Context: an optimization exercise on an open-source flow, tuned for small area. The choices shown serve that exercise and are no tape-out recipe. In this exercise RTL edits were held to simulation tests only and were not proved equivalent to the original. Some runs may be left out. An edit can pass the tests and still lose a function that they never use. No driver is modelled on the clock port, so clocking that relies on it looks cheaper here than on a real chip.

[flow/run.sh]
#!/bin/bash
# synth_recipe.tcl (not shown) runs the flow's synth.tcl, then flattens the netlist and writes it again
# the make line also repeats each setting of config.mk as NAME=value (left out here)
make -C /OpenROAD-flow-scripts/flow DESIGN_CONFIG=/design/flow/config.mk WORK_HOME=/design/flow/orfs CLKGATE_MAP_FILE= SYNTH_SCRIPT=/design/flow/synth_recipe.tcl finish
[flow/config.mk]
export PLATFORM = sky130hd
export DESIGN_NAME = router_top
export DESIGN_NICKNAME = router_top
export VERILOG_FILES = /design/flow/design.v
export SDC_FILE = /design/flow/constraint.sdc
export NUM_CORES = 4
export LEC_CHECK = 0
export CAP_MARGIN = 20
export CORE_MARGIN = 2
export CORE_UTILIZATION = 40
export PLACE_DENSITY = 0.6
export SLEW_MARGIN = 20
[flow/constraint.sdc]
create_clock -name core_clock -period 5.0 [get_ports {clk}]
set_input_delay 1.0000 -clock core_clock [delete_from_list [all_inputs] [get_ports {clk}]]
set_output_delay 1.0000 -clock core_clock [all_outputs]
set_load 0.01 [all_outputs]
[flow/design.v]
module router_fifo(clk,resetn,soft_reset,write_enb,read_enb,d_in,lfd_state,empty,d_out,full);
	input clk,resetn,soft_reset,read_enb,write_enb,lfd_state;
	input [7:0]d_in;
	output empty,full;
	output reg [7:0]d_out;
	reg temp;
	reg [4:0]write_enb_ptr,read_enb_ptr;
	reg [6:0]count;
	reg [8:0] mem [15:0];
	integer i,j;
	assign full = (write_enb_ptr[4]!=read_enb_ptr[4])&&(write_enb_ptr[3:0]==read_enb_ptr[3:0]);
	assign empty = (write_enb_ptr==read_enb_ptr);
	always@(posedge clk)
		begin
			if(!resetn)
				begin
				temp<=0;
				end
			else
				begin
				temp<=lfd_state;
				end
		end
	always@(posedge clk)
		begin
			if(!resetn)
				begin
					for(i=0;i<16;i=i+1)
						begin
							mem[i]<=0;
							write_enb_ptr<=0;
						end
				end
			else if(soft_reset)
				begin
					for(j=0;j<16;j=j+1)
						begin
							mem[j]<=0;
							write_enb_ptr<=0;
						end
				end
			else if(write_enb && !full)
				begin 
					{mem[write_enb_ptr[3:0]][8],mem[write_enb_ptr[3:0]][7:0]}<={temp,d_in};
					write_enb_ptr<=write_enb_ptr+1'b1;
				end
			else
				write_enb_ptr<=write_enb_ptr;
		end
	always@(posedge clk)
		begin
				if(!resetn)
					begin
						d_out<=8'b0;
						read_enb_ptr<=0;
					end
				else if(soft_reset)
					begin
						d_out<=8'b0;
						read_enb_ptr<=0;
					end
				else if(read_enb && !empty)
					begin
						d_out<=mem[read_enb_ptr[3:0]][7:0];
						read_enb_ptr<=read_enb_ptr+1'b1;
					end
				else
					d_out<=8'b0;
		end
	always@(posedge clk)
		begin
			if(!resetn)
				count<=0;
			else if(soft_reset)
				count<=0;
			else if(read_enb && !empty)
				begin
					if(mem[read_enb_ptr[3:0]][8]==1)
						count<=mem[read_enb_ptr[3:0]][7:2]+1'b1;
					else
						count<=count-1'b1;
				end
			else
				count<=count;
		end 
endmodule
module router_fsm(clk,resetn,pkt_valid,d_in,fifo_full,empty_0,empty_1,
                  empty_2,soft_reset_0,soft_reset_1,soft_reset_2,parity_done,
						low_pkt_valid,write_enb_reg,detect_add,ld_state,laf_state,lfd_state,
						full_state,rst_int_reg,busy);
			input [1:0]d_in;
			input clk,resetn,pkt_valid,fifo_full,empty_0,empty_1,empty_2,soft_reset_0,
			      soft_reset_1,soft_reset_2,parity_done,low_pkt_valid;
			output write_enb_reg,detect_add,ld_state,laf_state,lfd_state,full_state,rst_int_reg,busy;
			parameter DECODE_ADDRESS = 3'b000,
			          LOAD_FIRST_DATA = 3'b001,
						 WAIT_TILL_EMPTY = 3'b010,
						 LOAD_DATA = 3'b011,
						 LOAD_PARITY = 3'b100,
						 FIFO_FULL_STATE = 3'b101,
						 LOAD_AFTER_FULL = 3'b110,
						 CHECK_PARITY_ERROR = 3'b111;
			reg [2:0]next_state,present_state;
			always@(posedge clk)
			   begin
				   if(!resetn)
					    present_state <= DECODE_ADDRESS;
					else if(((soft_reset_0) && (d_in[1:0]==2'b00)) || 
					        ((soft_reset_1) && (d_in[1:0]==2'b01)) || 
							  ((soft_reset_2) && (d_in[1:0]==2'b10)))
					    present_state <= DECODE_ADDRESS;
					else
					    present_state <= next_state;
				end
			always@(*)
			   begin
				  case(present_state)
				      DECODE_ADDRESS : begin
						                    if((pkt_valid && (d_in[1:0]==2'd0) && empty_0) ||
												     (pkt_valid && (d_in[1:0]==2'd1) && empty_1) ||
													  (pkt_valid && (d_in[1:0]==2'd2) && empty_2))
													  next_state = LOAD_FIRST_DATA;
												  else if((pkt_valid && (d_in[1:0]==2'd0) && !empty_0) ||
												          (pkt_valid && (d_in[1:0]==2'd1) && !empty_1) ||
													      (pkt_valid && (d_in[1:0]==2'd2) && !empty_2))
													  next_state = WAIT_TILL_EMPTY;
												  else
												     next_state = DECODE_ADDRESS;
					  					     end
						LOAD_FIRST_DATA : begin
						                     next_state = LOAD_DATA;
											   end
						WAIT_TILL_EMPTY : begin
						                     if((empty_0 && (d_in[1:0]==2'b00)) ||
													   (empty_1 && (d_in[1:0]==2'b01)) ||
														(empty_2 && (d_in[1:0]==2'b10)))
														next_state = LOAD_FIRST_DATA;
													else
													  next_state = WAIT_TILL_EMPTY;
											   end
					   LOAD_DATA : begin
						               if(fifo_full==1'b1)
											     next_state = FIFO_FULL_STATE;
											else if(!fifo_full && !pkt_valid)
											     next_state = LOAD_PARITY;
											else 
											     next_state = LOAD_DATA;
									   end
						LOAD_PARITY : begin
											  next_state = CHECK_PARITY_ERROR;
										  end
						FIFO_FULL_STATE : begin
						                      if(!fifo_full)
													     next_state = LOAD_AFTER_FULL;
													 else
													     next_state = FIFO_FULL_STATE;
											   end
					   LOAD_AFTER_FULL : begin
						                      if(!parity_done && low_pkt_valid)
													       next_state = LOAD_PARITY;
													 else if(!parity_done && !low_pkt_valid)
                                              next_state = LOAD_DATA;
                                        else if(parity_done == 1'b1)
                                              next_state = DECODE_ADDRESS;
                                        else
															 next_state = LOAD_AFTER_FULL;
											  end
						CHECK_PARITY_ERROR : begin
													   if(!fifo_full)
															next_state = DECODE_ADDRESS;
														else
														   next_state = FIFO_FULL_STATE;
													end
						default : next_state = DECODE_ADDRESS;
				  endcase
			   end
         assign detect_add = (present_state == DECODE_ADDRESS)?1'b1:1'b0;
		   assign lfd_state = (present_state == LOAD_FIRST_DATA)?1'b1:1'b0;
			assign ld_state = (present_state == LOAD_DATA)?1'b1:1'b0;
			assign write_enb_reg = ((present_state == LOAD_DATA) ||
											(present_state == LOAD_AFTER_FULL) || 
											(present_state == LOAD_PARITY))?1'b1:1'b0;
			assign full_state = (present_state == FIFO_FULL_STATE)?1'b1:1'b0;
			assign laf_state = (present_state == LOAD_AFTER_FULL)?1'b1:1'b0;
			assign rst_int_reg = (present_state == CHECK_PARITY_ERROR)?1'b1:1'b0;
			assign busy = ((present_state == LOAD_FIRST_DATA) || 
								(present_state == LOAD_PARITY) ||
								(present_state == FIFO_FULL_STATE) ||
								(present_state == LOAD_AFTER_FULL) ||
								(present_state == WAIT_TILL_EMPTY) ||
								(present_state == CHECK_PARITY_ERROR))?1'b1:1'b0;
endmodule
	module router_register(clk,resetn,pkt_valid,fifo_full,rst_int_reg,detect_add,
								ld_state,laf_state,full_state,lfd_state,parity_done,
								low_pkt_valid,error,d_out,d_in);
	input clk,resetn,pkt_valid,fifo_full,rst_int_reg,detect_add,
								ld_state,laf_state,full_state,lfd_state;
	input [7:0]d_in;
	output reg parity_done, low_pkt_valid,error;
	output reg [7:0]d_out;
	reg [7:0]header,full_state_byte,internal_parity,packet_parity;
	always@(posedge clk)
		begin
			if(!resetn)
				d_out<=8'b0;
			else if(lfd_state)
				d_out<=header;
			else if(ld_state && !fifo_full)
				d_out<=d_in;
			else if(laf_state)
				d_out<=full_state_byte;
			else
				d_out<=d_out;				
		end
	always@(posedge clk)
		begin
			if(!resetn)
				header<=8'b0;
			else if(detect_add && pkt_valid && d_in[1:0]!=2'b11)
				header<=d_in;
			else
				header<=header;
		end
	always@(posedge clk)
		begin
			if(!resetn)
				full_state_byte<=8'b0;
			else if(ld_state && fifo_full)
				full_state_byte<=d_in;
			else
				full_state_byte<=full_state_byte;
		end
	always@(posedge clk)
		begin
			if(!resetn)
				internal_parity<=8'b0;
			else if(detect_add)
				internal_parity<=8'b0;
			else if(lfd_state)
				internal_parity<=internal_parity^header;
			else if(pkt_valid && ld_state && !full_state)
				internal_parity<=internal_parity^d_in;
			else
				internal_parity<=internal_parity;
		end
	always@(posedge clk)
		begin
			if(!resetn)
				packet_parity<=8'b0;
			else if(ld_state && !pkt_valid)
				packet_parity<=d_in;
			else
				packet_parity<=packet_parity;
		end
	always@(posedge clk)
		begin
			if(!resetn)
				error<=1'b0;
			else
				begin
					if(parity_done)
						error<=(internal_parity!=packet_parity)?1'b1:1'b0;
				end	
		end
	always@(posedge clk)
		begin
			if(!resetn)
				parity_done<=1'b0;
			else if(ld_state && !full_state && !pkt_valid)
				parity_done<=1'b1;
			else if(laf_state && low_pkt_valid && !parity_done)
				parity_done<=1'b1;
			else
				begin
					if(detect_add)
						parity_done<=1'b0;
				end
		end
	always@(posedge clk)
		begin
			if(!resetn)
				low_pkt_valid<=1'b0;
			else
				begin
					if(rst_int_reg)
						low_pkt_valid<=1'b0;
					if(ld_state && !pkt_valid)
						low_pkt_valid<=1'b1;
				end
		end
endmodule
module router_syn(clk,resetn,d_in,write_enb_reg,detect_add,vld_out_0,vld_out_1,vld_out_2,read_enb_0,read_enb_1,read_enb_2,write_enb,fifo_full,empty_0,empty_1,empty_2,soft_reset_0,soft_reset_1,soft_reset_2,full_0,full_1,full_2);
	input clk,resetn,empty_0,empty_1,empty_2,full_0,full_1,full_2,detect_add,write_enb_reg,read_enb_0,read_enb_1,read_enb_2;
	input [1:0]d_in;
	output reg soft_reset_0,soft_reset_1,soft_reset_2,fifo_full;
	output reg [2:0] write_enb;
	output vld_out_0,vld_out_1,vld_out_2;
	reg [1:0]temp;
	reg [4:0]count;
	assign vld_out_0 = ~empty_0;
	assign vld_out_1 = ~empty_1;
	assign vld_out_2 = ~empty_2;
	always@(posedge clk)
		begin
			if(!resetn)
				temp<=0;
			else if(detect_add)
				temp<=d_in;
			else
				temp<=temp;
		end
	always@(*)
		begin
			case(temp)
				2'b00 : fifo_full = full_0;
				2'b01 : fifo_full = full_1;
				2'b10 : fifo_full = full_2;
				default : fifo_full = 1'b0;
			endcase
		end
	always@(*)
		begin
			if(write_enb_reg)
				begin
					case(temp)
						2'b00 : write_enb = 3'b001;
						2'b01 : write_enb = 3'b010;
						2'b10 : write_enb = 3'b100;
						default : write_enb = 3'b000;
					endcase
				end
			else
				write_enb = 3'b0;
		end
	always@(posedge clk)
		begin
			soft_reset_0<=1'b0;
			soft_reset_1<=1'b0;
			soft_reset_2<=1'b0;
			if(!resetn)
				count<=5'b0;
			else if(vld_out_0)
				begin
					if(!read_enb_0)
						begin
							if(count==5'd29)
								begin
									soft_reset_0<=1'b1;
									count<=5'b0;
								end
							else
								begin
									soft_reset_0<=1'b0;
									count<=count+5'b1;
								end
						end
					else
						count<=5'b0;
				end
			else if(vld_out_1)
				begin
					if(!read_enb_1)
						begin
							if(count==5'd29)
								begin
									soft_reset_1<=1'b1;
									count<=5'b0;
								end
							else
								begin
									soft_reset_1<=1'b0;
									count<=count+5'b1;
								end
						end
					else
						count<=5'b0;
				end
			else if(vld_out_2)
				begin
					if(!read_enb_2)
						begin
							if(count==5'd29)
								begin
									soft_reset_2<=1'b1;
									count<=5'b0;
								end
							else
								begin
									soft_reset_2<=1'b0;
									count<=count+5'b1;
								end
						end
					else
						count<=5'b0;
				end
			else
				count<=5'b0;
		end
endmodule
module router_top(clk,resetn,read_enb_0,read_enb_1,read_enb_2,d_in,pkt_valid,
		d_out_0,d_out_1,d_out_2,vld_out_0,vld_out_1,vld_out_2,
		error,busy);
	input clk,resetn,read_enb_0,read_enb_1,read_enb_2,pkt_valid;
	input [7:0]d_in;
	output vld_out_0,vld_out_1,vld_out_2,error,busy;
	output [7:0]d_out_0,d_out_1,d_out_2;
	wire [2:0]write_enb;
	wire [7:0]d_out;
	router_register register(clk,resetn,pkt_valid,fifo_full,rst_int_reg,detect_add,ld_state,laf_state,full_state,
				lfd_state,parity_done,low_pkt_valid,error,d_out,d_in);
	router_syn syn(clk,resetn,d_in[1:0],write_enb_reg,detect_add,vld_out_0,vld_out_1,vld_out_2,read_enb_0,read_enb_1,read_enb_2,
			write_enb,fifo_full,empty_0,empty_1,empty_2,soft_reset_0,soft_reset_1,soft_reset_2,full_0,full_1,full_2);
	router_fsm fsm(clk,resetn,pkt_valid,d_in[1:0],fifo_full,empty_0,empty_1,empty_2,soft_reset_0,soft_reset_1,soft_reset_2,
			parity_done,low_pkt_valid,write_enb_reg,detect_add,ld_state,laf_state,lfd_state,full_state,rst_int_reg,busy);
	router_fifo fifo_0(clk,resetn,soft_reset_0,write_enb[0],read_enb_0,d_out,lfd_state,empty_0,d_out_0,full_0);
	router_fifo fifo_1(clk,resetn,soft_reset_1,write_enb[1],read_enb_1,d_out,lfd_state,empty_1,d_out_1,full_1);
	router_fifo fifo_2(clk,resetn,soft_reset_2,write_enb[2],read_enb_2,d_out,lfd_state,empty_2,d_out_2,full_2);
endmodule
Figure 1. M2 wires (run 1).
Bar = 50 µm. Cells faint in the background.
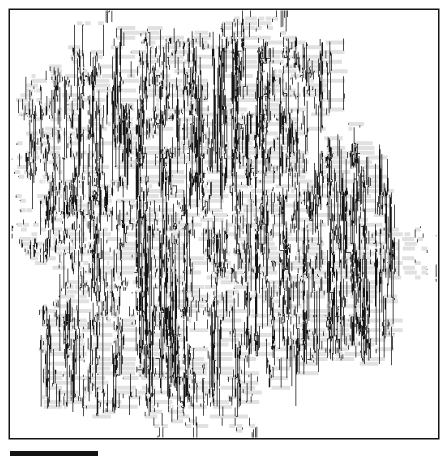
wire length on this layer: 24.5 mm
nets with wire on the layer: 1,344

Figure 2. Gate-type map (run 1).
Bar = 50 µm.
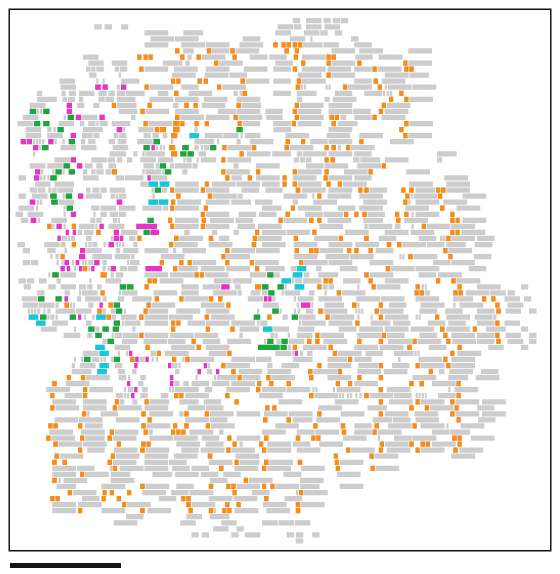
[magenta] inverting AOI/OAI gates | cells: 67
[orange] AND and OR gates | cells: 433
[green] XOR/XNOR gates | cells: 56
[cyan] adder and majority cells | cells: 17

==> out/results.txt, run 1 <==
Outcome -> complete, no violations
Number of flops mapped to enable cells by yosys -> 384
Yosys reg bits -> 494
Syn Nets -> 1,679
Largest area contributor in the netlist -> edfxtp_1
Post-route ant nets -> 0
Area of the multi-input gates -> 8362 µm²
CTS tree -> built
Die height -> 242.8 µm
Vias in the first global route -> 13,420
Placed cell count -> 2,328
Initial Utilization -> 0.4046
Post_cts resized -> 0
CTS Hold Bufs -> 0
Synth Area in Compound Gates -> 0.03307
Yosys cell types -> 60
Multiplexer share of the synthesized area -> 0.1281
XOR/XNOR Fraction of Synth Area -> 0.02232
Worst Setup End Kind -> output pin
Nets -> 1,659
CP arrival -> 2.90 ns
WP data required -> 4.00 ns
Initial antenna violation count -> 0
Max Slew Vio Count -> 0
Most frequent cell after synthesis -> edfxtp_1
# fillers -> 4,992
Startpoint Class -> flip-flop
Synth Area in Adders -> 0.009324
Largest net degree at the start of global routing -> 50
Final worst clock skew -> 0.01901 ns
Total gr overflow -> 0
Tcrit/Tclk final -> 0.7809
GPL Wtd Cong -> 0.7899
Largest family of logic cells by synthesized area -> simple AND/OR/NAND/NOR gates
Avg Inst Size Synth -> 13.84 µm²
Top FF cell, synth -> edfxtp_1
Top-area cell type share of the netlist area -> 0.5055
Reg clk slew, reported paths -> 0.06 ns
Drt drc -> 0
Post-Syn Instances -> 1,648
Synth area leaders -> edfxtp_1 51%, mux4_2 12%, dfxtp_1 9.7%, and3_1 6.9%, and2_1 4.5%
FFs w/ async S/R, synth -> 0
Reg area -> 13,760 µm²
Clock latency on the worst-skew pair -> 0.60 ns
Via count -> 13,230
Width of the die -> 242.8 µm
Clock Root Buffer -> clkbuf_16
Worst-margin pin slew -> 1.105 ns
Post-CTS setup buffer count -> 0
Total track usage -> 0.1797
Clock Path Buffers -> 3
Syn. warnings -> 23
Port bufs -> 42
Ports -> 43
Simple-gate share of the synthesized area -> 0.1722
Max Fclk -> 256.1 MHz
CTS Buf Count -> 54
Routed WL -> 52,100 µm
Area grow syn2layout -> 12.39%
Core area -> 56,390 µm²
Max Cap Viol -> 0
Unrepaired setup endpoints after global routing -> no
Period minus WS final -> 3.904 ns
Via/cell ratio -> 5.448
Register area share after synthesis -> 0.6020
Post-DP HPWL -> 32,730 µm
Critical setup path kind -> reg2out
Min-delay worst type -> reg2reg
Wire per inst -> 21.45 µm
Synth top cells by count -> 384 x edfxtp_1, 251 x and3_1, 165 x and2_1
Synth Cell Area -> 22,810 µm²
First DRT Iteration DRCs -> 1,082
Worst Path Max Fanout -> 12
First-pass GRT wire length -> 81,990 µm
Initial DRT Pass Iterations -> 5
Final hold viol count -> 0
Final setup viols -> 0
Die footprint -> 58,960 µm²
Row count -> 87
Fin Setup TNS -> 0 ns
Finished Layout Cells -> 2,429
Max-slew headroom -> 0.2636
Layout cell share with drive strength beyond 1 -> 0.1728
Figure 3. CTS result over the die (run 1).
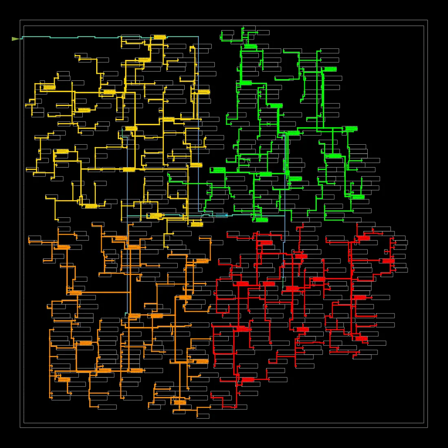
CTS Sinks: 494
FFs & Latches: 494
H-tree depth: 2

Figure 4. Sequential cells grouped by signal name (run 1).
Bar = 50 µm. Other sequential cells in the stronger gray, the rest of the logic in the fainter gray.
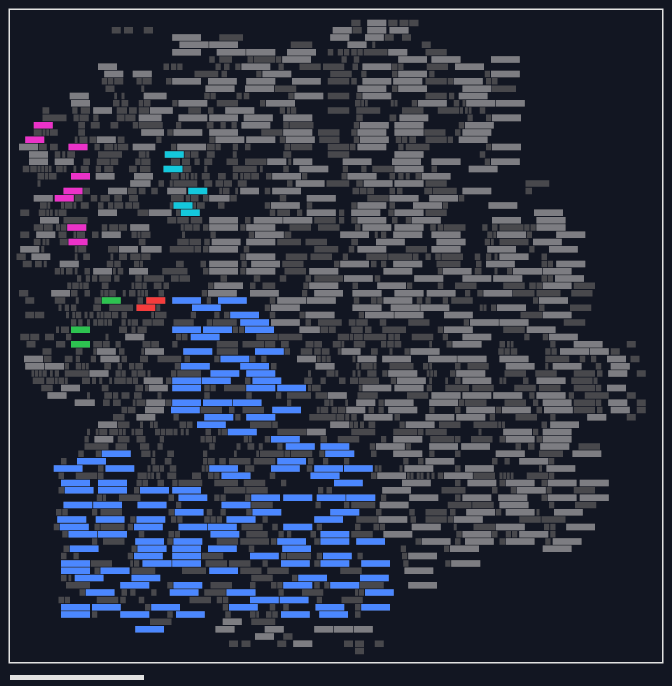
[cyan] fifo_1.write_enb_ptr | sequential cells: 5 | where: upper left
[green] fsm.present_state | sequential cells: 3
[blue] fifo_0.mem | sequential cells: 128
[red] syn.temp | sequential cells: 2
not colored: 348

run 1: worst max-delay path, stage by stage, from the launching register on:
cell and delay [ns]:
dfxtp_1 0.76, xnor2_1 0.22, nand4_1 0.30, nor2_1 0.38
inv_1 0.12, clkdlybuf4s50_1 0.51
run 1: sequential cells by signal, indices dropped and copies added, names as in the netlist, 2 cells and up:
name,flops
fifo_0.d_out,8
fifo_0.mem,128
fifo_0.read_enb_ptr,5
fifo_0.write_enb_ptr,5
fifo_1.d_out,8
fifo_1.mem,128
fifo_1.read_enb_ptr,5
fifo_1.write_enb_ptr,5
fifo_2.d_out,8
fifo_2.mem,128
fifo_2.read_enb_ptr,5
fifo_2.write_enb_ptr,5
fsm.present_state,3
register.d_out,8
register.full_state_byte,8
register.header,8
register.internal_parity,8
register.packet_parity,8
syn.count,5
syn.temp,2
run 1: cell usage in the layout, fill, tap and decap left out, types with 7 or more instances in the layout:
cell	n
a22oi_1	8
nand4_1	11
a22o_1	8
a21oi_1	7
xor2_1	32
and4_1	7
o221a_1	7
buf_4	40
and3_1	251
clkinv_1	8
a21o_1	10
ha_1	17
clkbuf_16	55
nand3_1	9
and2_1	165
clkdlybuf4s50_1	42
mux4_2	120
nor2_1	61
a211oi_1	8
xnor2_1	23
mux2i_1	22
clkbuf_1	8
nand2b_1	14
nor2b_1	17
a21boi_0	12
nand2_1	74
inv_1	25
clkinv_2	11
o21ai_0	20
edfxtp_1	384
dfxtp_1	99
run 1: final timing paths:
kind                                             start                to  slack [ns]  cells past startpoint
worst max-delay path            fifo_1.read_enb_ptr[2]         vld_out_1        1.10                      5
worst max register to register    fsm.present_state[1]  fifo_2.mem[5][3]        1.70                      6
worst min-delay path                      syn.count[0]      syn.count[0]        0.47                      1
worst min register to register            syn.count[0]      syn.count[0]        0.47                      1
run 1: metal layers:
metal  wire length (µm)  GRT usage  vias to the layer above  share of wire
met5                  0          0                        -              0
met3               2689    0.02222                       80          0.052
met1              23750     0.2604                     6684           0.46
li1                   -          -                     6117              -
met4               1208    0.05106                        0          0.023
met2              24450     0.2852                      352           0.47
run 1: stage by stage:
step | hold slack [ns] | instance area, µm² | setup WS (ns) | util
2_1_floorplan | 0.4334 | 22810 | 2.053 | -
3_3_place_gp | 0.4441 | 23860 | 1.016 | 0.4231
3_5_place_dp | 0.4695 | 23860 | 0.9065 | 0.4232
4_1_cts | 0.4823 | 25610 | 1.059 | 0.4543
5_1_grt | 0.5138 | 25640 | 0.9282 | 0.4547
6_report | 0.4735 | 25640 | 1.096 | 0.4547
run 1: cell type report:
cell class	count	share of cell area
clock inverter	30	0.01010
tap	756	0.03689
inverter	25	0.003660
sequential	494	0.5367
multi-input combinational	971	0.3261
antenna	1	0.00009760
clock buffer	70	0.05827
timing repair buffer	82	0.02811
run 1: cells by family (layout without fill, tap and decap cells):
group                      Yosys count  in the layout
DFF                                494            494
and+or+nand+nor                    657            657
xor gates and xnor gates            56             56
adders and majority gates           17             17
muxes                              142            142
AOI/OAI and AO/OA                   99             99
buffers and inverters              183            207
other                                0              1
Figure 5. Pin map (run 1).
Bar = 50 µm. Pins as bars across the die edge, other pins in gray.
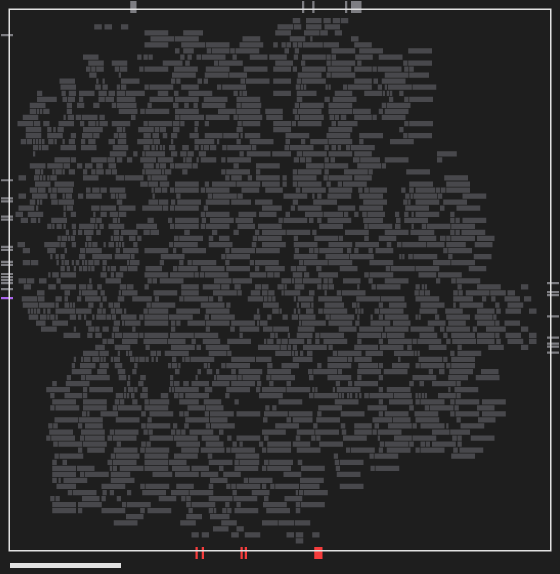

==> run 2: a larger rewrite; changed files in full <==
==> flow/design.v <==
module router_fifo(clk,resetn,soft_reset,write_enb,read_enb,d_in,empty,d_out,full);
	input clk,resetn,soft_reset,read_enb,write_enb;
	input [7:0]d_in;
	output empty,full;
	output [7:0]d_out;
	reg [4:0]count;
	reg rd_q;
	reg [7:0] mem [15:0];
	integer i;
	assign full  = count[4];
	assign empty = (count==5'd0);
	wire wr = write_enb && !full;
	wire rd = read_enb && !empty;
	always@(posedge clk)
		if(wr)
			begin
				mem[0]<=d_in;
				for(i=1;i<16;i=i+1)
					mem[i]<=mem[i-1];
			end
	always@(posedge clk)
		begin
			if(!resetn || soft_reset)
				begin
					count<=5'd0;
					rd_q<=1'b0;
				end
			else
				begin
					count<=count+{4'd0,wr}-{4'd0,rd};
					rd_q<=rd;
				end
		end
	assign d_out = rd_q ? mem[count[3:0]] : 8'b0;
endmodule
module router_fsm(clk,resetn,pkt_valid,d_in,fifo_full,empty_0,empty_1,
                  empty_2,soft_reset_0,soft_reset_1,soft_reset_2,parity_done,
                  low_pkt_valid,write_enb_reg,detect_add,ld_state,laf_state,lfd_state,
                  full_state,rst_int_reg,busy);
	input [1:0]d_in;
	input clk,resetn,pkt_valid,fifo_full,empty_0,empty_1,empty_2,soft_reset_0,
	      soft_reset_1,soft_reset_2,parity_done,low_pkt_valid;
	output write_enb_reg,detect_add,ld_state,laf_state,lfd_state,full_state,rst_int_reg,busy;
	parameter DECODE_ADDRESS     = 3'b000,
	          LOAD_FIRST_DATA    = 3'b001,
	          WAIT_TILL_EMPTY    = 3'b010,
	          LOAD_DATA          = 3'b011,
	          LOAD_PARITY        = 3'b100,
	          FIFO_FULL_STATE    = 3'b101,
	          LOAD_AFTER_FULL    = 3'b110,
	          CHECK_PARITY_ERROR = 3'b111;
	reg [2:0]next_state,present_state;
	wire sel_empty = (d_in==2'd0) ? empty_0 :
	                 (d_in==2'd1) ? empty_1 :
	                 (d_in==2'd2) ? empty_2 : 1'b0;
	wire addr_ok = (d_in!=2'd3);
	wire sr_hit = (soft_reset_0 && d_in==2'd0) ||
	              (soft_reset_1 && d_in==2'd1) ||
	              (soft_reset_2 && d_in==2'd2);
	always@(posedge clk)
		begin
			if(!resetn || sr_hit)
				present_state <= DECODE_ADDRESS;
			else
				present_state <= next_state;
		end
	always@(*)
		begin
			case(present_state)
				DECODE_ADDRESS :
					if(pkt_valid && addr_ok)
						next_state = sel_empty ? LOAD_FIRST_DATA : WAIT_TILL_EMPTY;
					else
						next_state = DECODE_ADDRESS;
				LOAD_FIRST_DATA :
					next_state = LOAD_DATA;
				WAIT_TILL_EMPTY :
					next_state = sel_empty ? LOAD_FIRST_DATA : WAIT_TILL_EMPTY;
				LOAD_DATA :
					if(fifo_full)
						next_state = FIFO_FULL_STATE;
					else if(!pkt_valid)
						next_state = LOAD_PARITY;
					else
						next_state = LOAD_DATA;
				LOAD_PARITY :
					next_state = CHECK_PARITY_ERROR;
				FIFO_FULL_STATE :
					next_state = fifo_full ? FIFO_FULL_STATE : LOAD_AFTER_FULL;
				LOAD_AFTER_FULL :
					if(parity_done)
						next_state = DECODE_ADDRESS;
					else if(low_pkt_valid)
						next_state = LOAD_PARITY;
					else
						next_state = LOAD_DATA;
				default :  
					next_state = fifo_full ? FIFO_FULL_STATE : DECODE_ADDRESS;
			endcase
		end
	assign detect_add    = (present_state == DECODE_ADDRESS);
	assign lfd_state     = (present_state == LOAD_FIRST_DATA);
	assign ld_state      = (present_state == LOAD_DATA);
	assign write_enb_reg = (present_state == LOAD_DATA) ||
	                       (present_state == LOAD_AFTER_FULL) ||
	                       (present_state == LOAD_PARITY);
	assign full_state    = (present_state == FIFO_FULL_STATE);
	assign laf_state     = (present_state == LOAD_AFTER_FULL);
	assign rst_int_reg   = (present_state == CHECK_PARITY_ERROR);
	assign busy          = !(detect_add || ld_state);
endmodule
module router_register(clk,resetn,pkt_valid,fifo_full,rst_int_reg,detect_add,
                       ld_state,laf_state,lfd_state,parity_done,
                       low_pkt_valid,error,d_out,d_in);
	input clk,resetn,pkt_valid,fifo_full,rst_int_reg,detect_add,
	      ld_state,laf_state,lfd_state;
	input [7:0]d_in;
	output reg parity_done,low_pkt_valid,error;
	output reg [7:0]d_out;
	reg [7:0]full_state_byte,internal_parity,packet_parity;
	always@(posedge clk)
		begin
			if(detect_add && pkt_valid && d_in[1:0]!=2'b11)
				d_out<=d_in;
			else if(ld_state && !fifo_full)
				d_out<=d_in;
			else if(laf_state)
				d_out<=full_state_byte;
		end
	always@(posedge clk)
		if(ld_state && fifo_full)
			full_state_byte<=d_in;
	always@(posedge clk)
		begin
			if(detect_add)
				internal_parity<=d_in;
			else if(pkt_valid && ld_state)
				internal_parity<=internal_parity^d_in;
		end
	always@(posedge clk)
		if(ld_state && !pkt_valid)
			packet_parity<=d_in;
	always@(posedge clk)
		begin
			if(!resetn)
				error<=1'b0;
			else if(parity_done)
				error<=(internal_parity!=packet_parity);
		end
	always@(posedge clk)
		begin
			if(!resetn)
				parity_done<=1'b0;
			else if(ld_state && !pkt_valid)
				parity_done<=1'b1;
			else if(laf_state && low_pkt_valid && !parity_done)
				parity_done<=1'b1;
			else if(detect_add)
				parity_done<=1'b0;
		end
	always@(posedge clk)
		begin
			if(!resetn)
				low_pkt_valid<=1'b0;
			else if(ld_state && !pkt_valid)
				low_pkt_valid<=1'b1;
			else if(rst_int_reg)
				low_pkt_valid<=1'b0;
		end
endmodule
module router_syn(clk,resetn,d_in,write_enb_reg,detect_add,vld_out_0,vld_out_1,vld_out_2,read_enb_0,read_enb_1,read_enb_2,write_enb,fifo_full,empty_0,empty_1,empty_2,soft_reset_0,soft_reset_1,soft_reset_2,full_0,full_1,full_2);
	input clk,resetn,empty_0,empty_1,empty_2,full_0,full_1,full_2,detect_add,write_enb_reg,read_enb_0,read_enb_1,read_enb_2;
	input [1:0]d_in;
	output reg soft_reset_0,soft_reset_1,soft_reset_2;
	output fifo_full;
	output [2:0] write_enb;
	output vld_out_0,vld_out_1,vld_out_2;
	reg [1:0]temp;
	reg [4:0]count;
	assign vld_out_0 = ~empty_0;
	assign vld_out_1 = ~empty_1;
	assign vld_out_2 = ~empty_2;
	always@(posedge clk)
		if(detect_add)
			temp<=d_in;
	assign fifo_full = (temp==2'b00) ? full_0 :
	                   (temp==2'b01) ? full_1 :
	                   (temp==2'b10) ? full_2 : 1'b0;
	assign write_enb[0] = write_enb_reg && (temp==2'b00);
	assign write_enb[1] = write_enb_reg && (temp==2'b01);
	assign write_enb[2] = write_enb_reg && (temp==2'b10);
	wire any  = vld_out_0 || vld_out_1 || vld_out_2;
	wire rd   = vld_out_0 ? read_enb_0 : vld_out_1 ? read_enb_1 : read_enb_2;
	wire tick = any && !rd;
	wire hit  = tick && (count==5'd29);
	always@(posedge clk)
		begin
			if(!resetn || !tick || hit)
				count<=5'b0;
			else
				count<=count+5'b1;
		end
	always@(posedge clk)
		begin
			if(!resetn)
				begin
					soft_reset_0<=1'b0;
					soft_reset_1<=1'b0;
					soft_reset_2<=1'b0;
				end
			else
				begin
					soft_reset_0<=hit && vld_out_0;
					soft_reset_1<=hit && !vld_out_0 && vld_out_1;
					soft_reset_2<=hit && !vld_out_0 && !vld_out_1;
				end
		end
endmodule
module router_top(clk,resetn,read_enb_0,read_enb_1,read_enb_2,d_in,pkt_valid,
		d_out_0,d_out_1,d_out_2,vld_out_0,vld_out_1,vld_out_2,
		error,busy);
	input clk,resetn,read_enb_0,read_enb_1,read_enb_2,pkt_valid;
	input [7:0]d_in;
	output vld_out_0,vld_out_1,vld_out_2,error,busy;
	output [7:0]d_out_0,d_out_1,d_out_2;
	wire [2:0]write_enb;
	wire [7:0]d_out;
	router_register register(clk,resetn,pkt_valid,fifo_full,rst_int_reg,detect_add,ld_state,laf_state,
				lfd_state,parity_done,low_pkt_valid,error,d_out,d_in);
	router_syn syn(clk,resetn,d_in[1:0],write_enb_reg,detect_add,vld_out_0,vld_out_1,vld_out_2,read_enb_0,read_enb_1,read_enb_2,
			write_enb,fifo_full,empty_0,empty_1,empty_2,soft_reset_0,soft_reset_1,soft_reset_2,full_0,full_1,full_2);
	router_fsm fsm(clk,resetn,pkt_valid,d_in[1:0],fifo_full,empty_0,empty_1,empty_2,soft_reset_0,soft_reset_1,soft_reset_2,
			parity_done,low_pkt_valid,write_enb_reg,detect_add,ld_state,laf_state,lfd_state,full_state,rst_int_reg,busy);
	router_fifo fifo_0(clk,resetn,soft_reset_0,write_enb[0],read_enb_0,d_out,empty_0,d_out_0,full_0);
	router_fifo fifo_1(clk,resetn,soft_reset_1,write_enb[1],read_enb_1,d_out,empty_1,d_out_1,full_1);
	router_fifo fifo_2(clk,resetn,soft_reset_2,write_enb[2],read_enb_2,d_out,empty_2,d_out_2,full_2);
endmodule
Figure 6. Pin map (run 2).
Bar = 50 µm. Pins as bars across the die edge, other pins in gray.
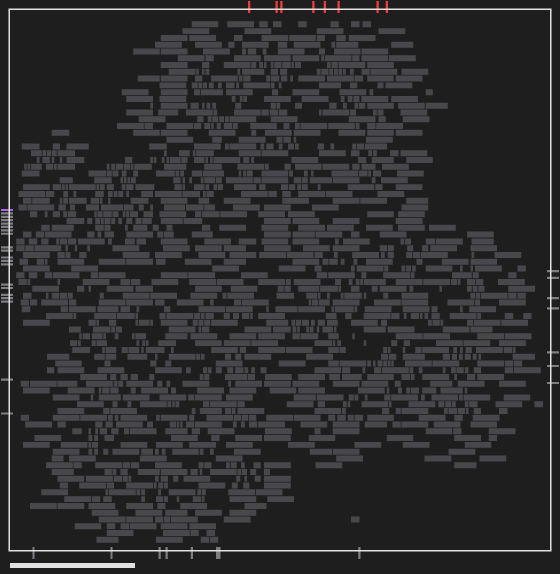
[red] d_out_0 | pins: 8 | direction: output | edge: top
[purple] read_enb_0 | pins: 1 | direction: input | edge: left
all pins by edge: 20 left, 8 bottom, 8 top, 7 right

Figure 7. Sequential cells grouped by signal name (run 2).
Bar = 50 µm. Other sequential cells in the stronger gray, the rest of the logic in the fainter gray.
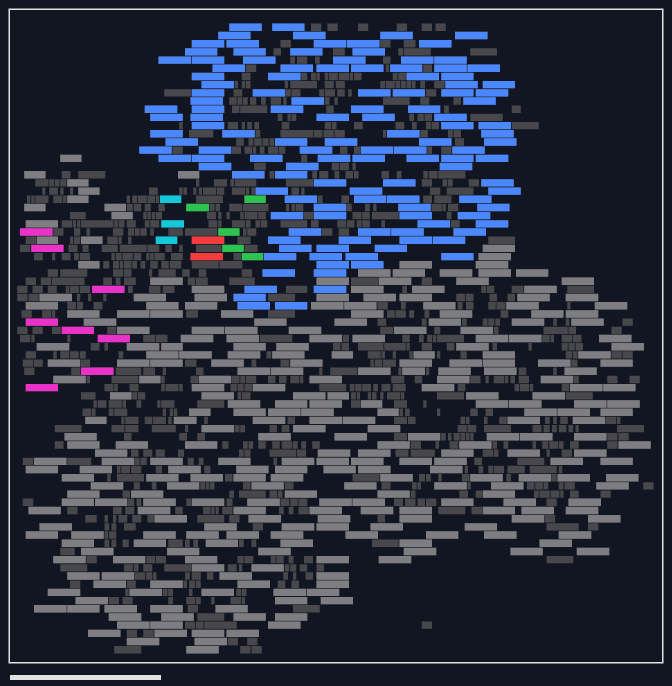
[red] syn.temp | sequential cells: 2
[blue] fifo_0.mem | sequential cells: 128 | where: top center
[cyan] fsm.present_state | sequential cells: 3
[green] fifo_0.count | sequential cells: 5

==> out/results.txt, run 2 <==
Outcome -> complete, no violations (unchanged)
Initial DRT Pass Iterations -> 7 (was 5)
Final setup viols -> 0 (unchanged)
Post-DP HPWL -> 23,390 µm (was 32,730 µm)
CP arrival -> 3.71 ns (was 2.90 ns)
Area of the multi-input gates -> 4471 µm² (was 8362 µm²)
Period minus WS final -> 4.708 ns (was 3.904 ns)
Via count -> 10,270 (was 13,230)
Flop-to-flop setup slack -> 1.55 ns (was 1.70 ns)
Area grow syn2layout -> 15.07% (was 12.39%)
Top FF cell, synth -> edfxtp_1 (unchanged)
Critical path's top delay family -> buffers and inverters (was flip-flops)
Worst-margin pin slew -> 0.9606 ns (was 1.105 ns)
Via/cell ratio -> 5.587 (was 5.448)
R2r worst-path depth -> 15 (was 6)
Wire per inst -> 20.47 µm (was 21.45 µm)
Worst Setup End Kind -> output pin (unchanged)
H-tree depth -> 2 (unchanged)
First-pass GRT wire length -> 59,440 µm (was 81,990 µm)
Max Slew Vio Count -> 0 (unchanged)
Clock latency on the worst-skew pair -> 0.58 ns (was 0.60 ns)
Synth area leaders -> edfxtp_1 69%, dfxtp_1 3.5%, ha_1 1.9%, a22oi_1 1.9%, a222oi_1 1.6% (was edfxtp_1 51%, mux4_2 12%, dfxtp_1 9.7%, and3_1 6.9%, and2_1 4.5%)
Most frequent cell after synthesis -> edfxtp_1 (unchanged)
XOR/XNOR Fraction of Synth Area -> 0.01357 (was 0.02232)
CTS Sinks -> 450 (was 494)
FFs w/ async S/R, synth -> 0 (unchanged)
Largest family of logic cells by synthesized area -> compound AO/OA/AOI/OAI gates (was simple AND/OR/NAND/NOR gates)
Synth Area in Adders -> 0.02271 (was 0.009324)
Synth Cell Area -> 18,070 µm² (was 22,810 µm²)
Total track usage -> 0.1610 (was 0.1797)
Core area -> 44,410 µm² (was 56,390 µm²)
Slowest stage delay, CP -> 0.65 ns (was 0.76 ns)
Max-slew headroom -> 0.3596 (was 0.2636)
Register area share after synthesis -> 0.7300 (was 0.6020)
Commonest non-fill, non-tap cell in the layout -> edfxtp_1 (unchanged)
Final hold viol count -> 0 (unchanged)
GPL Wtd Cong -> 0.7892 (was 0.7899)
# fillers -> 3,774 (was 4,992)
First DRT Iteration DRCs -> 1,318 (was 1,082)
Initial antenna violation count -> 0 (unchanged)
Post-CTS setup buffer count -> 0 (unchanged)
WP data required -> 4.00 ns (about the same)
Ports -> 43 (unchanged)
Nets -> 1,254 (was 1,659)
Pre-CTS setup slack -> 0.9155 ns (was 0.9065 ns)
Layout cell share with drive strength beyond 1 -> 0.1091 (was 0.1728)
Routed WL -> 37,630 µm (was 52,100 µm)
Worst Path Max Fanout -> 19 (was 12)
Worst setup endpoint -> d_out_0[0] (was vld_out_1)
Clock Root Buffer -> clkbuf_16 (unchanged)
Post-route ant nets -> 0 (unchanged)
Yosys cell types -> 72 (was 60)
Die height -> 216.6 µm (was 242.8 µm)
Critical Path Start -> fifo_0.count[3] (was fifo_1.read_enb_ptr[2])
CTS tree -> built (unchanged)
Crit path depth -> 8 (was 5)
CTS Buf Count -> 47 (was 54)
Finished Layout Cells -> 1,838 (was 2,429)
Vias in the first global route -> 10,110 (was 13,420)
Post_cts resized -> 0 (unchanged)
Syn. warnings -> 24 (was 23)
Tcrit/Tclk final -> 0.9417 (was 0.7809)
Row count -> 77 (was 87)
Reg area -> 13,200 µm² (was 13,760 µm²)
Antenna diodes -> 0 (was 1)
Reg clk slew, reported paths -> 0.06 ns (about the same)
Max Fclk -> 212.4 MHz (was 256.1 MHz)
Number of flops mapped to enable cells by yosys -> 418 (was 384)
Post-Syn Instances -> 1,158 (was 1,648)
Top-area cell type share of the netlist area -> 0.6946 (was 0.5055)
Simple-gate share of the synthesized area -> 0.05276 (was 0.1722)
Die footprint -> 46,890 µm² (was 58,960 µm²)
Synth Area in Compound Gates -> 0.1222 (was 0.03307)
Largest net degree at the start of global routing -> 129 (was 50)
CP Buf/Inv Count -> 3 (was 2)
Regs by FF count -> fifo_0.mem x128, fifo_1.mem x128, fifo_2.mem x128 (unchanged)
Avg Inst Size Synth -> 15.61 µm² (was 13.84 µm²)
CP max-delay cell -> ha_1 (was dfxtp_1)
Width of the die -> 216.6 µm (was 242.8 µm)
Clock Path Buffers -> 3 (unchanged)
Hold Path Stages -> 0 (was 1)
Multiplexer share of the synthesized area -> 0.03067 (was 0.1281)
Largest area contributor in the netlist -> edfxtp_1 (unchanged)
Synth top cells by count -> 418 x edfxtp_1, 57 x nand2_1, 56 x o21ai_0 (was 384 x edfxtp_1, 251 x and3_1, 165 x and2_1)
RR Endpoint -> fifo_1.count[4] (was fifo_2.mem[5][3])
Port bufs -> 42 (unchanged)
Final worst clock skew -> 0.02671 ns (was 0.01901 ns)
Total gr overflow -> 0 (unchanged)
CP cell instances -> inv_1, ha_1, buf_4, nor3_1, nand2_1, o21ai_0, a21oi_1, clkdlybuf4s50_1 (was xnor2_1, nand4_1, nor2_1, inv_1, clkdlybuf4s50_1)
Final setup margin -> 0.2916 ns (was 1.096 ns)
Placed cell count -> 1,752 (was 2,328)
Max Cap Viol -> 0 (unchanged)
Yosys reg bits -> 450 (was 494)
Commonest non-fill, non-tap cells in the layout -> 418 x edfxtp_1, 56 x nand2_1, 55 x o21ai_0, 47 x a21oi_1, 47 x clkbuf_16 (was 384 x edfxtp_1, 251 x and3_1, 165 x and2_1, 120 x mux4_2, 99 x dfxtp_1)
Drt drc -> 0 (unchanged)
Unrepaired setup endpoints after global routing -> no (unchanged)
Critical setup path kind -> reg2out (unchanged)
R2R Path Start -> fifo_1.count[2] (was fsm.present_state[1])
Min-delay worst type -> reg2reg (unchanged)
CTS Hold Bufs -> 0 (unchanged)
Syn Nets -> 1,203 (was 1,679)
Startpoint Class -> flip-flop (unchanged)
Initial Utilization -> 0.4069 (was 0.4046)
[run 2: cell types whose count changed in the layout (fill, tap and decap cells not counted), sizes merged, moves of 34 or more]
cell / change
and2: -162
edfxtp: +34
o21ai: +37
and3: -244
a22oi: +37
dfxtp: -78
mux4: -116
a21oi: +42
[run 2: worst min-delay path by stage]
stage,slack (ns),to,from
floorplan,0.42,fifo_1.mem[2][0],fifo_1.mem[1][0]
global placement,0.43,fifo_0.mem[12][7],fifo_0.mem[11][7]
global route,0.45,fifo_0.mem[9][2],fifo_0.mem[8][2]
finish,0.44,fifo_1.mem[15][7],fifo_1.mem[14][7]
CTS,0.44,fifo_1.mem[15][7],fifo_1.mem[14][7]
detailed placement,0.43,fifo_0.mem[8][3],fifo_0.mem[7][3]
[run 2: layout make-up]
type                       count  area share
multi-input combinational    600      0.2150
tap                          592     0.03562
clock inverter                28     0.01739
clock buffer                  58     0.05951
sequential                   450      0.6347
timing repair buffer          68     0.03021
inverter                      42    0.007582
[run 2: per-layer routing]
layer	GRT usage	vias to the layer above	wire length, µm
met4	0.04726	0	783
met1	0.2444	5133	17890
met5	0	-	0
met3	0.03340	57	2478
met2	0.2327	363	16470
li1	-	4716	-
[run 2: logic make-up (layout without fill, tap and decap cells)]
family	after synthesis	after routing
mux	48	48
simple gates	185	185
buf+inv	108	196
flops	450	450
fa+ha+maj	31	31
xor+xnor	28	28
compound gates	308	308
[run 2: metrics by stage]
| stage | setup TNS [ns] | hold WS, ns | util | instance area [µm²] |
|---|---|---|---|---|
| 3_3_place_gp | 0 | 0.4256 | 0.4320 | 19180 |
| 3_5_place_dp | 0 | 0.4308 | 0.4321 | 19190 |
| 4_1_cts | 0 | 0.4424 | 0.4681 | 20790 |
| 5_1_grt | 0 | 0.4548 | 0.4682 | 20790 |
| 6_report | 0 | 0.4422 | 0.4682 | 20790 |
| 2_1_floorplan | -137.05 | 0.4174 | - | 18200 |
Figure 8. CTS result over the die (run 2).
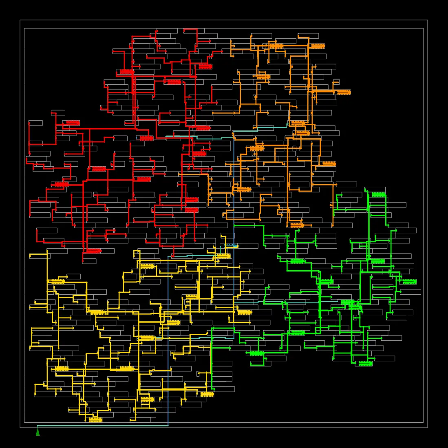

==> run 3, diff against run 2 <==
--- a/flow/config.mk
+++ b/flow/config.mk
@@ -9,4 +9,4 @@
 export CORE_MARGIN = 2
-export CORE_UTILIZATION = 40
-export PLACE_DENSITY = 0.6
+export CORE_UTILIZATION = 70
+export PLACE_DENSITY = 0.8
 export SLEW_MARGIN = 20
Figure 9. CTS result over the die (run 3).
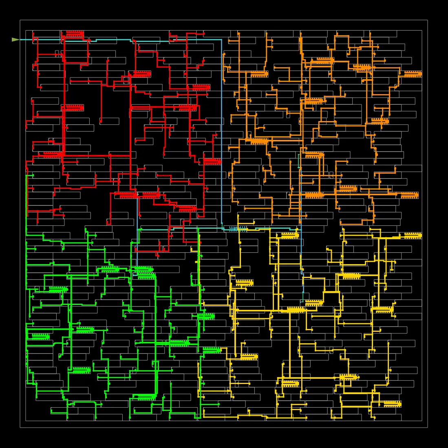
CTS Sinks: 450
Clock Root Buffer: clkbuf_16
FFs & Latches: 450

==> out/results.txt, run 3 <==
Post-CTS setup buffer count -> 0 (unchanged)
Final worst clock skew -> 0.01609 ns (was 0.02671 ns)
Commonest non-fill, non-tap cell in the layout -> edfxtp_1 (unchanged)
Ports -> 43 (unchanged)
CTS tree -> built (unchanged)
Worst Path Max Fanout -> 17 (was 19)
FFs w/ async S/R, synth -> 0 (unchanged)
Post-DP HPWL -> 22,530 µm (was 23,390 µm)
R2R Path Start -> fifo_2.count[2] (was fifo_1.count[2])
Commonest non-fill, non-tap cells in the layout -> 418 x edfxtp_1, 56 x nand2_1, 55 x o21ai_0, 47 x a21oi_1 (was 418 x edfxtp_1, 56 x nand2_1, 55 x o21ai_0, 47 x a21oi_1, 47 x clkbuf_16)
CP max-delay cell -> clkdlybuf4s50_1 (was ha_1)
Yosys reg bits -> 450 (unchanged)
Placed cell count -> 1,489 (was 1,752)
Total track usage -> 0.2789 (was 0.1610)
Fin Setup TNS -> 0 ns (unchanged)
Final setup viols -> 0 (unchanged)
Core area -> 25,250 µm² (was 44,410 µm²)
Most frequent cell on the critical path -> o21ai_0
Clock Path Buffers -> 3 (unchanged)
Top-area cell type share of the netlist area -> 0.6946 (unchanged)
Wire per inst -> 23.67 µm (was 20.47 µm)
Total gr overflow -> 0 (unchanged)
Clock latency on the worst-skew pair -> 0.54 ns (was 0.58 ns)
Row count -> 58 (was 77)
Post-route ant nets -> 0 (unchanged)
Synth top cells by count -> 418 x edfxtp_1, 57 x nand2_1, 56 x o21ai_0 (unchanged)
Multiplexer share of the synthesized area -> 0.03067 (unchanged)
Synth area leaders -> edfxtp_1 69%, dfxtp_1 3.5%, ha_1 1.9%, a22oi_1 1.9%, a222oi_1 1.6% (unchanged)
Nets -> 1,250 (was 1,254)
Synth Area in Adders -> 0.02271 (unchanged)
Min-delay worst type -> reg2reg (unchanged)
Max-slew headroom -> 0.3422 (was 0.3596)
Die footprint -> 27,120 µm² (was 46,890 µm²)
Worst Min Path Start -> fifo_2.mem[13][4] (was fifo_1.mem[14][7])
CTS Hold Bufs -> 0 (unchanged)
Synth Cell Area -> 18,070 µm² (unchanged)
Number of flops mapped to enable cells by yosys -> 418 (unchanged)
GPL Wtd Cong -> 0.8226 (was 0.7892)
Routed WL -> 37,140 µm (was 37,630 µm)
Placement Cell Area -> 18,850 µm² (was 19,190 µm²)
Width of the die -> 164.7 µm (was 216.6 µm)
Vias in the first global route -> 10,270 (was 10,110)
Regs by FF count -> fifo_0.mem x128, fifo_1.mem x128, fifo_2.mem x128 (unchanged)
Max Cap Viol -> 0 (unchanged)
Via count -> 10,640 (was 10,270)
Synth Area in Compound Gates -> 0.1222 (unchanged)
Flop-to-flop setup slack -> 1.43 ns (was 1.55 ns)
Via/cell ratio -> 6.783 (was 5.587)
Tcrit/Tclk final -> 0.8905 (was 0.9417)
Worst Setup End Kind -> output pin (unchanged)
CP arrival -> 3.45 ns (was 3.71 ns)
CP cell instances -> inv_1, ha_1, o21ai_0, nand2_1, o21ai_0, a41oi_1, clkdlybuf4s50_1 (was inv_1, ha_1, buf_4, nor3_1, nand2_1, o21ai_0, a21oi_1, clkdlybuf4s50_1)
Worst-margin pin slew -> 0.9867 ns (was 0.9606 ns)
Die height -> 164.7 µm (was 216.6 µm)
Worst setup endpoint -> d_out_0[6] (was d_out_0[0])
Largest net degree at the start of global routing -> 129 (unchanged)
XOR/XNOR Fraction of Synth Area -> 0.01357 (unchanged)
Critical path's top delay family -> compound AO/OA/AOI/OAI gates (was buffers and inverters)
Finished Layout Cells -> 1,569 (was 1,838)
Most frequent cell after synthesis -> edfxtp_1 (unchanged)
Area grow syn2layout -> 12.02% (was 15.07%)
Final setup margin -> 0.5476 ns (was 0.2916 ns)
First-pass GRT wire length -> 57,590 µm (was 59,440 µm)
Largest area contributor in the netlist -> edfxtp_1 (unchanged)
CTS Buf Count -> 44 (was 47)
Reg clk slew, reported paths -> 0.06 ns (about the same)
Initial Utilization -> 0.7156 (was 0.4069)
Port bufs -> 42 (unchanged)
Outcome -> complete, no violations (unchanged)
Max Slew Vio Count -> 0 (unchanged)
WP data required -> 4.00 ns (about the same)
Top FF cell, synth -> edfxtp_1 (unchanged)
Syn Nets -> 1,203 (unchanged)
Simple-gate share of the synthesized area -> 0.05276 (unchanged)
R2r worst-path depth -> 12 (was 15)
Pre-CTS setup slack -> 1.071 ns (was 0.9155 ns)
Max Fclk -> 224.6 MHz (was 212.4 MHz)
First DRT Iteration DRCs -> 1,491 (was 1,318)
Post_cts resized -> 0 (unchanged)
Syn. warnings -> 24 (unchanged)
Slowest stage delay, CP -> 0.61 ns (was 0.65 ns)
Post-Syn Instances -> 1,158 (unchanged)
Largest family of logic cells by synthesized area -> compound AO/OA/AOI/OAI gates (unchanged)
Crit path depth -> 7 (was 8)
Drt drc -> 0 (unchanged)
Unrepaired setup endpoints after global routing -> no (unchanged)
Reg area -> 13,200 µm² (about the same)
Yosys cell types -> 72 (unchanged)
Critical Path Start -> fifo_0.count[2] (was fifo_0.count[3])
Startpoint Class -> flip-flop (unchanged)
Initial DRT Pass Iterations -> 8 (was 7)
CP Buf/Inv Count -> 2 (was 3)
Avg Inst Size Synth -> 15.61 µm² (unchanged)
Layout cell share with drive strength beyond 1 -> 0.1010 (was 0.1091)
Critical setup path kind -> reg2out (unchanged)
Fin area -> 20,240 µm² (was 20,790 µm²)
Register area share after synthesis -> 0.7300 (unchanged)
Period minus WS final -> 4.452 ns (was 4.708 ns)
Initial antenna violation count -> 0 (unchanged)
Area of the multi-input gates -> 4473 µm² (was 4471 µm²)
# fillers -> 1,344 (was 3,774)
RR Endpoint -> fifo_2.count[4] (was fifo_1.count[4])
H-tree depth -> 2 (unchanged)
Final hold viol count -> 0 (unchanged)
Figure 10. Pin map (run 3).
Bar = 50 µm. Pins as bars across the die edge, other pins in gray.
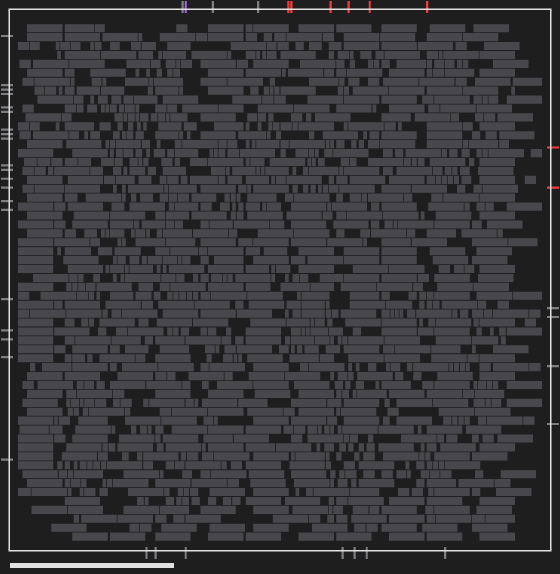
[red] d_out_0 | pins: 8 | direction: output | edge: 6 top, 2 right
[purple] read_enb_0 | pins: 1 | direction: input | edge: top

run 3: cell counts after synthesis:
No cell type changed its count.
run 3: logic make-up after synthesis:
kind of cell / Yosys count
mux: 48
compound gates: 308
simple gates: 185
buf+inv: 108
fa+ha+maj: 31
flops: 450
xor+xnor: 28
run 3: worst reg2reg max path, cell delays in order, from the launching register on:
cell,delay (ns)
dfxtp_1,0.35
inv_1,0.15
ha_1,0.64
nor4b_4,0.56
nor2b_1,0.11
ha_1,0.30
inv_1,0.04
ha_1,0.22
fa_1,0.44
a21oi_1,0.15
nor2_1,0.07
or3_1,0.34
a21oi_1,0.15
run 3: metrics by stage:
| step | hold WS (ns) | utilization |
|---|---|---|
| 6_report | 0.4425 | 0.8016 |
| 3_5_place_dp | 0.4305 | 0.7465 |
| 2_1_floorplan | 0.4174 | - |
| 3_3_place_gp | 0.4216 | 0.7463 |
| 5_1_grt | 0.4445 | 0.8015 |
| 4_1_cts | 0.4439 | 0.8011 |
run 3: worst min path at each step:
stage	end	slack, ns	cells past startpoint
final	fifo_2.mem[14][4]	0.44	0
after floorplan	fifo_1.mem[2][0]	0.42	0
after global routing	fifo_0.mem[3][3]	0.44	0
after global placement	fifo_1.mem[10][3]	0.42	0
after detailed placement	fifo_1.mem[1][7]	0.43	0
after CTS	fifo_0.mem[3][3]	0.44	0
run 3: routing by layer:
layer,vias up,part of all wire,track usage
met5,-,0,0
met3,62,0.076,0.04169
met4,0,0.021,0.08656
met2,586,0.49,0.4422
met1,5284,0.41,0.4095
li1,4710,-,-
run 3: final cells by class:
cell class / count / area share
inverters: 42 / 0.007788
repair buffers: 67 / 0.03066
well taps: 330 / 0.02040
clock buffers: 60 / 0.05989
clock inverters: 19 / 0.008282
multi-input cells: 600 / 0.2210
diodes: 1 / 0.0001236
flip-flops and latches: 450 / 0.6519
Figure 11. M2 wires (run 3).
Bar = 50 µm. Cells faint in the background.
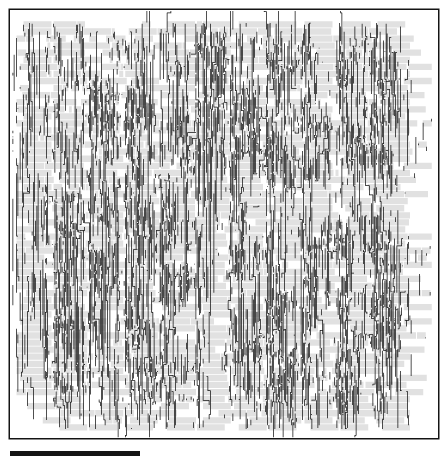

--- run 4 (changed files replaced; the others as in run 3) ---
removed: flow/run.sh
==> flow/design.v <==
module router_fifo(clk,resetn,soft_reset,write_enb_next,read_enb,d_in,empty,d_out,full);
	input clk,resetn,soft_reset,read_enb,write_enb_next;
	input [7:0]d_in;
	output empty,full;
	output [7:0]d_out;
	reg [4:0]count;
	reg rd_q, wr_q, wr_n;
	reg [7:0] mem [15:0];
	integer i;
	assign full  = count[4];
	assign empty = (count==5'd0);
	wire rd = read_enb && !empty;
	wire [4:0] count_next = (!resetn || soft_reset) ? 5'd0 : count+{4'd0,wr_q}-{4'd0,rd};
	wire wr_next = write_enb_next && !count_next[4];
	always@(posedge clk)
		begin
			mem[0]<=({8{wr_q}}&d_in)|({8{wr_n}}&mem[0]);
			for(i=1;i<16;i=i+1)
				mem[i]<=({8{wr_q}}&mem[i-1])|({8{wr_n}}&mem[i]);
		end
	always@(posedge clk)
		begin
			count<=count_next;
			wr_q<=wr_next;
			wr_n<=!wr_next;
			rd_q<=resetn && !soft_reset && rd;
		end
	assign d_out = rd_q ? mem[count[3:0]] : 8'b0;
endmodule
module router_fsm(clk,resetn,pkt_valid,d_in,fifo_full,empty_0,empty_1,
                  empty_2,soft_reset_0,soft_reset_1,soft_reset_2,parity_done,
                  low_pkt_valid,write_enb_reg,detect_add,ld_state,laf_state,lfd_state,
                  full_state,rst_int_reg,busy,write_enb_reg_next);
	input [1:0]d_in;
	input clk,resetn,pkt_valid,fifo_full,empty_0,empty_1,empty_2,soft_reset_0,
	      soft_reset_1,soft_reset_2,parity_done,low_pkt_valid;
	output write_enb_reg_next;
	output write_enb_reg,detect_add,ld_state,laf_state,lfd_state,full_state,rst_int_reg,busy;
	parameter DECODE_ADDRESS     = 3'b000,
	          LOAD_FIRST_DATA    = 3'b001,
	          WAIT_TILL_EMPTY    = 3'b010,
	          LOAD_DATA          = 3'b011,
	          LOAD_PARITY        = 3'b100,
	          FIFO_FULL_STATE    = 3'b101,
	          LOAD_AFTER_FULL    = 3'b110,
	          CHECK_PARITY_ERROR = 3'b111;
	reg [2:0]next_state,present_state;
	wire sel_empty = (d_in==2'd0) ? empty_0 :
	                 (d_in==2'd1) ? empty_1 :
	                 (d_in==2'd2) ? empty_2 : 1'b0;
	wire addr_ok = (d_in!=2'd3);
	wire sr_hit = (soft_reset_0 && d_in==2'd0) ||
	              (soft_reset_1 && d_in==2'd1) ||
	              (soft_reset_2 && d_in==2'd2);
	wire [2:0] state_d = (!resetn || sr_hit) ? DECODE_ADDRESS : next_state;
	always@(posedge clk)
		present_state <= state_d;
	assign write_enb_reg_next = (state_d == LOAD_DATA) ||
	                            (state_d == LOAD_AFTER_FULL) ||
	                            (state_d == LOAD_PARITY);
	always@(*)
		begin
			case(present_state)
				DECODE_ADDRESS :
					if(pkt_valid && addr_ok)
						next_state = sel_empty ? LOAD_FIRST_DATA : WAIT_TILL_EMPTY;
					else
						next_state = DECODE_ADDRESS;
				LOAD_FIRST_DATA :
					next_state = LOAD_DATA;
				WAIT_TILL_EMPTY :
					next_state = sel_empty ? LOAD_FIRST_DATA : WAIT_TILL_EMPTY;
				LOAD_DATA :
					if(fifo_full)
						next_state = FIFO_FULL_STATE;
					else if(!pkt_valid)
						next_state = LOAD_PARITY;
					else
						next_state = LOAD_DATA;
				LOAD_PARITY :
					next_state = CHECK_PARITY_ERROR;
				FIFO_FULL_STATE :
					next_state = fifo_full ? FIFO_FULL_STATE : LOAD_AFTER_FULL;
				LOAD_AFTER_FULL :
					if(parity_done)
						next_state = DECODE_ADDRESS;
					else if(low_pkt_valid)
						next_state = LOAD_PARITY;
					else
						next_state = LOAD_DATA;
				default :  
					next_state = fifo_full ? FIFO_FULL_STATE : DECODE_ADDRESS;
			endcase
		end
	assign detect_add    = (present_state == DECODE_ADDRESS);
	assign lfd_state     = (present_state == LOAD_FIRST_DATA);
	assign ld_state      = (present_state == LOAD_DATA);
	assign write_enb_reg = (present_state == LOAD_DATA) ||
	                       (present_state == LOAD_AFTER_FULL) ||
	                       (present_state == LOAD_PARITY);
	assign full_state    = (present_state == FIFO_FULL_STATE);
	assign laf_state     = (present_state == LOAD_AFTER_FULL);
	assign rst_int_reg   = (present_state == CHECK_PARITY_ERROR);
	assign busy          = !(detect_add || ld_state);
endmodule
module router_register(clk,resetn,pkt_valid,fifo_full,rst_int_reg,detect_add,
                       ld_state,laf_state,lfd_state,parity_done,
                       low_pkt_valid,error,d_out,d_in);
	input clk,resetn,pkt_valid,fifo_full,rst_int_reg,detect_add,
	      ld_state,laf_state,lfd_state;
	input [7:0]d_in;
	output reg parity_done,low_pkt_valid,error;
	output reg [7:0]d_out;
	reg [7:0]full_state_byte,internal_parity,packet_parity;
	always@(posedge clk)
		begin
			if(detect_add && pkt_valid && d_in[1:0]!=2'b11)
				d_out<=d_in;
			else if(ld_state && !fifo_full)
				d_out<=d_in;
			else if(laf_state)
				d_out<=full_state_byte;
		end
	always@(posedge clk)
		if(ld_state && fifo_full)
			full_state_byte<=d_in;
	always@(posedge clk)
		begin
			if(detect_add)
				internal_parity<=d_in;
			else if(pkt_valid && ld_state)
				internal_parity<=internal_parity^d_in;
		end
	always@(posedge clk)
		if(ld_state && !pkt_valid)
			packet_parity<=d_in;
	always@(posedge clk)
		begin
			if(!resetn)
				error<=1'b0;
			else if(parity_done)
				error<=(internal_parity!=packet_parity);
		end
	always@(posedge clk)
		begin
			if(!resetn)
				parity_done<=1'b0;
			else if(ld_state && !pkt_valid)
				parity_done<=1'b1;
			else if(laf_state && low_pkt_valid && !parity_done)
				parity_done<=1'b1;
			else if(detect_add)
				parity_done<=1'b0;
		end
	always@(posedge clk)
		begin
			if(!resetn)
				low_pkt_valid<=1'b0;
			else if(ld_state && !pkt_valid)
				low_pkt_valid<=1'b1;
			else if(rst_int_reg)
				low_pkt_valid<=1'b0;
		end
endmodule
module router_syn(clk,resetn,d_in,write_enb_reg,detect_add,vld_out_0,vld_out_1,vld_out_2,read_enb_0,read_enb_1,read_enb_2,write_enb,fifo_full,empty_0,empty_1,empty_2,soft_reset_0,soft_reset_1,soft_reset_2,full_0,full_1,full_2,write_enb_reg_next,write_enb_next);
	input clk,resetn,empty_0,empty_1,empty_2,full_0,full_1,full_2,detect_add,write_enb_reg,read_enb_0,read_enb_1,read_enb_2;
	input [1:0]d_in;
	output reg soft_reset_0,soft_reset_1,soft_reset_2;
	output fifo_full;
	output [2:0] write_enb;
	output vld_out_0,vld_out_1,vld_out_2;
	input write_enb_reg_next;
	output [2:0] write_enb_next;
	reg [1:0]temp;
	reg [4:0]count;
	assign vld_out_0 = ~empty_0;
	assign vld_out_1 = ~empty_1;
	assign vld_out_2 = ~empty_2;
	wire [1:0] temp_d = detect_add ? d_in : temp;
	always@(posedge clk)
		temp<=temp_d;
	assign write_enb_next[0] = write_enb_reg_next && (temp_d==2'b00);
	assign write_enb_next[1] = write_enb_reg_next && (temp_d==2'b01);
	assign write_enb_next[2] = write_enb_reg_next && (temp_d==2'b10);
	assign fifo_full = (temp==2'b00) ? full_0 :
	                   (temp==2'b01) ? full_1 :
	                   (temp==2'b10) ? full_2 : 1'b0;
	assign write_enb[0] = write_enb_reg && (temp==2'b00);
	assign write_enb[1] = write_enb_reg && (temp==2'b01);
	assign write_enb[2] = write_enb_reg && (temp==2'b10);
	wire any  = vld_out_0 || vld_out_1 || vld_out_2;
	wire rd   = vld_out_0 ? read_enb_0 : vld_out_1 ? read_enb_1 : read_enb_2;
	wire tick = any && !rd;
	wire hit  = tick && (count==5'd29);
	always@(posedge clk)
		begin
			if(!resetn || !tick || hit)
				count<=5'b0;
			else
				count<=count+5'b1;
		end
	always@(posedge clk)
		begin
			if(!resetn)
				begin
					soft_reset_0<=1'b0;
					soft_reset_1<=1'b0;
					soft_reset_2<=1'b0;
				end
			else
				begin
					soft_reset_0<=hit && vld_out_0;
					soft_reset_1<=hit && !vld_out_0 && vld_out_1;
					soft_reset_2<=hit && !vld_out_0 && !vld_out_1;
				end
		end
endmodule
module router_top(clk,resetn,read_enb_0,read_enb_1,read_enb_2,d_in,pkt_valid,
		d_out_0,d_out_1,d_out_2,vld_out_0,vld_out_1,vld_out_2,
		error,busy);
	input clk,resetn,read_enb_0,read_enb_1,read_enb_2,pkt_valid;
	input [7:0]d_in;
	output vld_out_0,vld_out_1,vld_out_2,error,busy;
	output [7:0]d_out_0,d_out_1,d_out_2;
	wire [2:0]write_enb, write_enb_next;
	wire [7:0]d_out;
	router_register register(clk,resetn,pkt_valid,fifo_full,rst_int_reg,detect_add,ld_state,laf_state,
				lfd_state,parity_done,low_pkt_valid,error,d_out,d_in);
	router_syn syn(clk,resetn,d_in[1:0],write_enb_reg,detect_add,vld_out_0,vld_out_1,vld_out_2,read_enb_0,read_enb_1,read_enb_2,
			write_enb,fifo_full,empty_0,empty_1,empty_2,soft_reset_0,soft_reset_1,soft_reset_2,full_0,full_1,full_2,write_enb_reg_next,write_enb_next);
	router_fsm fsm(clk,resetn,pkt_valid,d_in[1:0],fifo_full,empty_0,empty_1,empty_2,soft_reset_0,soft_reset_1,soft_reset_2,
			parity_done,low_pkt_valid,write_enb_reg,detect_add,ld_state,laf_state,lfd_state,full_state,rst_int_reg,busy,write_enb_reg_next);
	router_fifo fifo_0(clk,resetn,soft_reset_0,write_enb_next[0],read_enb_0,d_out,empty_0,d_out_0,full_0);
	router_fifo fifo_1(clk,resetn,soft_reset_1,write_enb_next[1],read_enb_1,d_out,empty_1,d_out_1,full_1);
	router_fifo fifo_2(clk,resetn,soft_reset_2,write_enb_next[2],read_enb_2,d_out,empty_2,d_out_2,full_2);
endmodule
==> flow/flow/run.sh <==
#!/bin/bash
# Standard ORFS layout (standard.sh) with three changes:
#  - synthesis is the standard synthesis script, with only the ABC
#    technology-mapping script replaced by an area-oriented one (registers,
#    their names and cell types are untouched: ABC maps combinational logic);
#  - clock tree synthesis without dummy loads;
#  - the port buffers use the smallest buffer cell.
set -euo pipefail
WORK=$(pwd)
FLOWDIR=$WORK/flow
cat > $WORK/my_synth.tcl <<EOT
proc abc {args} {
  set i [lsearch \$args -script]
  if {\$i >= 0} { lset args [expr {\$i+1}] $FLOWDIR/abc_area.script }
  yosys abc {*}\$args
}
source $WORK/synth_recipe.tcl
EOT
bash $WORK/standard.sh SYNTH_SCRIPT=$WORK/my_synth.tcl \
  "CTS_ARGS=-sink_clustering_enable -repair_clock_nets -dont_use_dummy_load -sink_clustering_size 32 -sink_clustering_max_diameter 80 -buf_list sky130_fd_sc_hd__clkbuf_16" \
  "BUFFER_PORTS_ARGS=-buffer_cell sky130_fd_sc_hd__buf_1" \
  finish > $WORK/standard_flow.log 2>&1
==> flow/flow/abc_area.script <==
&get -n
&st
&dch -f
&nf -a -R 1000
&put
topo
==> flow/standard.sh <==
#!/bin/bash
# synth_recipe.tcl (not shown) runs the flow's synth.tcl, then flattens the netlist and writes it again
# the make line also repeats each setting of config.mk as NAME=value (left out here)
make -C /OpenROAD-flow-scripts/flow DESIGN_CONFIG=/design/flow/config.mk WORK_HOME=/design/flow/orfs CLKGATE_MAP_FILE= SYNTH_SCRIPT=/design/flow/synth_recipe.tcl "${@:-finish}"
==> flow/config.mk <==
export PLATFORM = sky130hd
export DESIGN_NAME = router_top
export DESIGN_NICKNAME = router_top
export VERILOG_FILES = /design/flow/design.v
export SDC_FILE = /design/flow/constraint.sdc
export NUM_CORES = 4
export LEC_CHECK = 0
export CAP_MARGIN = 20
export CORE_MARGIN = 2
export CORE_UTILIZATION = 70
export CTS_BUF_LIST = sky130_fd_sc_hd__clkbuf_8
export CTS_CLUSTER_DIAMETER = 100
export CTS_CLUSTER_SIZE = 30
export PLACE_DENSITY = 0.8
export SLEW_MARGIN = 20
Figure 12. M2 wires (run 4).
Bar = 50 µm. Cells faint in the background.
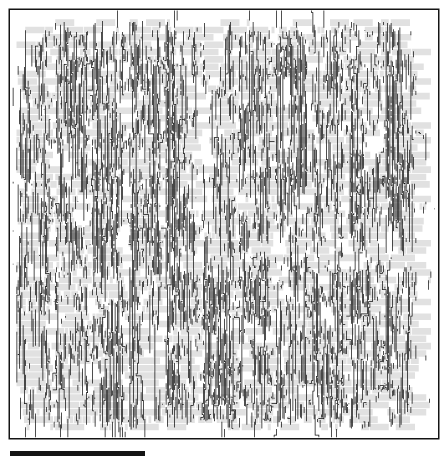
main direction: vertical
wire length on this layer: 17,400 µm
longest straight run: 62.0 µm

==> out/results.txt, run 4 <==
Port bufs -> 42 (unchanged)
Ports -> 43 (unchanged)
Worst Setup End Kind -> output pin (unchanged)
R2R Path Start -> fifo_1.count[1] (was fifo_2.count[2])
Outcome -> complete, no violations (unchanged)
Largest area contributor in the netlist -> dfxtp_1 (was edfxtp_1)
Top FF cell, synth -> dfxtp_1 (was edfxtp_1)
Finished Layout Cells -> 1,799 (was 1,569)
Via count -> 12,630 (was 10,640)
Unrepaired setup endpoints after global routing -> no (unchanged)
Worst Path Max Fanout -> 13 (was 17)
First-pass GRT wire length -> 61,310 µm (was 57,590 µm)
Register area share after synthesis -> 0.5666 (was 0.7300)
Placed cell count -> 1,781 (was 1,489)
Worst-margin pin slew -> 1.038 ns (was 0.9867 ns)
Row count -> 56 (was 58)
Max Slew Vio Count -> 0 (unchanged)
Fin Setup TNS -> 0 ns (unchanged)
Syn. warnings -> 25 (was 24)
Post-DP HPWL -> 24,180 µm (was 22,530 µm)
Post-Syn Instances -> 1,412 (was 1,158)
Vias in the first global route -> 11,410 (was 10,270)
Clock Path Buffers -> 3 (unchanged)
Startpoint Class -> flip-flop (unchanged)
Initial DRT Pass Iterations -> 9 (was 8)
Initial Utilization -> 0.7126 (was 0.7156)
Pre-CTS setup slack -> 1.640 ns (was 1.071 ns)
Final setup margin -> 0.9892 ns (was 0.5476 ns)
Yosys cell types -> 41 (was 72)
Final setup viols -> 0 (unchanged)
Wire per inst -> 21.73 µm (was 23.67 µm)
Min-delay worst type -> reg2reg (unchanged)
Total track usage -> 0.3058 (was 0.2789)
Number of flops mapped to enable cells by yosys -> 32 (was 418)
Die footprint -> 25,070 µm² (was 27,120 µm²)
CTS tree -> built (unchanged)
Period minus WS final -> 4.011 ns (was 4.452 ns)
Layout cell share with drive strength beyond 1 -> 0.02162 (was 0.1010)
Nets -> 1,527 (was 1,250)
Clock latency on the worst-skew pair -> 0.54 ns (about the same)
Max Fclk -> 249.3 MHz (was 224.6 MHz)
Top-area cell type share of the netlist area -> 0.5090 (was 0.6946)
First DRT Iteration DRCs -> 1,637 (was 1,491)
CP arrival -> 3.01 ns (was 3.45 ns)
Die height -> 158.3 µm (was 164.7 µm)
CTS Hold Bufs -> 0 (unchanged)
Synth top cells by count -> 424 x dfxtp_1, 408 x a22o_1, 71 x a22oi_1 (was 418 x edfxtp_1, 57 x nand2_1, 56 x o21ai_0)
Most frequent cell after synthesis -> dfxtp_1 (was edfxtp_1)
Width of the die -> 158.3 µm (was 164.7 µm)
Core area -> 23,400 µm² (was 25,250 µm²)
Flop-to-flop setup slack -> 1.65 ns (was 1.43 ns)
Syn Nets -> 1,457 (was 1,203)
Synth Cell Area -> 16,680 µm² (was 18,070 µm²)
GPL Wtd Cong -> 0.8672 (was 0.8226)
Post_cts resized -> 0 (unchanged)
FFs w/ async S/R, synth -> 0 (unchanged)
Post-route ant nets -> 0 (unchanged)
Tcrit/Tclk final -> 0.8022 (was 0.8905)
Synth area leaders -> dfxtp_1 51%, a22o_1 21%, edfxtp_1 5.8%, a22oi_1 3.2%, ha_1 2.1% (was edfxtp_1 69%, dfxtp_1 3.5%, ha_1 1.9%, a22oi_1 1.9%, a222oi_1 1.6%)
Commonest non-fill, non-tap cells in the layout -> 418 x dfxtp_1, 408 x a22o_1, 71 x a22oi_1, 55 x nand2_1, 42 x buf_1 (was 418 x edfxtp_1, 56 x nand2_1, 55 x o21ai_0, 47 x a21oi_1)
Via/cell ratio -> 7.022 (was 6.783)
Avg Inst Size Synth -> 11.81 µm² (was 15.61 µm²)
Post-CTS setup buffer count -> 0 (unchanged)
Initial antenna violation count -> 0 (unchanged)
Critical Path Start -> fifo_0.count[1] (was fifo_0.count[2])
Commonest non-fill, non-tap cell in the layout -> dfxtp_1 (was edfxtp_1)
Area grow syn2layout -> 6.535% (was 12.02%)
WP data required -> 4.00 ns (about the same)
Antenna diodes -> 0 (was 1)
Largest net degree at the start of global routing -> 106 (was 129)
Drt drc -> 0 (unchanged)
Clock Root Buffer -> clkbuf_16 (unchanged)
Regs by FF count -> fifo_0.mem x128, fifo_1.mem x128, fifo_2.mem x128 (unchanged)
Max-slew headroom -> 0.3078 (was 0.3422)
Routed WL -> 39,090 µm (was 37,140 µm)
Total gr overflow -> 0 (unchanged)
Critical setup path kind -> reg2out (unchanged)
Max Cap Viol -> 0 (unchanged)
Final hold viol count -> 0 (unchanged)
Final worst clock skew -> 0.06126 ns (was 0.01609 ns)
Yosys reg bits -> 456 (was 450)
Reg clk slew, reported paths -> 0.11 ns (was 0.06 ns)
Worst Min Path Start -> syn.count[0] (was fifo_2.mem[13][4])
Figure 13. CTS result over the die (run 4).
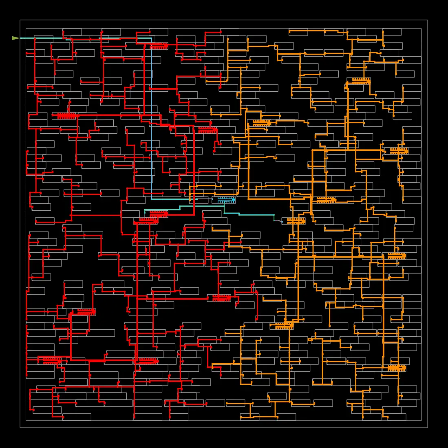
CTS Buf Count: 18
CTS Sinks: 456
FFs & Latches: 456
H-tree depth: 1

[run 4: worst max-delay path, stage by stage (launching register included)]
cell      delay (ns)
dfxtp_1         0.59
clkinv_1        0.28
and3_1          0.44
a222oi_1        0.46
nand2_1         0.10
a211oi_1        0.22
a31oi_1         0.18
buf_1           0.19
[run 4: kinds of logic after synthesis]
group                    synth area share
AO/OA/AOI/OAI                      0.3079
XOR/XNOR                          0.01313
multiplexers                     0.006003
AND/OR/NAND/NOR                   0.07315
flip-flops                         0.5666
adder cells (fa/ha/maj)           0.02461
buffers and inverters            0.008554
[run 4: final timing paths]
path	end	depth (start not counted)
setup reg to reg	fifo_1.wr_q	17
setup / recovery	d_out_0[5]	7
hold / removal	syn.count[0]	1
hold reg to reg	syn.count[0]	1
[run 4: through the flow]
stage / hold slack, ns / utilization / instance area, µm²
3_3_place_gp: 0.4480 / 0.7399 / 17320
6_report: 0.4718 / 0.7591 / 17770
4_1_cts: 0.4768 / 0.7591 / 17770
2_1_floorplan: 0.4334 / - / 16680
3_5_place_dp: 0.4568 / 0.7399 / 17320
5_1_grt: 0.4935 / 0.7591 / 17770
[run 4: final cells by class]
cell class                      count  area [µm²]
Tap cell                          319       399.1
Inverter                           38       142.6
Timing Repair Buffer               50       217.7
Fill cell                        1646        5637
Sequential cell                   456        9472
Clock buffer                       18       450.4
Multi-Input combinational cell    918        7084
[run 4: layer usage]
metal	GRT usage	vias up	routed length, µm
met1	0.4458	6168	17410
li1	-	5866	-
met5	0	-	0
met3	0.03729	97	2891
met2	0.4687	501	17420
met4	0.1175	0	1370
Figure 14. Gate-type map (run 4).
Bar = 50 µm.
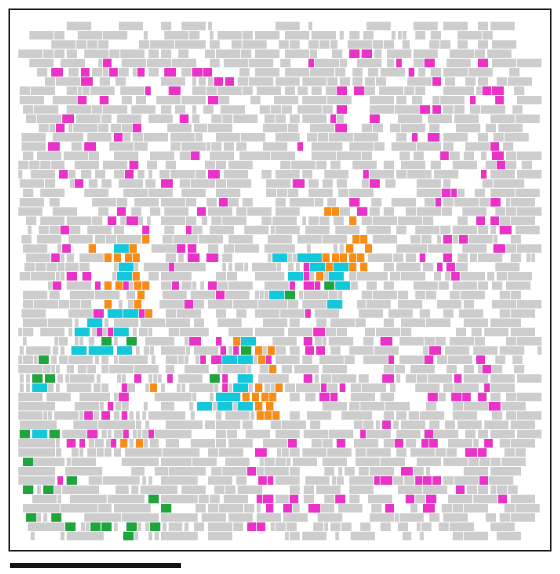

==> run 5, diff against run 4 <==
--- a/flow/flow/run.sh
+++ b/flow/flow/run.sh
@@ -19,3 +19,3 @@
 bash $WORK/standard.sh SYNTH_SCRIPT=$WORK/my_synth.tcl \
-  "CTS_ARGS=-sink_clustering_enable -repair_clock_nets -dont_use_dummy_load -sink_clustering_size 32 -sink_clustering_max_diameter 80 -buf_list sky130_fd_sc_hd__clkbuf_16" \
+  "CTS_ARGS=-sink_clustering_enable -repair_clock_nets -dont_use_dummy_load -sink_clustering_size 16 -sink_clustering_max_diameter 60 -buf_list sky130_fd_sc_hd__clkbuf_8" \
   "BUFFER_PORTS_ARGS=-buffer_cell sky130_fd_sc_hd__buf_1" \
Figure 15. Gate-type map (run 5).
Bar = 50 µm.
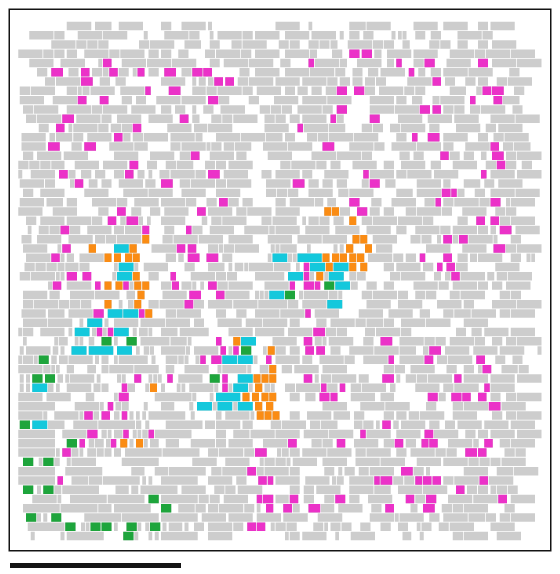
commonest non-fill, non-tap cell in the layout: dfxtp_1
Finished Layout Cells: 1,817
multi-input gate share of total cell area: 0.3978

==> out/results.txt, run 5 <==
Final worst clock skew -> 0.05539 ns (was 0.06126 ns)
GPL Wtd Cong -> 0.8672 (unchanged)
Layout Utilization -> 0.7611 (was 0.7591)
CTS Hold Bufs -> 0 (unchanged)
Worst-margin pin slew -> 1.002 ns (was 1.038 ns)
Core area -> 23,400 µm² (unchanged)
Startpoint Class -> flip-flop (unchanged)
Vias in the first global route -> 11,570 (was 11,410)
WP data required -> 4.00 ns (about the same)
Crit path depth -> 8 (was 7)
Flop-to-flop setup slack -> 1.54 ns (was 1.65 ns)
Final setup viols -> 0 (unchanged)
CP max-delay cell -> dfxtp_1 (unchanged)
Width of the die -> 158.3 µm (unchanged)
CP cell instances -> clkinv_1, ha_1, and2_0, a222oi_1, nand3_1, a211oi_1, a31oi_1, buf_1 (was clkinv_1, and3_1, a222oi_1, nand2_1, a211oi_1, a31oi_1, buf_1)
Critical Path Start -> fifo_0.count[2] (was fifo_0.count[1])
Max Fclk -> 254.1 MHz (was 249.3 MHz)
Worst Min Path Start -> fifo_0.mem[15][7] (was syn.count[0])
Hold Path Stages -> 1 (unchanged)
Critical path's top delay family -> compound AO/OA/AOI/OAI gates (unchanged)
Total track usage -> 0.3090 (was 0.3058)
Layout cell share with drive strength beyond 1 -> 0.03338 (was 0.02162)
Worst Path Max Fanout -> 8 (was 13)
Worst Setup End Kind -> output pin (unchanged)
Critical setup path kind -> reg2out (unchanged)
Yosys cell types -> 41 (unchanged)
Clock latency on the worst-skew pair -> 0.57 ns (was 0.54 ns)
Post_cts resized -> 0 (unchanged)
Fin area -> 17,810 µm² (was 17,770 µm²)
Regs by FF count -> fifo_0.mem x128, fifo_1.mem x128, fifo_2.mem x128 (unchanged)
Most frequent cell after synthesis -> dfxtp_1 (unchanged)
Die height -> 158.3 µm (unchanged)
R2R Path Start -> fifo_1.count[1] (unchanged)
Unrepaired setup endpoints after global routing -> no (unchanged)
Area grow syn2layout -> 6.805% (was 6.535%)
Post-Syn Instances -> 1,412 (unchanged)
Port bufs -> 42 (unchanged)
CTS tree -> built (unchanged)
Final hold viol count -> 0 (unchanged)
Row count -> 56 (unchanged)
Top-area cell type share of the netlist area -> 0.5090 (unchanged)
Minimum hold slack -> 0.4788 ns (was 0.4718 ns)
Number of flops mapped to enable cells by yosys -> 32 (unchanged)
Synth Cell Area -> 16,680 µm² (unchanged)
R2r worst-path depth -> 17 (unchanged)
Syn. warnings -> 25 (unchanged)
Outcome -> complete, no violations (unchanged)
Max Slew Vio Count -> 0 (unchanged)
Avg Inst Size Synth -> 11.81 µm² (unchanged)
Post-route ant nets -> 0 (unchanged)
Syn Nets -> 1,457 (unchanged)
Via count -> 12,780 (was 12,630)
Slowest stage delay, CP -> 0.41 ns (was 0.59 ns)
Max-slew headroom -> 0.3317 (was 0.3078)
Top FF cell, synth -> dfxtp_1 (unchanged)
Largest area contributor in the netlist -> dfxtp_1 (unchanged)
Post-CTS setup buffer count -> 0 (unchanged)
Die footprint -> 25,070 µm² (unchanged)
Reg clk slew, reported paths -> 0.09 ns (was 0.11 ns)
Placement Cell Area -> 17,320 µm² (unchanged)
Synth area leaders -> dfxtp_1 51%, a22o_1 21%, edfxtp_1 5.8%, a22oi_1 3.2%, ha_1 2.1% (unchanged)
Max Cap Viol -> 0 (unchanged)
Min-delay worst type -> reg2reg (unchanged)
Initial antenna violation count -> 0 (unchanged)
Via/cell ratio -> 7.031 (was 7.022)
Nets -> 1,545 (was 1,527)
CP Buf/Inv Count -> 2 (unchanged)
Commonest non-fill, non-tap cells in the layout -> 418 x dfxtp_1, 408 x a22o_1, 71 x a22oi_1, 55 x nand2_1, 42 x buf_1 (unchanged)
Total gr overflow -> 0 (unchanged)
Largest net degree at the start of global routing -> 106 (unchanged)
Hold Path Sink -> fifo_0.mem[15][7] (was syn.count[0])
Yosys reg bits -> 456 (unchanged)
RR Endpoint -> fifo_1.wr_q (unchanged)
Clock Path Buffers -> 3 (unchanged)
First DRT Iteration DRCs -> 1,733 (was 1,637)
Wire per inst -> 21.58 µm (was 21.73 µm)
Period minus WS final -> 3.935 ns (was 4.011 ns)
Ports -> 43 (unchanged)
Routed WL -> 39,210 µm (was 39,090 µm)
Register area share after synthesis -> 0.5666 (unchanged)
Fin Setup TNS -> 0 ns (unchanged)
Synth top cells by count -> 424 x dfxtp_1, 408 x a22o_1, 71 x a22oi_1 (unchanged)
# fillers -> 1,623 (was 1,646)
CTS Sinks -> 456 (unchanged)
Drt drc -> 0 (unchanged)
Antenna diodes -> 0 (unchanged)
Tcrit/Tclk final -> 0.7870 (was 0.8022)
CP arrival -> 2.93 ns (was 3.01 ns)
FFs w/ async S/R, synth -> 0 (unchanged)
Initial DRT Pass Iterations -> 6 (was 9)
First-pass GRT wire length -> 61,580 µm (was 61,310 µm)
Initial Utilization -> 0.7126 (unchanged)
Post-DP HPWL -> 24,180 µm (unchanged)
Figure 16. CTS result over the die (run 5).
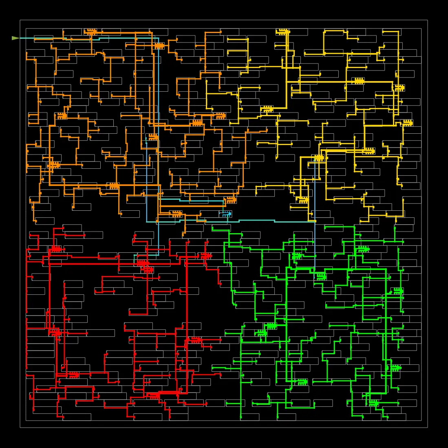
CTS Buf Count: 36
Clock Root Buffer: clkbuf_8
H-tree depth: 2

[run 5: cell count changes in the layout (fill, tap and decap cells not counted), sizes merged]
| cell | previous run | this run |
|---|---|---|
| clkbuf | 18 | 36 |
[run 5: kinds of logic after synthesis]
logic type	share of synthesized area
simple gates	0.07315
flops	0.5666
mux	0.006003
buf+inv	0.008554
xor+xnor	0.01313
fa+ha+maj	0.02461
compound gates	0.3079
[run 5: worst reg2reg max path, cell delays in order (launching register included)]
cell,delay [ns]
dfxtp_1,0.43
nor2_1,0.30
nand3b_1,0.39
nand2_1,0.23
clkinv_1,0.13
ha_1,0.30
clkinv_1,0.06
ha_1,0.19
clkinv_1,0.06
fa_1,0.21
clkinv_1,0.07
a21oi_1,0.12
nor2_1,0.06
or3_1,0.35
a21oi_1,0.18
nor2_1,0.07
nand2_1,0.08
clkinv_1,0.06
[run 5: cell type report]
cell class / instances / area [µm²] / share of cell area
Clock buffer: 36 / 495.5 / 0.02782
Tap cell: 319 / 399.1 / 0.02241
Timing Repair Buffer: 50 / 217.7 / 0.01222
Sequential cell: 456 / 9472 / 0.5318
Multi-Input combinational cell: 918 / 7084 / 0.3978
Inverter: 38 / 142.6 / 0.008008
[run 5: worst max path at each step]
stage                             end  slack, ns
after global routing       d_out_1[3]       0.93
after floorplan           fifo_1.wr_q       1.03
final                      d_out_0[5]       1.07
after CTS                  d_out_0[5]       1.13
after global placement     d_out_2[4]       1.79
after detailed placement  fifo_1.wr_q       1.64
[run 5: layer usage]
layer,track usage,vias up,share of wire
li1,-,5894,-
met1,0.4481,6265,0.44
met2,0.4708,521,0.45
met3,0.04001,95,0.074
met4,0.1270,0,0.033
met5,0,-,0
[run 5: stage by stage]
| step | setup slack [ns] | instances |
|---|---|---|
| final | 1.065 | 1817 |
| after global routing | 0.9269 | 1817 |
| after CTS | 1.126 | 1817 |
| after detailed placement | 1.640 | 1781 |
| after global placement | 1.790 | 1781 |
| after floorplan | 1.029 | 1412 |
Figure 17. M2 wires (run 5).
Bar = 50 µm. Cells faint in the background.
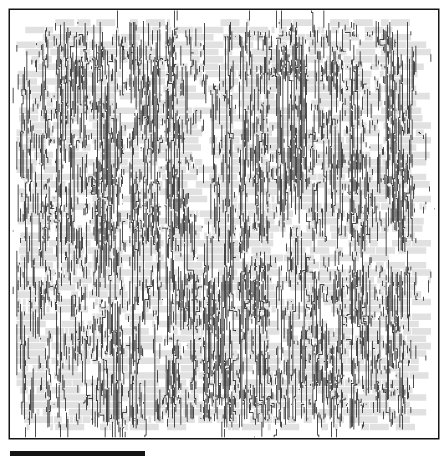

==> run 6, diff against run 5 <==
--- a/flow/design.v
+++ b/flow/design.v
@@ -12,3 +12,10 @@
 	wire rd = read_enb && !empty;
-	wire [4:0] count_next = (!resetn || soft_reset) ? 5'd0 : count+{4'd0,wr_q}-{4'd0,rd};
+	wire inc = wr_q && !rd, dec = rd && !wr_q;
+	wire [4:0] tog;
+	assign tog[0] = inc || dec;
+	assign tog[1] = (inc && count[0]) || (dec && !count[0]);
+	assign tog[2] = (inc && &count[1:0]) || (dec && !(|count[1:0]));
+	assign tog[3] = (inc && &count[2:0]) || (dec && !(|count[2:0]));
+	assign tog[4] = (inc && &count[3:0]) || (dec && !(|count[3:0]));
+	wire [4:0] count_next = (!resetn || soft_reset) ? 5'd0 : count^tog;
 	wire wr_next = write_enb_next && !count_next[4];
Figure 18. M2 wires (run 6).
Bar = 50 µm. Cells faint in the background.
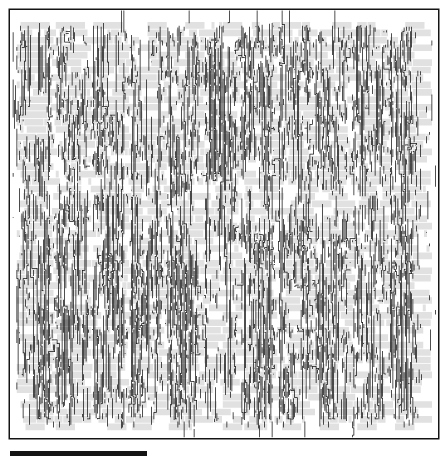
main direction: vertical
longest straight run: 57.5 µm
share of all routed wire: 46%
nets with wire on the layer: 1,324

==> out/results.txt, run 6 <==
Outcome -> complete, no violations (unchanged)
Final hold viol count -> 0 (unchanged)
Largest area contributor in the netlist -> dfxtp_1 (unchanged)
Vias in the first global route -> 11,470 (was 11,570)
Fin Setup TNS -> 0 ns (unchanged)
Min-delay worst type -> reg2reg (unchanged)
Layout cell share with drive strength beyond 1 -> 0.04184 (was 0.03338)
Yosys reg bits -> 456 (unchanged)
Row count -> 55 (was 56)
Clock latency on the worst-skew pair -> 0.57 ns (about the same)
Post-Syn Instances -> 1,387 (was 1,412)
Max Slew Vio Count -> 0 (unchanged)
CP arrival -> 3.09 ns (was 2.93 ns)
CP max-delay cell -> nor3_1 (was dfxtp_1)
Pre-CTS setup slack -> 1.489 ns (was 1.640 ns)
Worst Setup End Kind -> output pin (unchanged)
Startpoint Class -> flip-flop (unchanged)
Worst Path Max Fanout -> 11 (was 8)
Register area share after synthesis -> 0.5796 (was 0.5666)
Area grow syn2layout -> 7.337% (was 6.805%)
Avg Inst Size Synth -> 11.75 µm² (was 11.81 µm²)
Commonest non-fill, non-tap cell in the layout -> dfxtp_1 (unchanged)
CTS Hold Bufs -> 0 (unchanged)
Reg clk slew, reported paths -> 0.10 ns (was 0.09 ns)
Initial antenna violation count -> 0 (unchanged)
Initial DRT Pass Iterations -> 6 (unchanged)
H-tree depth -> 2 (unchanged)
FFs w/ async S/R, synth -> 0 (unchanged)
Syn Nets -> 1,409 (was 1,457)
Post-DP HPWL -> 24,030 µm (was 24,180 µm)
Synth top cells by count -> 424 x dfxtp_1, 395 x a22o_1, 79 x a22oi_1 (was 424 x dfxtp_1, 408 x a22o_1, 71 x a22oi_1)
Clock Root Buffer -> clkbuf_8 (unchanged)
Yosys cell types -> 38 (was 41)
Period minus WS final -> 4.087 ns (was 3.935 ns)
Final setup margin -> 0.9134 ns (was 1.065 ns)
Via count -> 12,580 (was 12,780)
Placement Cell Area -> 17,000 µm² (was 17,320 µm²)
Slowest stage delay, CP -> 0.83 ns (was 0.41 ns)
Routed WL -> 38,610 µm (was 39,210 µm)
M3 GR Usage -> 0.04071 (was 0.04001)
Final worst clock skew -> 0.05522 ns (was 0.05539 ns)
Core area -> 22,780 µm² (was 23,400 µm²)
Antenna diodes -> 0 (unchanged)
Via/cell ratio -> 7.008 (was 7.031)
WP data required -> 4.00 ns (about the same)
Max Cap Viol -> 0 (unchanged)
Initial Utilization -> 0.7157 (was 0.7126)
Max-slew headroom -> 0.2306 (was 0.3317)
Regs by FF count -> fifo_0.mem x128, fifo_1.mem x128, fifo_2.mem x128 (unchanged)
GPL Wtd Cong -> 0.8481 (was 0.8672)
Width of the die -> 156.6 µm (was 158.3 µm)
Fin area -> 17,500 µm² (was 17,810 µm²)
First DRT Iteration DRCs -> 1,713 (was 1,733)
Max Fclk -> 244.7 MHz (was 254.1 MHz)
Total gr overflow -> 0 (unchanged)
R2r worst-path depth -> 12 (was 17)
Syn. warnings -> 25 (unchanged)
Placed cell count -> 1,757 (was 1,781)
Final setup viols -> 0 (unchanged)
Unrepaired setup endpoints after global routing -> no (unchanged)
CTS Sinks -> 456 (unchanged)
Hold Path Stages -> 1 (unchanged)
CP cell instances -> nand2b_1, nor3_1, a22o_1, a21oi_1, nand4_1, a221oi_1, a31oi_1, buf_1 (was clkinv_1, ha_1, and2_0, a222oi_1, nand3_1, a211oi_1, a31oi_1, buf_1)
Commonest non-fill, non-tap cells in the layout -> 418 x dfxtp_1, 395 x a22o_1, 79 x a22oi_1, 73 x nand2_1, 72 x nor2_1 (was 418 x dfxtp_1, 408 x a22o_1, 71 x a22oi_1, 55 x nand2_1, 42 x buf_1)
Most frequent cell after synthesis -> dfxtp_1 (unchanged)
Post-CTS setup buffer count -> 0 (unchanged)
Die footprint -> 24,530 µm² (was 25,070 µm²)
Layout Utilization -> 0.7683 (was 0.7611)
Synth Cell Area -> 16,300 µm² (was 16,680 µm²)
Ports -> 43 (unchanged)
CTS tree -> built (unchanged)
Top-area cell type share of the netlist area -> 0.5206 (was 0.5090)
Total track usage -> 0.3082 (was 0.3090)
Finished Layout Cells -> 1,795 (was 1,817)
Drt drc -> 0 (unchanged)
GR peak layer -> met2 (unchanged)
Clock Path Buffers -> 3 (unchanged)
Minimum hold slack -> 0.4601 ns (was 0.4788 ns)
Critical setup path kind -> reg2out (unchanged)
Port bufs -> 42 (unchanged)
Top FF cell, synth -> dfxtp_1 (unchanged)
Tcrit/Tclk final -> 0.8173 (was 0.7870)
Nets -> 1,506 (was 1,545)
Wire per inst -> 21.51 µm (was 21.58 µm)
Number of flops mapped to enable cells by yosys -> 32 (unchanged)
Synth area leaders -> dfxtp_1 52%, a22o_1 21%, edfxtp_1 5.9%, a22oi_1 3.6%, a222oi_1 2.3% (was dfxtp_1 51%, a22o_1 21%, edfxtp_1 5.8%, a22oi_1 3.2%, ha_1 2.1%)
Post-route ant nets -> 0 (unchanged)
Worst-margin pin slew -> 1.145 ns (was 1.002 ns)
# fillers -> 1,573 (was 1,623)
Met1 Resource Use GR -> 0.4566 (was 0.4481)
Largest net degree at the start of global routing -> 97 (was 106)
First-pass GRT wire length -> 60,950 µm (was 61,580 µm)
Met2 GRT Util -> 0.4705 (was 0.4708)
Die height -> 156.6 µm (was 158.3 µm)
Post_cts resized -> 0 (unchanged)
Figure 19. CTS result over the die (run 6).
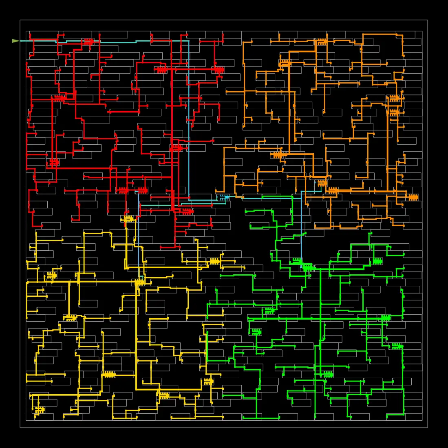
CTS Buf Count: 35

-- run 6: cell types whose count changed in the layout (fill, tap and decap cells not counted), sizes merged, moves of 9 or more --
cell	before	now
and3	36	0
a22o	408	395
nor3	6	21
buf	50	59
and2	10	1
nand2	55	73
clkinv	38	13
nand2b	8	21
a221oi	22	13
ha	28	8
nor2	40	72
-- run 6: logic make-up (layout without fill, tap and decap cells) --
family | after synthesis | after routing | share of synthesized area
AND/OR/NAND/NOR | 258 | 258 | 0.07391
multiplexers | 13 | 13 | 0.008596
flip-flops | 456 | 456 | 0.5796
adder cells (fa/ha/maj) | 8 | 8 | 0.006140
buffers and inverters | 13 | 108 | 0.002993
XOR/XNOR | 32 | 32 | 0.01719
AO/OA/AOI/OAI | 607 | 607 | 0.3116
-- run 6: path summary, 6_finish.rpt --
kind	start	to	slack, ns
worst max-delay path	fifo_1.count[0]	d_out_1[5]	0.91
worst max register to register	fifo_2.count[0]	fifo_2.wr_n	1.67
worst min register to register	fifo_1.mem[10][1]	fifo_1.mem[11][1]	0.46
worst min-delay path	fifo_1.mem[10][1]	fifo_1.mem[11][1]	0.46
-- run 6: critical path, delay by kind of cell (launching register included) --
kind	cells	cell delay (ns)
flops	1	0.56
simple gates	3	1.12
buf+inv	1	0.18
compound gates	4	0.65
-- run 6: per-layer routing --
metal | up-vias | part of all wire | routed length (µm)
met2 | 490 | 0.46 | 17570
met4 | 0 | 0.027 | 1037
met3 | 80 | 0.071 | 2754
met5 | - | 0 | 0
met1 | 6187 | 0.45 | 17250
li1 | 5823 | - | -
-- run 6: final cells by class --
class	count	area [µm²]	area share
Inverter	13	48.80	0.002789
Sequential cell	456	9472	0.5413
Timing Repair Buffer	60	285.3	0.01630
Tap cell	313	391.6	0.02238
Clock buffer	35	481.7	0.02753
Multi-Input combinational cell	918	6820	0.3897
Figure 20. Sequential cells grouped by signal name (run 6).
Bar = 50 µm. Other sequential cells in the stronger gray, the rest of the logic in the fainter gray.
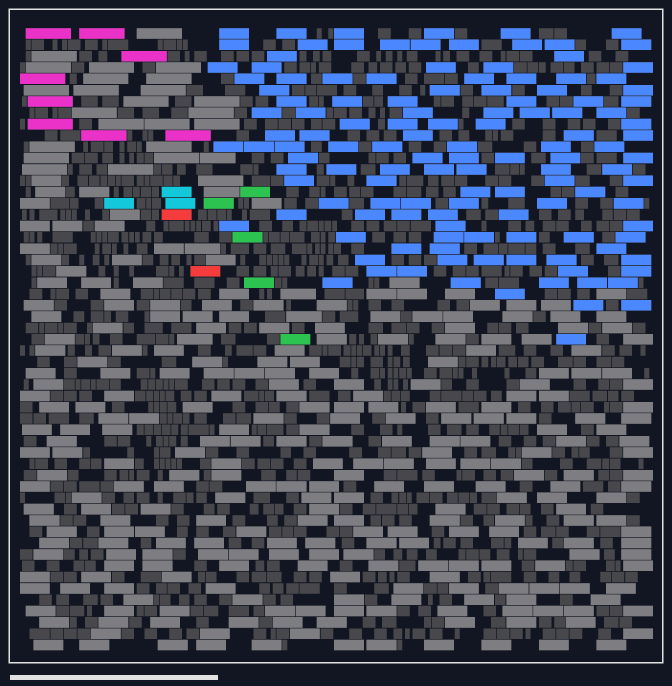

==> run 7, diff against run 6 <==
--- a/flow/design.v
+++ b/flow/design.v
@@ -121,11 +121,6 @@
 	reg [7:0]full_state_byte,internal_parity,packet_parity;
-	always@(posedge clk)
-		begin
-			if(detect_add && pkt_valid && d_in[1:0]!=2'b11)
-				d_out<=d_in;
-			else if(ld_state && !fifo_full)
-				d_out<=d_in;
-			else if(laf_state)
-				d_out<=full_state_byte;
-		end
+	wire ld_in = (detect_add && pkt_valid && d_in[1:0]!=2'b11) || (ld_state && !fifo_full);
+	wire hold  = !ld_in && !laf_state;
+	always@(posedge clk)
+		d_out <= ({8{ld_in}} & d_in) | ({8{laf_state}} & full_state_byte) | ({8{hold}} & d_out);
 	always@(posedge clk)
@@ -133,9 +128,5 @@
 			full_state_byte<=d_in;
-	always@(posedge clk)
-		begin
-			if(detect_add)
-				internal_parity<=d_in;
-			else if(pkt_valid && ld_state)
-				internal_parity<=internal_parity^d_in;
-		end
+	wire acc = detect_add || (pkt_valid && ld_state);
+	always@(posedge clk)
+		internal_parity <= ({8{!detect_add}} & internal_parity) ^ ({8{acc}} & d_in);
 	always@(posedge clk)
==> flow/flow/abc_area.script (replaced) <==
strash
dch -f
map -a
mfs2 -a
&get -n
&st
&dch -f
&nf -a -R 1000
&put
topo
==> flow/config.mk (replaced) <==
export PLATFORM = sky130hd
export DESIGN_NAME = router_top
export DESIGN_NICKNAME = router_top
export VERILOG_FILES = /design/flow/design.v
export SDC_FILE = /design/flow/constraint.sdc
export NUM_CORES = 4
export LEC_CHECK = 0
export CAP_MARGIN = 5
export CORE_MARGIN = 2
export CORE_UTILIZATION = 70
export PLACE_DENSITY = 0.8
export SLEW_MARGIN = 5
Figure 21. Sequential cells grouped by signal name (run 7).
Bar = 50 µm. Other sequential cells in the stronger gray, the rest of the logic in the fainter gray.
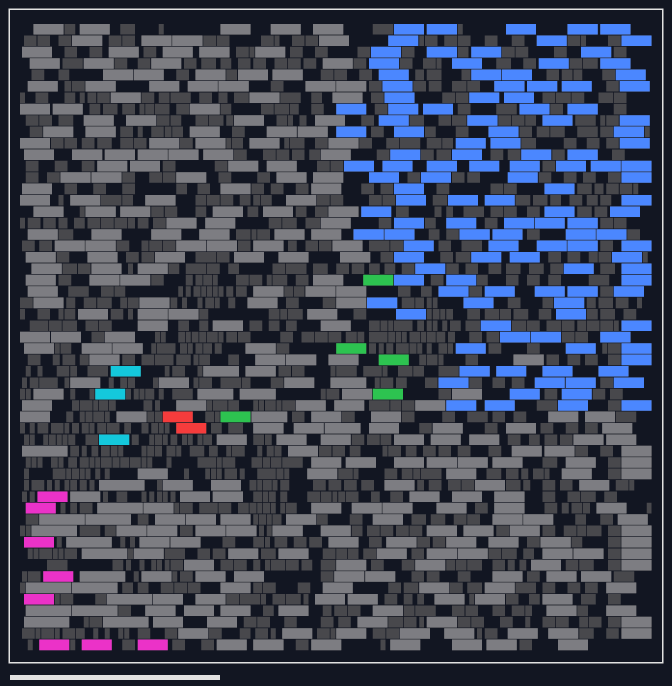
[cyan] fsm.present_state | sequential cells: 3
[blue] fifo_0.mem | sequential cells: 128
[red] syn.temp | sequential cells: 2
[green] fifo_0.count | sequential cells: 5 | where: center
not colored: 310

Figure 22. M2 wires (run 7).
Bar = 50 µm. Cells faint in the background.
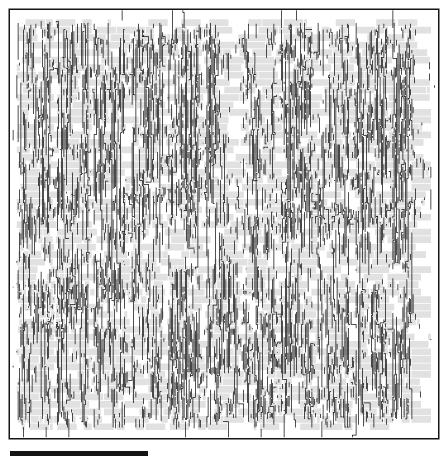
met2 GRT Util: 0.4703
via count: 12,500
Routed WL: 38,400 µm

==> out/results.txt, run 7 <==
CTS Hold Bufs -> 0 (unchanged)
Reg area -> 9311 µm² (was 9472 µm²)
CTS Sinks -> 456 (unchanged)
Synth Cell Area -> 16,080 µm² (was 16,300 µm²)
Synth top cells by count -> 440 x dfxtp_1, 395 x a22o_1, 85 x nand2_1 (was 424 x dfxtp_1, 395 x a22o_1, 79 x a22oi_1)
Ports -> 43 (unchanged)
Initial Utilization -> 0.7124 (was 0.7157)
Yosys cell types -> 38 (unchanged)
Reg clk slew, reported paths -> 0.09 ns (was 0.10 ns)
R2R Path Start -> fifo_0.count[1] (was fifo_2.count[0])
# fillers -> 1,558 (was 1,573)
Most frequent cell after synthesis -> dfxtp_1 (unchanged)
Via/cell ratio -> 7.082 (was 7.008)
Largest area contributor in the netlist -> dfxtp_1 (unchanged)
Unrepaired setup endpoints after global routing -> no (unchanged)
RR Endpoint -> fifo_0.wr_n (was fifo_2.wr_n)
Min-delay worst type -> reg2reg (unchanged)
Pre-CTS setup slack -> 1.555 ns (was 1.489 ns)
Top FF cell, synth -> dfxtp_1 (unchanged)
First-pass GRT wire length -> 61,270 µm (was 60,950 µm)
Commonest non-fill, non-tap cells in the layout -> 434 x dfxtp_1, 395 x a22o_1, 85 x nand2_1, 68 x a222oi_1, 64 x a22oi_1 (was 418 x dfxtp_1, 395 x a22o_1, 79 x a22oi_1, 73 x nand2_1, 72 x nor2_1)
CTS Buf Count -> 35 (unchanged)
Top-area cell type share of the netlist area -> 0.5478 (was 0.5206)
Regs by FF count -> fifo_0.mem x128, fifo_1.mem x128, fifo_2.mem x128 (unchanged)
Worst Setup End Kind -> output pin (unchanged)
WP data required -> 4.00 ns (about the same)
Tcrit/Tclk final -> 0.8201 (was 0.8173)
DR WL met3 -> 3540 µm (was 2754 µm)
Max Slew Vio Count -> 0 (unchanged)
Syn Nets -> 1,400 (was 1,409)
Die height -> 155.6 µm (was 156.6 µm)
Nets -> 1,503 (was 1,506)
Initial DRT Pass Iterations -> 9 (was 6)
Row count -> 55 (unchanged)
Outcome -> complete, no violations (unchanged)
Number of flops mapped to enable cells by yosys -> 16 (was 32)
Core area -> 22,570 µm² (was 22,780 µm²)
Worst Min Path Start -> fifo_1.mem[15][6] (was fifo_1.mem[10][1])
Final hold viol count -> 0 (unchanged)
Critical setup path kind -> reg2out (unchanged)
Hold Path Stages -> 1 (unchanged)
Wire per inst -> 21.75 µm (was 21.51 µm)
Clock Path Buffers -> 3 (unchanged)
CTS tree -> built (unchanged)
Post_cts resized -> 0 (unchanged)
Post-CTS setup buffer count -> 0 (unchanged)
Initial antenna violation count -> 1 (was 0)
Period minus WS final -> 4.100 ns (was 4.087 ns)
Register area share after synthesis -> 0.5777 (was 0.5796)
Worst Path Max Fanout -> 11 (unchanged)
Syn. warnings -> 25 (unchanged)
Port bufs -> 42 (unchanged)
FFs w/ async S/R, synth -> 0 (unchanged)
Post-Syn Instances -> 1,378 (was 1,387)
Die footprint -> 24,200 µm² (was 24,530 µm²)
H-tree depth -> 2 (unchanged)
Worst-margin pin slew -> 1.325 ns (was 1.145 ns)
Met2 wire len -> 16,630 µm (was 17,570 µm)
First DRT Iteration DRCs -> 1,537 (was 1,713)
Width of the die -> 155.6 µm (was 156.6 µm)
GPL Wtd Cong -> 0.8114 (was 0.8481)
Max Fclk -> 243.9 MHz (was 244.7 MHz)
Clock latency on the worst-skew pair -> 0.55 ns (was 0.57 ns)
Total track usage -> 0.3121 (was 0.3082)
Area of the multi-input gates -> 6716 µm² (was 6820 µm²)
Post-route ant nets -> 0 (unchanged)
Layout cell share with drive strength beyond 1 -> 0.04530 (was 0.04184)
Total gr overflow -> 0 (unchanged)
R2r worst-path depth -> 9 (was 12)
Final setup margin -> 0.8997 ns (was 0.9134 ns)
Max Cap Viol -> 0 (unchanged)
Drt drc -> 0 (unchanged)
Avg Inst Size Synth -> 11.67 µm² (was 11.75 µm²)
Commonest non-fill, non-tap cell in the layout -> dfxtp_1 (unchanged)
M1 WL -> 16,800 µm (was 17,250 µm)
Clock Root Buffer -> clkbuf_8 (unchanged)
Post-DP HPWL -> 23,590 µm (was 24,030 µm)
Yosys reg bits -> 456 (unchanged)
Max-slew headroom -> 0.1100 (was 0.2306)
CP arrival -> 3.10 ns (was 3.09 ns)
Hold Path Sink -> fifo_1.mem[15][6] (was fifo_1.mem[11][1])
Area grow syn2layout -> 7.548% (was 7.337%)
Final setup viols -> 0 (unchanged)
Largest net degree at the start of global routing -> 101 (was 97)
Vias in the first global route -> 11,640 (was 11,470)
Top sig layer -> met4 (unchanged)
Flop-to-flop setup slack -> 1.92 ns (was 1.67 ns)
Fin Setup TNS -> 0 ns (unchanged)
Final worst clock skew -> 0.03279 ns (was 0.05522 ns)
Synth area leaders -> dfxtp_1 55%, a22o_1 22%, a222oi_1 4.2%, a22oi_1 3.0%, edfxtp_1 3.0% (was dfxtp_1 52%, a22o_1 21%, edfxtp_1 5.9%, a22oi_1 3.6%, a222oi_1 2.3%)
Startpoint Class -> flip-flop (unchanged)
run 7: cell count changes in the layout (fill, tap and decap cells not counted), moves of 12 or more:
| cell | delta |
|---|---|
| xnor2_1 | -12 |
| nor2_1 | -12 |
| edfxtp_1 | -16 |
| nand4_1 | -15 |
| nand2_1 | +12 |
| a22oi_1 | -15 |
| a222oi_1 | +30 |
| dfxtp_1 | +16 |
run 7: worst max-delay path by stage:
stage / start / to / depth (start not counted)
finish: fifo_1.count[0] / d_out_1[0] / 7
global route: fifo_1.count[0] / d_out_1[3] / 7
CTS: fifo_0.count[0] / d_out_0[6] / 6
detailed placement: fifo_1.count[0] / d_out_1[0] / 7
global placement: fifo_0.count[0] / d_out_0[5] / 6
floorplan: fifo_2.wr_q / fifo_2.wr_n / 10
run 7: area by class of cell:
class,instances,area share
Antenna cell,1,0.0001447
Timing Repair Buffer,66,0.01954
Multi-Input combinational cell,899,0.3884
Tap cell,285,0.02062
Sequential cell,456,0.5385
Clock buffer,35,0.02786
Inverter,23,0.004992
run 7: critical path, stage by stage (launching register included):
cell	delay (ns)
dfxtp_1	0.56
nand2b_1	0.17
nor3_1	1.03
a222oi_1	0.17
nand2_1	0.15
a221oi_1	0.06
a31oi_1	0.25
buf_1	0.18
run 7: through the flow:
step	area, µm²	std cells	utilization	hold slack [ns]
floorplan	16080	1378	-	0.4337
global placement	16810	1729	0.7447	0.4462
detailed placement	16810	1729	0.7447	0.4551
CTS	17290	1764	0.7660	0.4802
global route	17290	1764	0.7660	0.4958
finish	17290	1765	0.7661	0.4805
run 7: metal layers:
layer,global-route usage,vias to the layer above
met5,0,-
li1,-,5829
met2,0.4703,523
met3,0.06778,105
met1,0.4406,6042
met4,0.1271,0
run 7: logic make-up after synthesis:
logic type / after synthesis / synth area share
compound gates: 617 / 0.3238
flops: 456 / 0.5777
simple gates: 245 / 0.07089
xor+xnor: 26 / 0.01416
buf+inv: 23 / 0.005369
fa+ha+maj: 8 / 0.006225
mux: 3 / 0.001868
Figure 23. CTS result over the die (run 7).
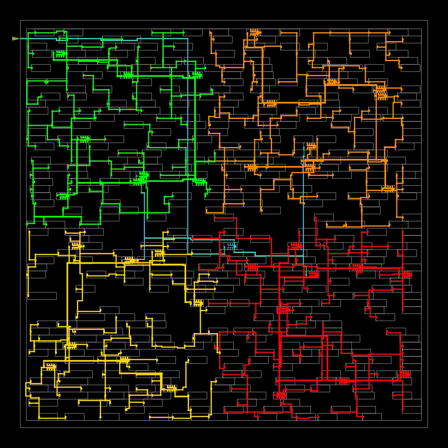

==> run 8, diff against run 7 <==
--- a/flow/config.mk
+++ b/flow/config.mk
@@ -7,6 +7,7 @@
 export LEC_CHECK = 0
-export CAP_MARGIN = 5
+export CAP_MARGIN = 20
 export CORE_MARGIN = 2
 export CORE_UTILIZATION = 70
+export GPL_TIMING_DRIVEN = 0
 export PLACE_DENSITY = 0.8
-export SLEW_MARGIN = 5
+export SLEW_MARGIN = 20
Figure 24. CTS result over the die (run 8).
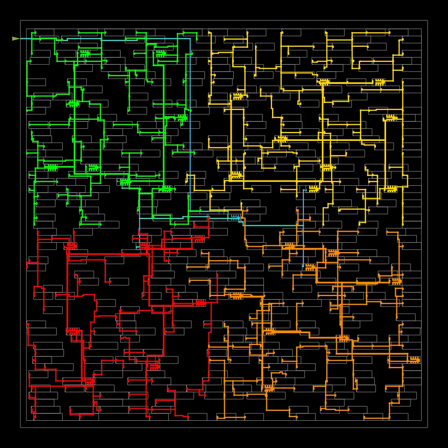
CTS Buf Count: 34

Figure 25. M2 wires (run 8).
Bar = 50 µm. Cells faint in the background.
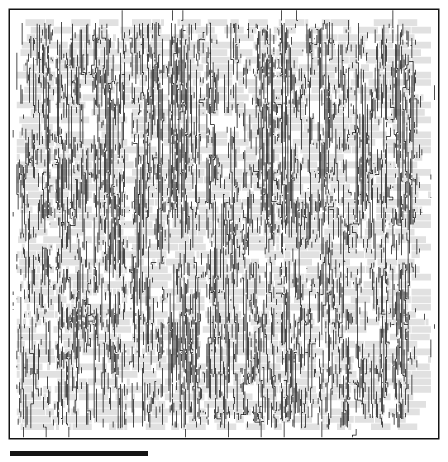
main direction: vertical
wire length on this layer: 16,800 µm
longest straight run: 64.9 µm
nets with wire on the layer: 1,319

==> out/results.txt, run 8 <==
Outcome -> complete, no violations (unchanged)
GPL Wtd Cong -> 0.7847 (was 0.8114)
Pre-CTS setup slack -> 1.417 ns (was 1.555 ns)
Max-slew headroom -> 0.2068 (was 0.1100)
Worst Min Path Start -> syn.count[0] (was fifo_1.mem[15][6])
H-tree depth -> 2 (unchanged)
Register area share after synthesis -> 0.5777 (unchanged)
Avg Inst Size Synth -> 11.67 µm² (unchanged)
Clock latency on the worst-skew pair -> 0.54 ns (was 0.55 ns)
CTS tree -> built (unchanged)
Initial antenna violation count -> 0 (was 1)
Post-Syn Instances -> 1,378 (unchanged)
Worst Path Max Fanout -> 11 (unchanged)
Post_cts resized -> 0 (unchanged)
Clock Root Buffer -> clkbuf_8 (unchanged)
Row count -> 55 (unchanged)
Commonest non-fill, non-tap cells in the layout -> 434 x dfxtp_1, 395 x a22o_1, 85 x nand2_1, 68 x a222oi_1, 64 x a22oi_1 (unchanged)
Ports -> 43 (unchanged)
Fin area -> 17,360 µm² (was 17,290 µm²)
FFs w/ async S/R, synth -> 0 (unchanged)
Flop-to-flop setup slack -> 1.62 ns (was 1.92 ns)
Syn Nets -> 1,400 (unchanged)
Synth top cells by count -> 440 x dfxtp_1, 395 x a22o_1, 85 x nand2_1 (unchanged)
Post-route ant nets -> 0 (unchanged)
R2R Path Start -> fifo_0.count[0] (was fifo_0.count[1])
Number of flops mapped to enable cells by yosys -> 16 (unchanged)
Largest area contributor in the netlist -> dfxtp_1 (unchanged)
Tcrit/Tclk final -> 0.8355 (was 0.8201)
Most frequent cell after synthesis -> dfxtp_1 (unchanged)
Max Cap Viol -> 0 (unchanged)
Synth area leaders -> dfxtp_1 55%, a22o_1 22%, a222oi_1 4.2%, a22oi_1 3.0%, edfxtp_1 3.0% (unchanged)
Post-CTS setup buffer count -> 0 (unchanged)
Total track usage -> 0.2992 (was 0.3121)
Reg clk slew, reported paths -> 0.09 ns (about the same)
Nets -> 1,489 (was 1,503)
Vias in the first global route -> 11,220 (was 11,640)
Final worst clock skew -> 0.03311 ns (was 0.03279 ns)
Post-DP HPWL -> 23,220 µm (was 23,590 µm)
Min-delay worst type -> reg2reg (unchanged)
Core area -> 22,570 µm² (unchanged)
First DRT Iteration DRCs -> 1,761 (was 1,537)
Worst setup endpoint -> d_out_0[7] (was d_out_1[0])
Final hold viol count -> 0 (unchanged)
Worst Setup End Kind -> output pin (unchanged)
Max Slew Vio Count -> 0 (unchanged)
Initial DRT Pass Iterations -> 8 (was 9)
Regs by FF count -> fifo_0.mem x128, fifo_1.mem x128, fifo_2.mem x128 (unchanged)
Via count -> 12,460 (was 12,500)
Commonest non-fill, non-tap cell in the layout -> dfxtp_1 (unchanged)
Placement Cell Area -> 16,880 µm² (was 16,810 µm²)
CP arrival -> 3.18 ns (was 3.10 ns)
Total gr overflow -> 0 (unchanged)
CP cell instances -> nand2_1, nor2_1, a222oi_1, and4_1, a31oi_1, buf_1 (was nand2b_1, nor3_1, a222oi_1, nand2_1, a221oi_1, a31oi_1, buf_1)
WP data required -> 4.00 ns (about the same)
Yosys reg bits -> 456 (unchanged)
Wire per inst -> 21.36 µm (was 21.75 µm)
Width of the die -> 155.6 µm (unchanged)
R2r worst-path depth -> 9 (unchanged)
Worst-margin pin slew -> 1.181 ns (was 1.325 ns)
Drt drc -> 0 (unchanged)
Critical setup path kind -> reg2out (unchanged)
Via/cell ratio -> 7.118 (was 7.082)
Syn. warnings -> 25 (unchanged)
Slowest stage delay, CP -> 0.86 ns (was 1.03 ns)
Largest net degree at the start of global routing -> 83 (was 101)
CP max-delay cell -> nor2_1 (was nor3_1)
Yosys cell types -> 38 (unchanged)
Area grow syn2layout -> 7.968% (was 7.548%)
CTS Hold Bufs -> 0 (unchanged)
Initial Utilization -> 0.7124 (unchanged)
Synth Cell Area -> 16,080 µm² (unchanged)
Final setup margin -> 0.8223 ns (was 0.8997 ns)
Period minus WS final -> 4.178 ns (was 4.100 ns)
CTS Sinks -> 456 (unchanged)
First-pass GRT wire length -> 59,040 µm (was 61,270 µm)
RR Endpoint -> fifo_0.wr_n (unchanged)
Routed WL -> 37,390 µm (was 38,400 µm)
Port bufs -> 42 (unchanged)
Minimum hold slack -> 0.4756 ns (was 0.4805 ns)
Die footprint -> 24,200 µm² (unchanged)
Final setup viols -> 0 (unchanged)
Layout cell share with drive strength beyond 1 -> 0.04778 (was 0.04530)
Critical Path Start -> fifo_0.count[0] (was fifo_1.count[0])
Die height -> 155.6 µm (unchanged)
Unrepaired setup endpoints after global routing -> no (unchanged)
Top-area cell type share of the netlist area -> 0.5478 (unchanged)
Startpoint Class -> flip-flop (unchanged)
Antenna diodes -> 0 (was 1)
Max Fclk -> 239.4 MHz (was 243.9 MHz)
Top FF cell, synth -> dfxtp_1 (unchanged)
Clock Path Buffers -> 3 (unchanged)
==> run 8: worst min-delay path by stage <==
| stage | cells past startpoint | slack (ns) | endpoint |
|---|---|---|---|
| finish | 1 | 0.48 | syn.count[0] |
| global route | 1 | 0.50 | fifo_1.mem[15][7] |
| CTS | 1 | 0.48 | syn.count[0] |
| detailed placement | 1 | 0.45 | fifo_2.mem[15][4] |
| global placement | 1 | 0.45 | syn.count[0] |
| floorplan | 1 | 0.43 | syn.count[0] |
==> run 8: cell type report <==
| cell class | instances | area, µm² |
|---|---|---|
| fillers | 1549 | 5211 |
| repair buffers | 53 | 335.3 |
| flip-flops and latches | 456 | 9311 |
| well taps | 285 | 356.6 |
| inverters | 23 | 86.33 |
| clock buffers | 34 | 467.9 |
| multi-input cells | 899 | 6803 |
==> run 8: worst max-delay path: cells and delay by family, from the launching register on <==
| kind | cells | cell delay [ns] |
|---|---|---|
| AO/OA/AOI/OAI | 2 | 0.44 |
| flip-flops | 1 | 0.66 |
| AND/OR/NAND/NOR | 3 | 1.37 |
| buffers and inverters | 1 | 0.18 |
==> run 8: per-layer routing <==
layer | wire, µm | up-vias | global-route usage
li1 | - | 5813 | -
met5 | 0 | - | 0
met2 | 16840 | 482 | 0.4555
met1 | 16820 | 6088 | 0.4386
met4 | 1026 | 0 | 0.1066
met3 | 2702 | 73 | 0.04389
==> run 8: cell families after synthesis <==
family / share of synthesized area
compound gates: 0.3238
flops: 0.5777
simple gates: 0.07089
xor+xnor: 0.01416
buf+inv: 0.005369
fa+ha+maj: 0.006225
mux: 0.001868
==> run 8: per-stage QoR <==
step	TNS [ns]	std cells	util
finish	0	1750	0.7691
floorplan	0	1378	-
global route	0	1750	0.7691
detailed placement	0	1716	0.7479
CTS	0	1750	0.7687
global placement	-0.7881	1705	0.7351

==> notes/layouts.md <==
Pictures saved along the way, in no particular order.

Pin map.
Bar = 50 µm. Pins as bars across the die edge, other pins in gray.
(a)
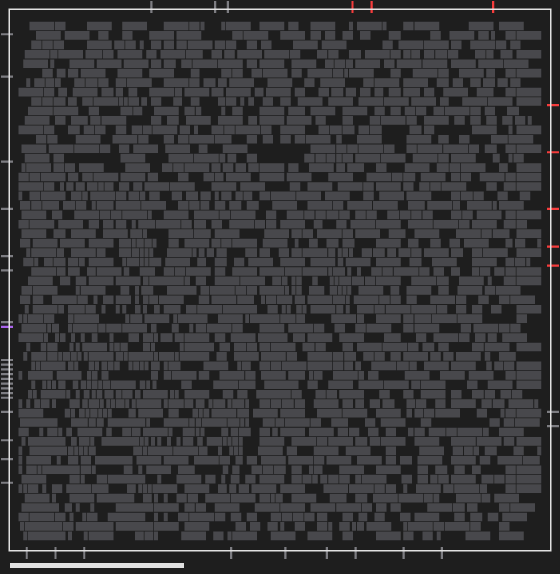
(b)
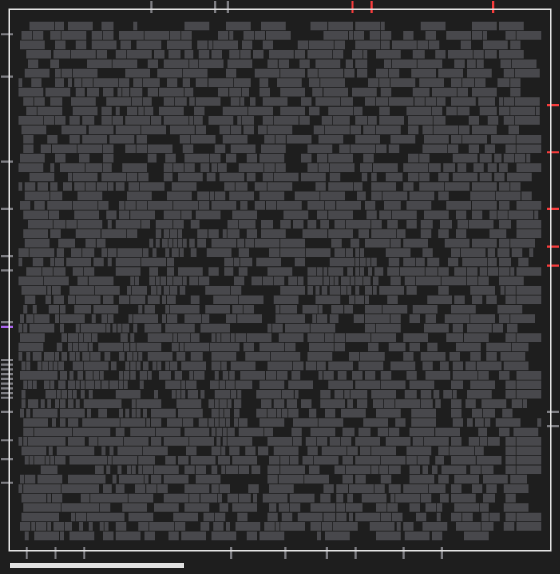
(c)
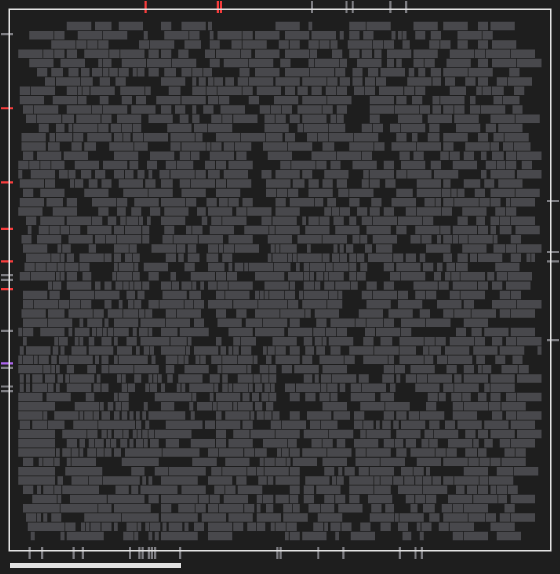
(c) is run 5.
(a) is run 8.
(b) is run 7.

Key to (c):
[red] d_out_0 | pins: 8 | direction: output | edge: 5 left, 3 top
[purple] read_enb_0 | pins: 1 | direction: input | edge: left
all pins by edge: 18 bottom, 13 left, 8 top, 4 right


==> screenshots <==
Gate-type map.
Bar = 50 µm.
image #1
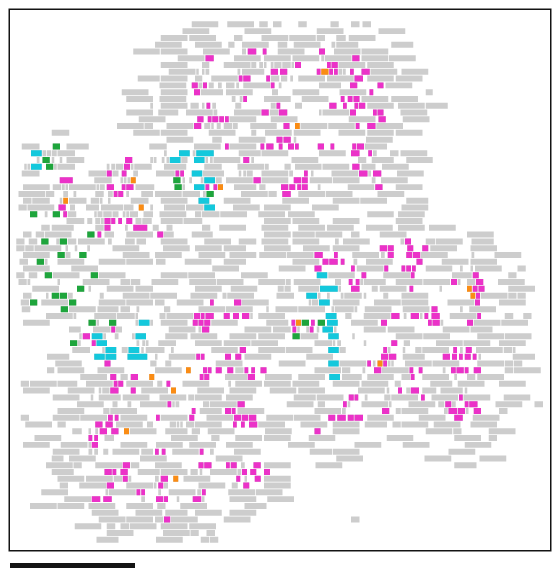
image #2
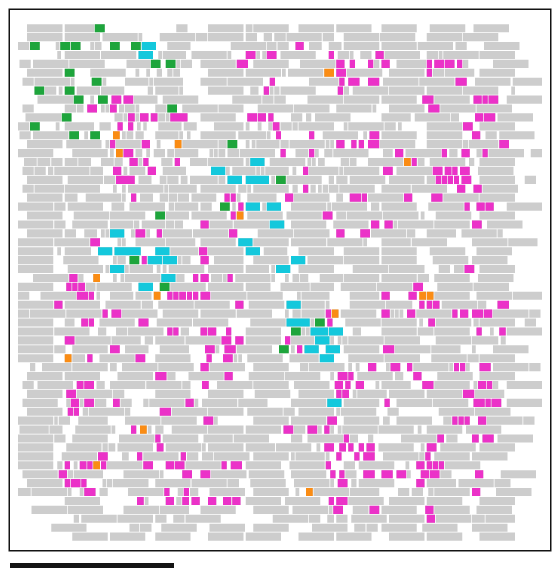
image #3
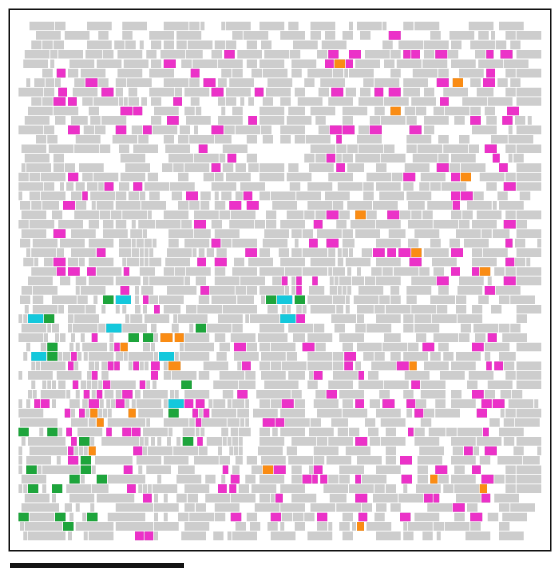
| picture | from |
|---|---|
| image #2 | run 3 |
| image #1 | run 2 |
| image #3 | run 8 |
The one with the largest die is image #1.

## afterwards: timing with drivers on the ports
The results above use ideal ports. As a check the final layouts listed here were re-extracted and re-timed, cells and wires unchanged. Step 1: set_driving_cell puts a clkbuf_16 on clk and a buf_2 on each other input, an assumption about the parent block. Step 2 also shifts input and output timing later by t, the mid clock arrival at the registers, as if the neighbouring blocks saw the same clock. Slacks: no drivers / after step 1 / after step 2; pairs: no drivers / after step 1.
run	shift t [ns]	setup slack, ns	worst setup path after step 2	clock arrival spread, ns	pins driven straight from the clock port
run 1	0.647	1.096 / 1.037 / 0.889	input to register	0.022 / 0.021	1
run 2	0.624	0.292 / 0.239 / 0.863	register to output	0.033 / 0.032	1
run 3	0.579	0.548 / 0.497 / 1.077	register to output	0.019 / 0.019	1
run 4	0.556	0.989 / 0.942 / 1.498	register to output	0.062 / 0.062	1
run 5	0.589	1.065 / 1.020 / 1.544	register to register	0.059 / 0.059	1
run 6	0.585	0.913 / 0.869 / 1.454	register to output	0.060 / 0.060	1
run 7	0.580	0.900 / 0.850 / 1.429	register to output	0.051 / 0.051	1
run 8	0.575	0.822 / 0.775 / 1.350	register to output	0.044 / 0.044	1
After both steps setup and hold are still met in every run listed. For run 1, which loses most, drivers alone change the setup slack by -0.059 ns; drivers and shift together by -0.207 ns.
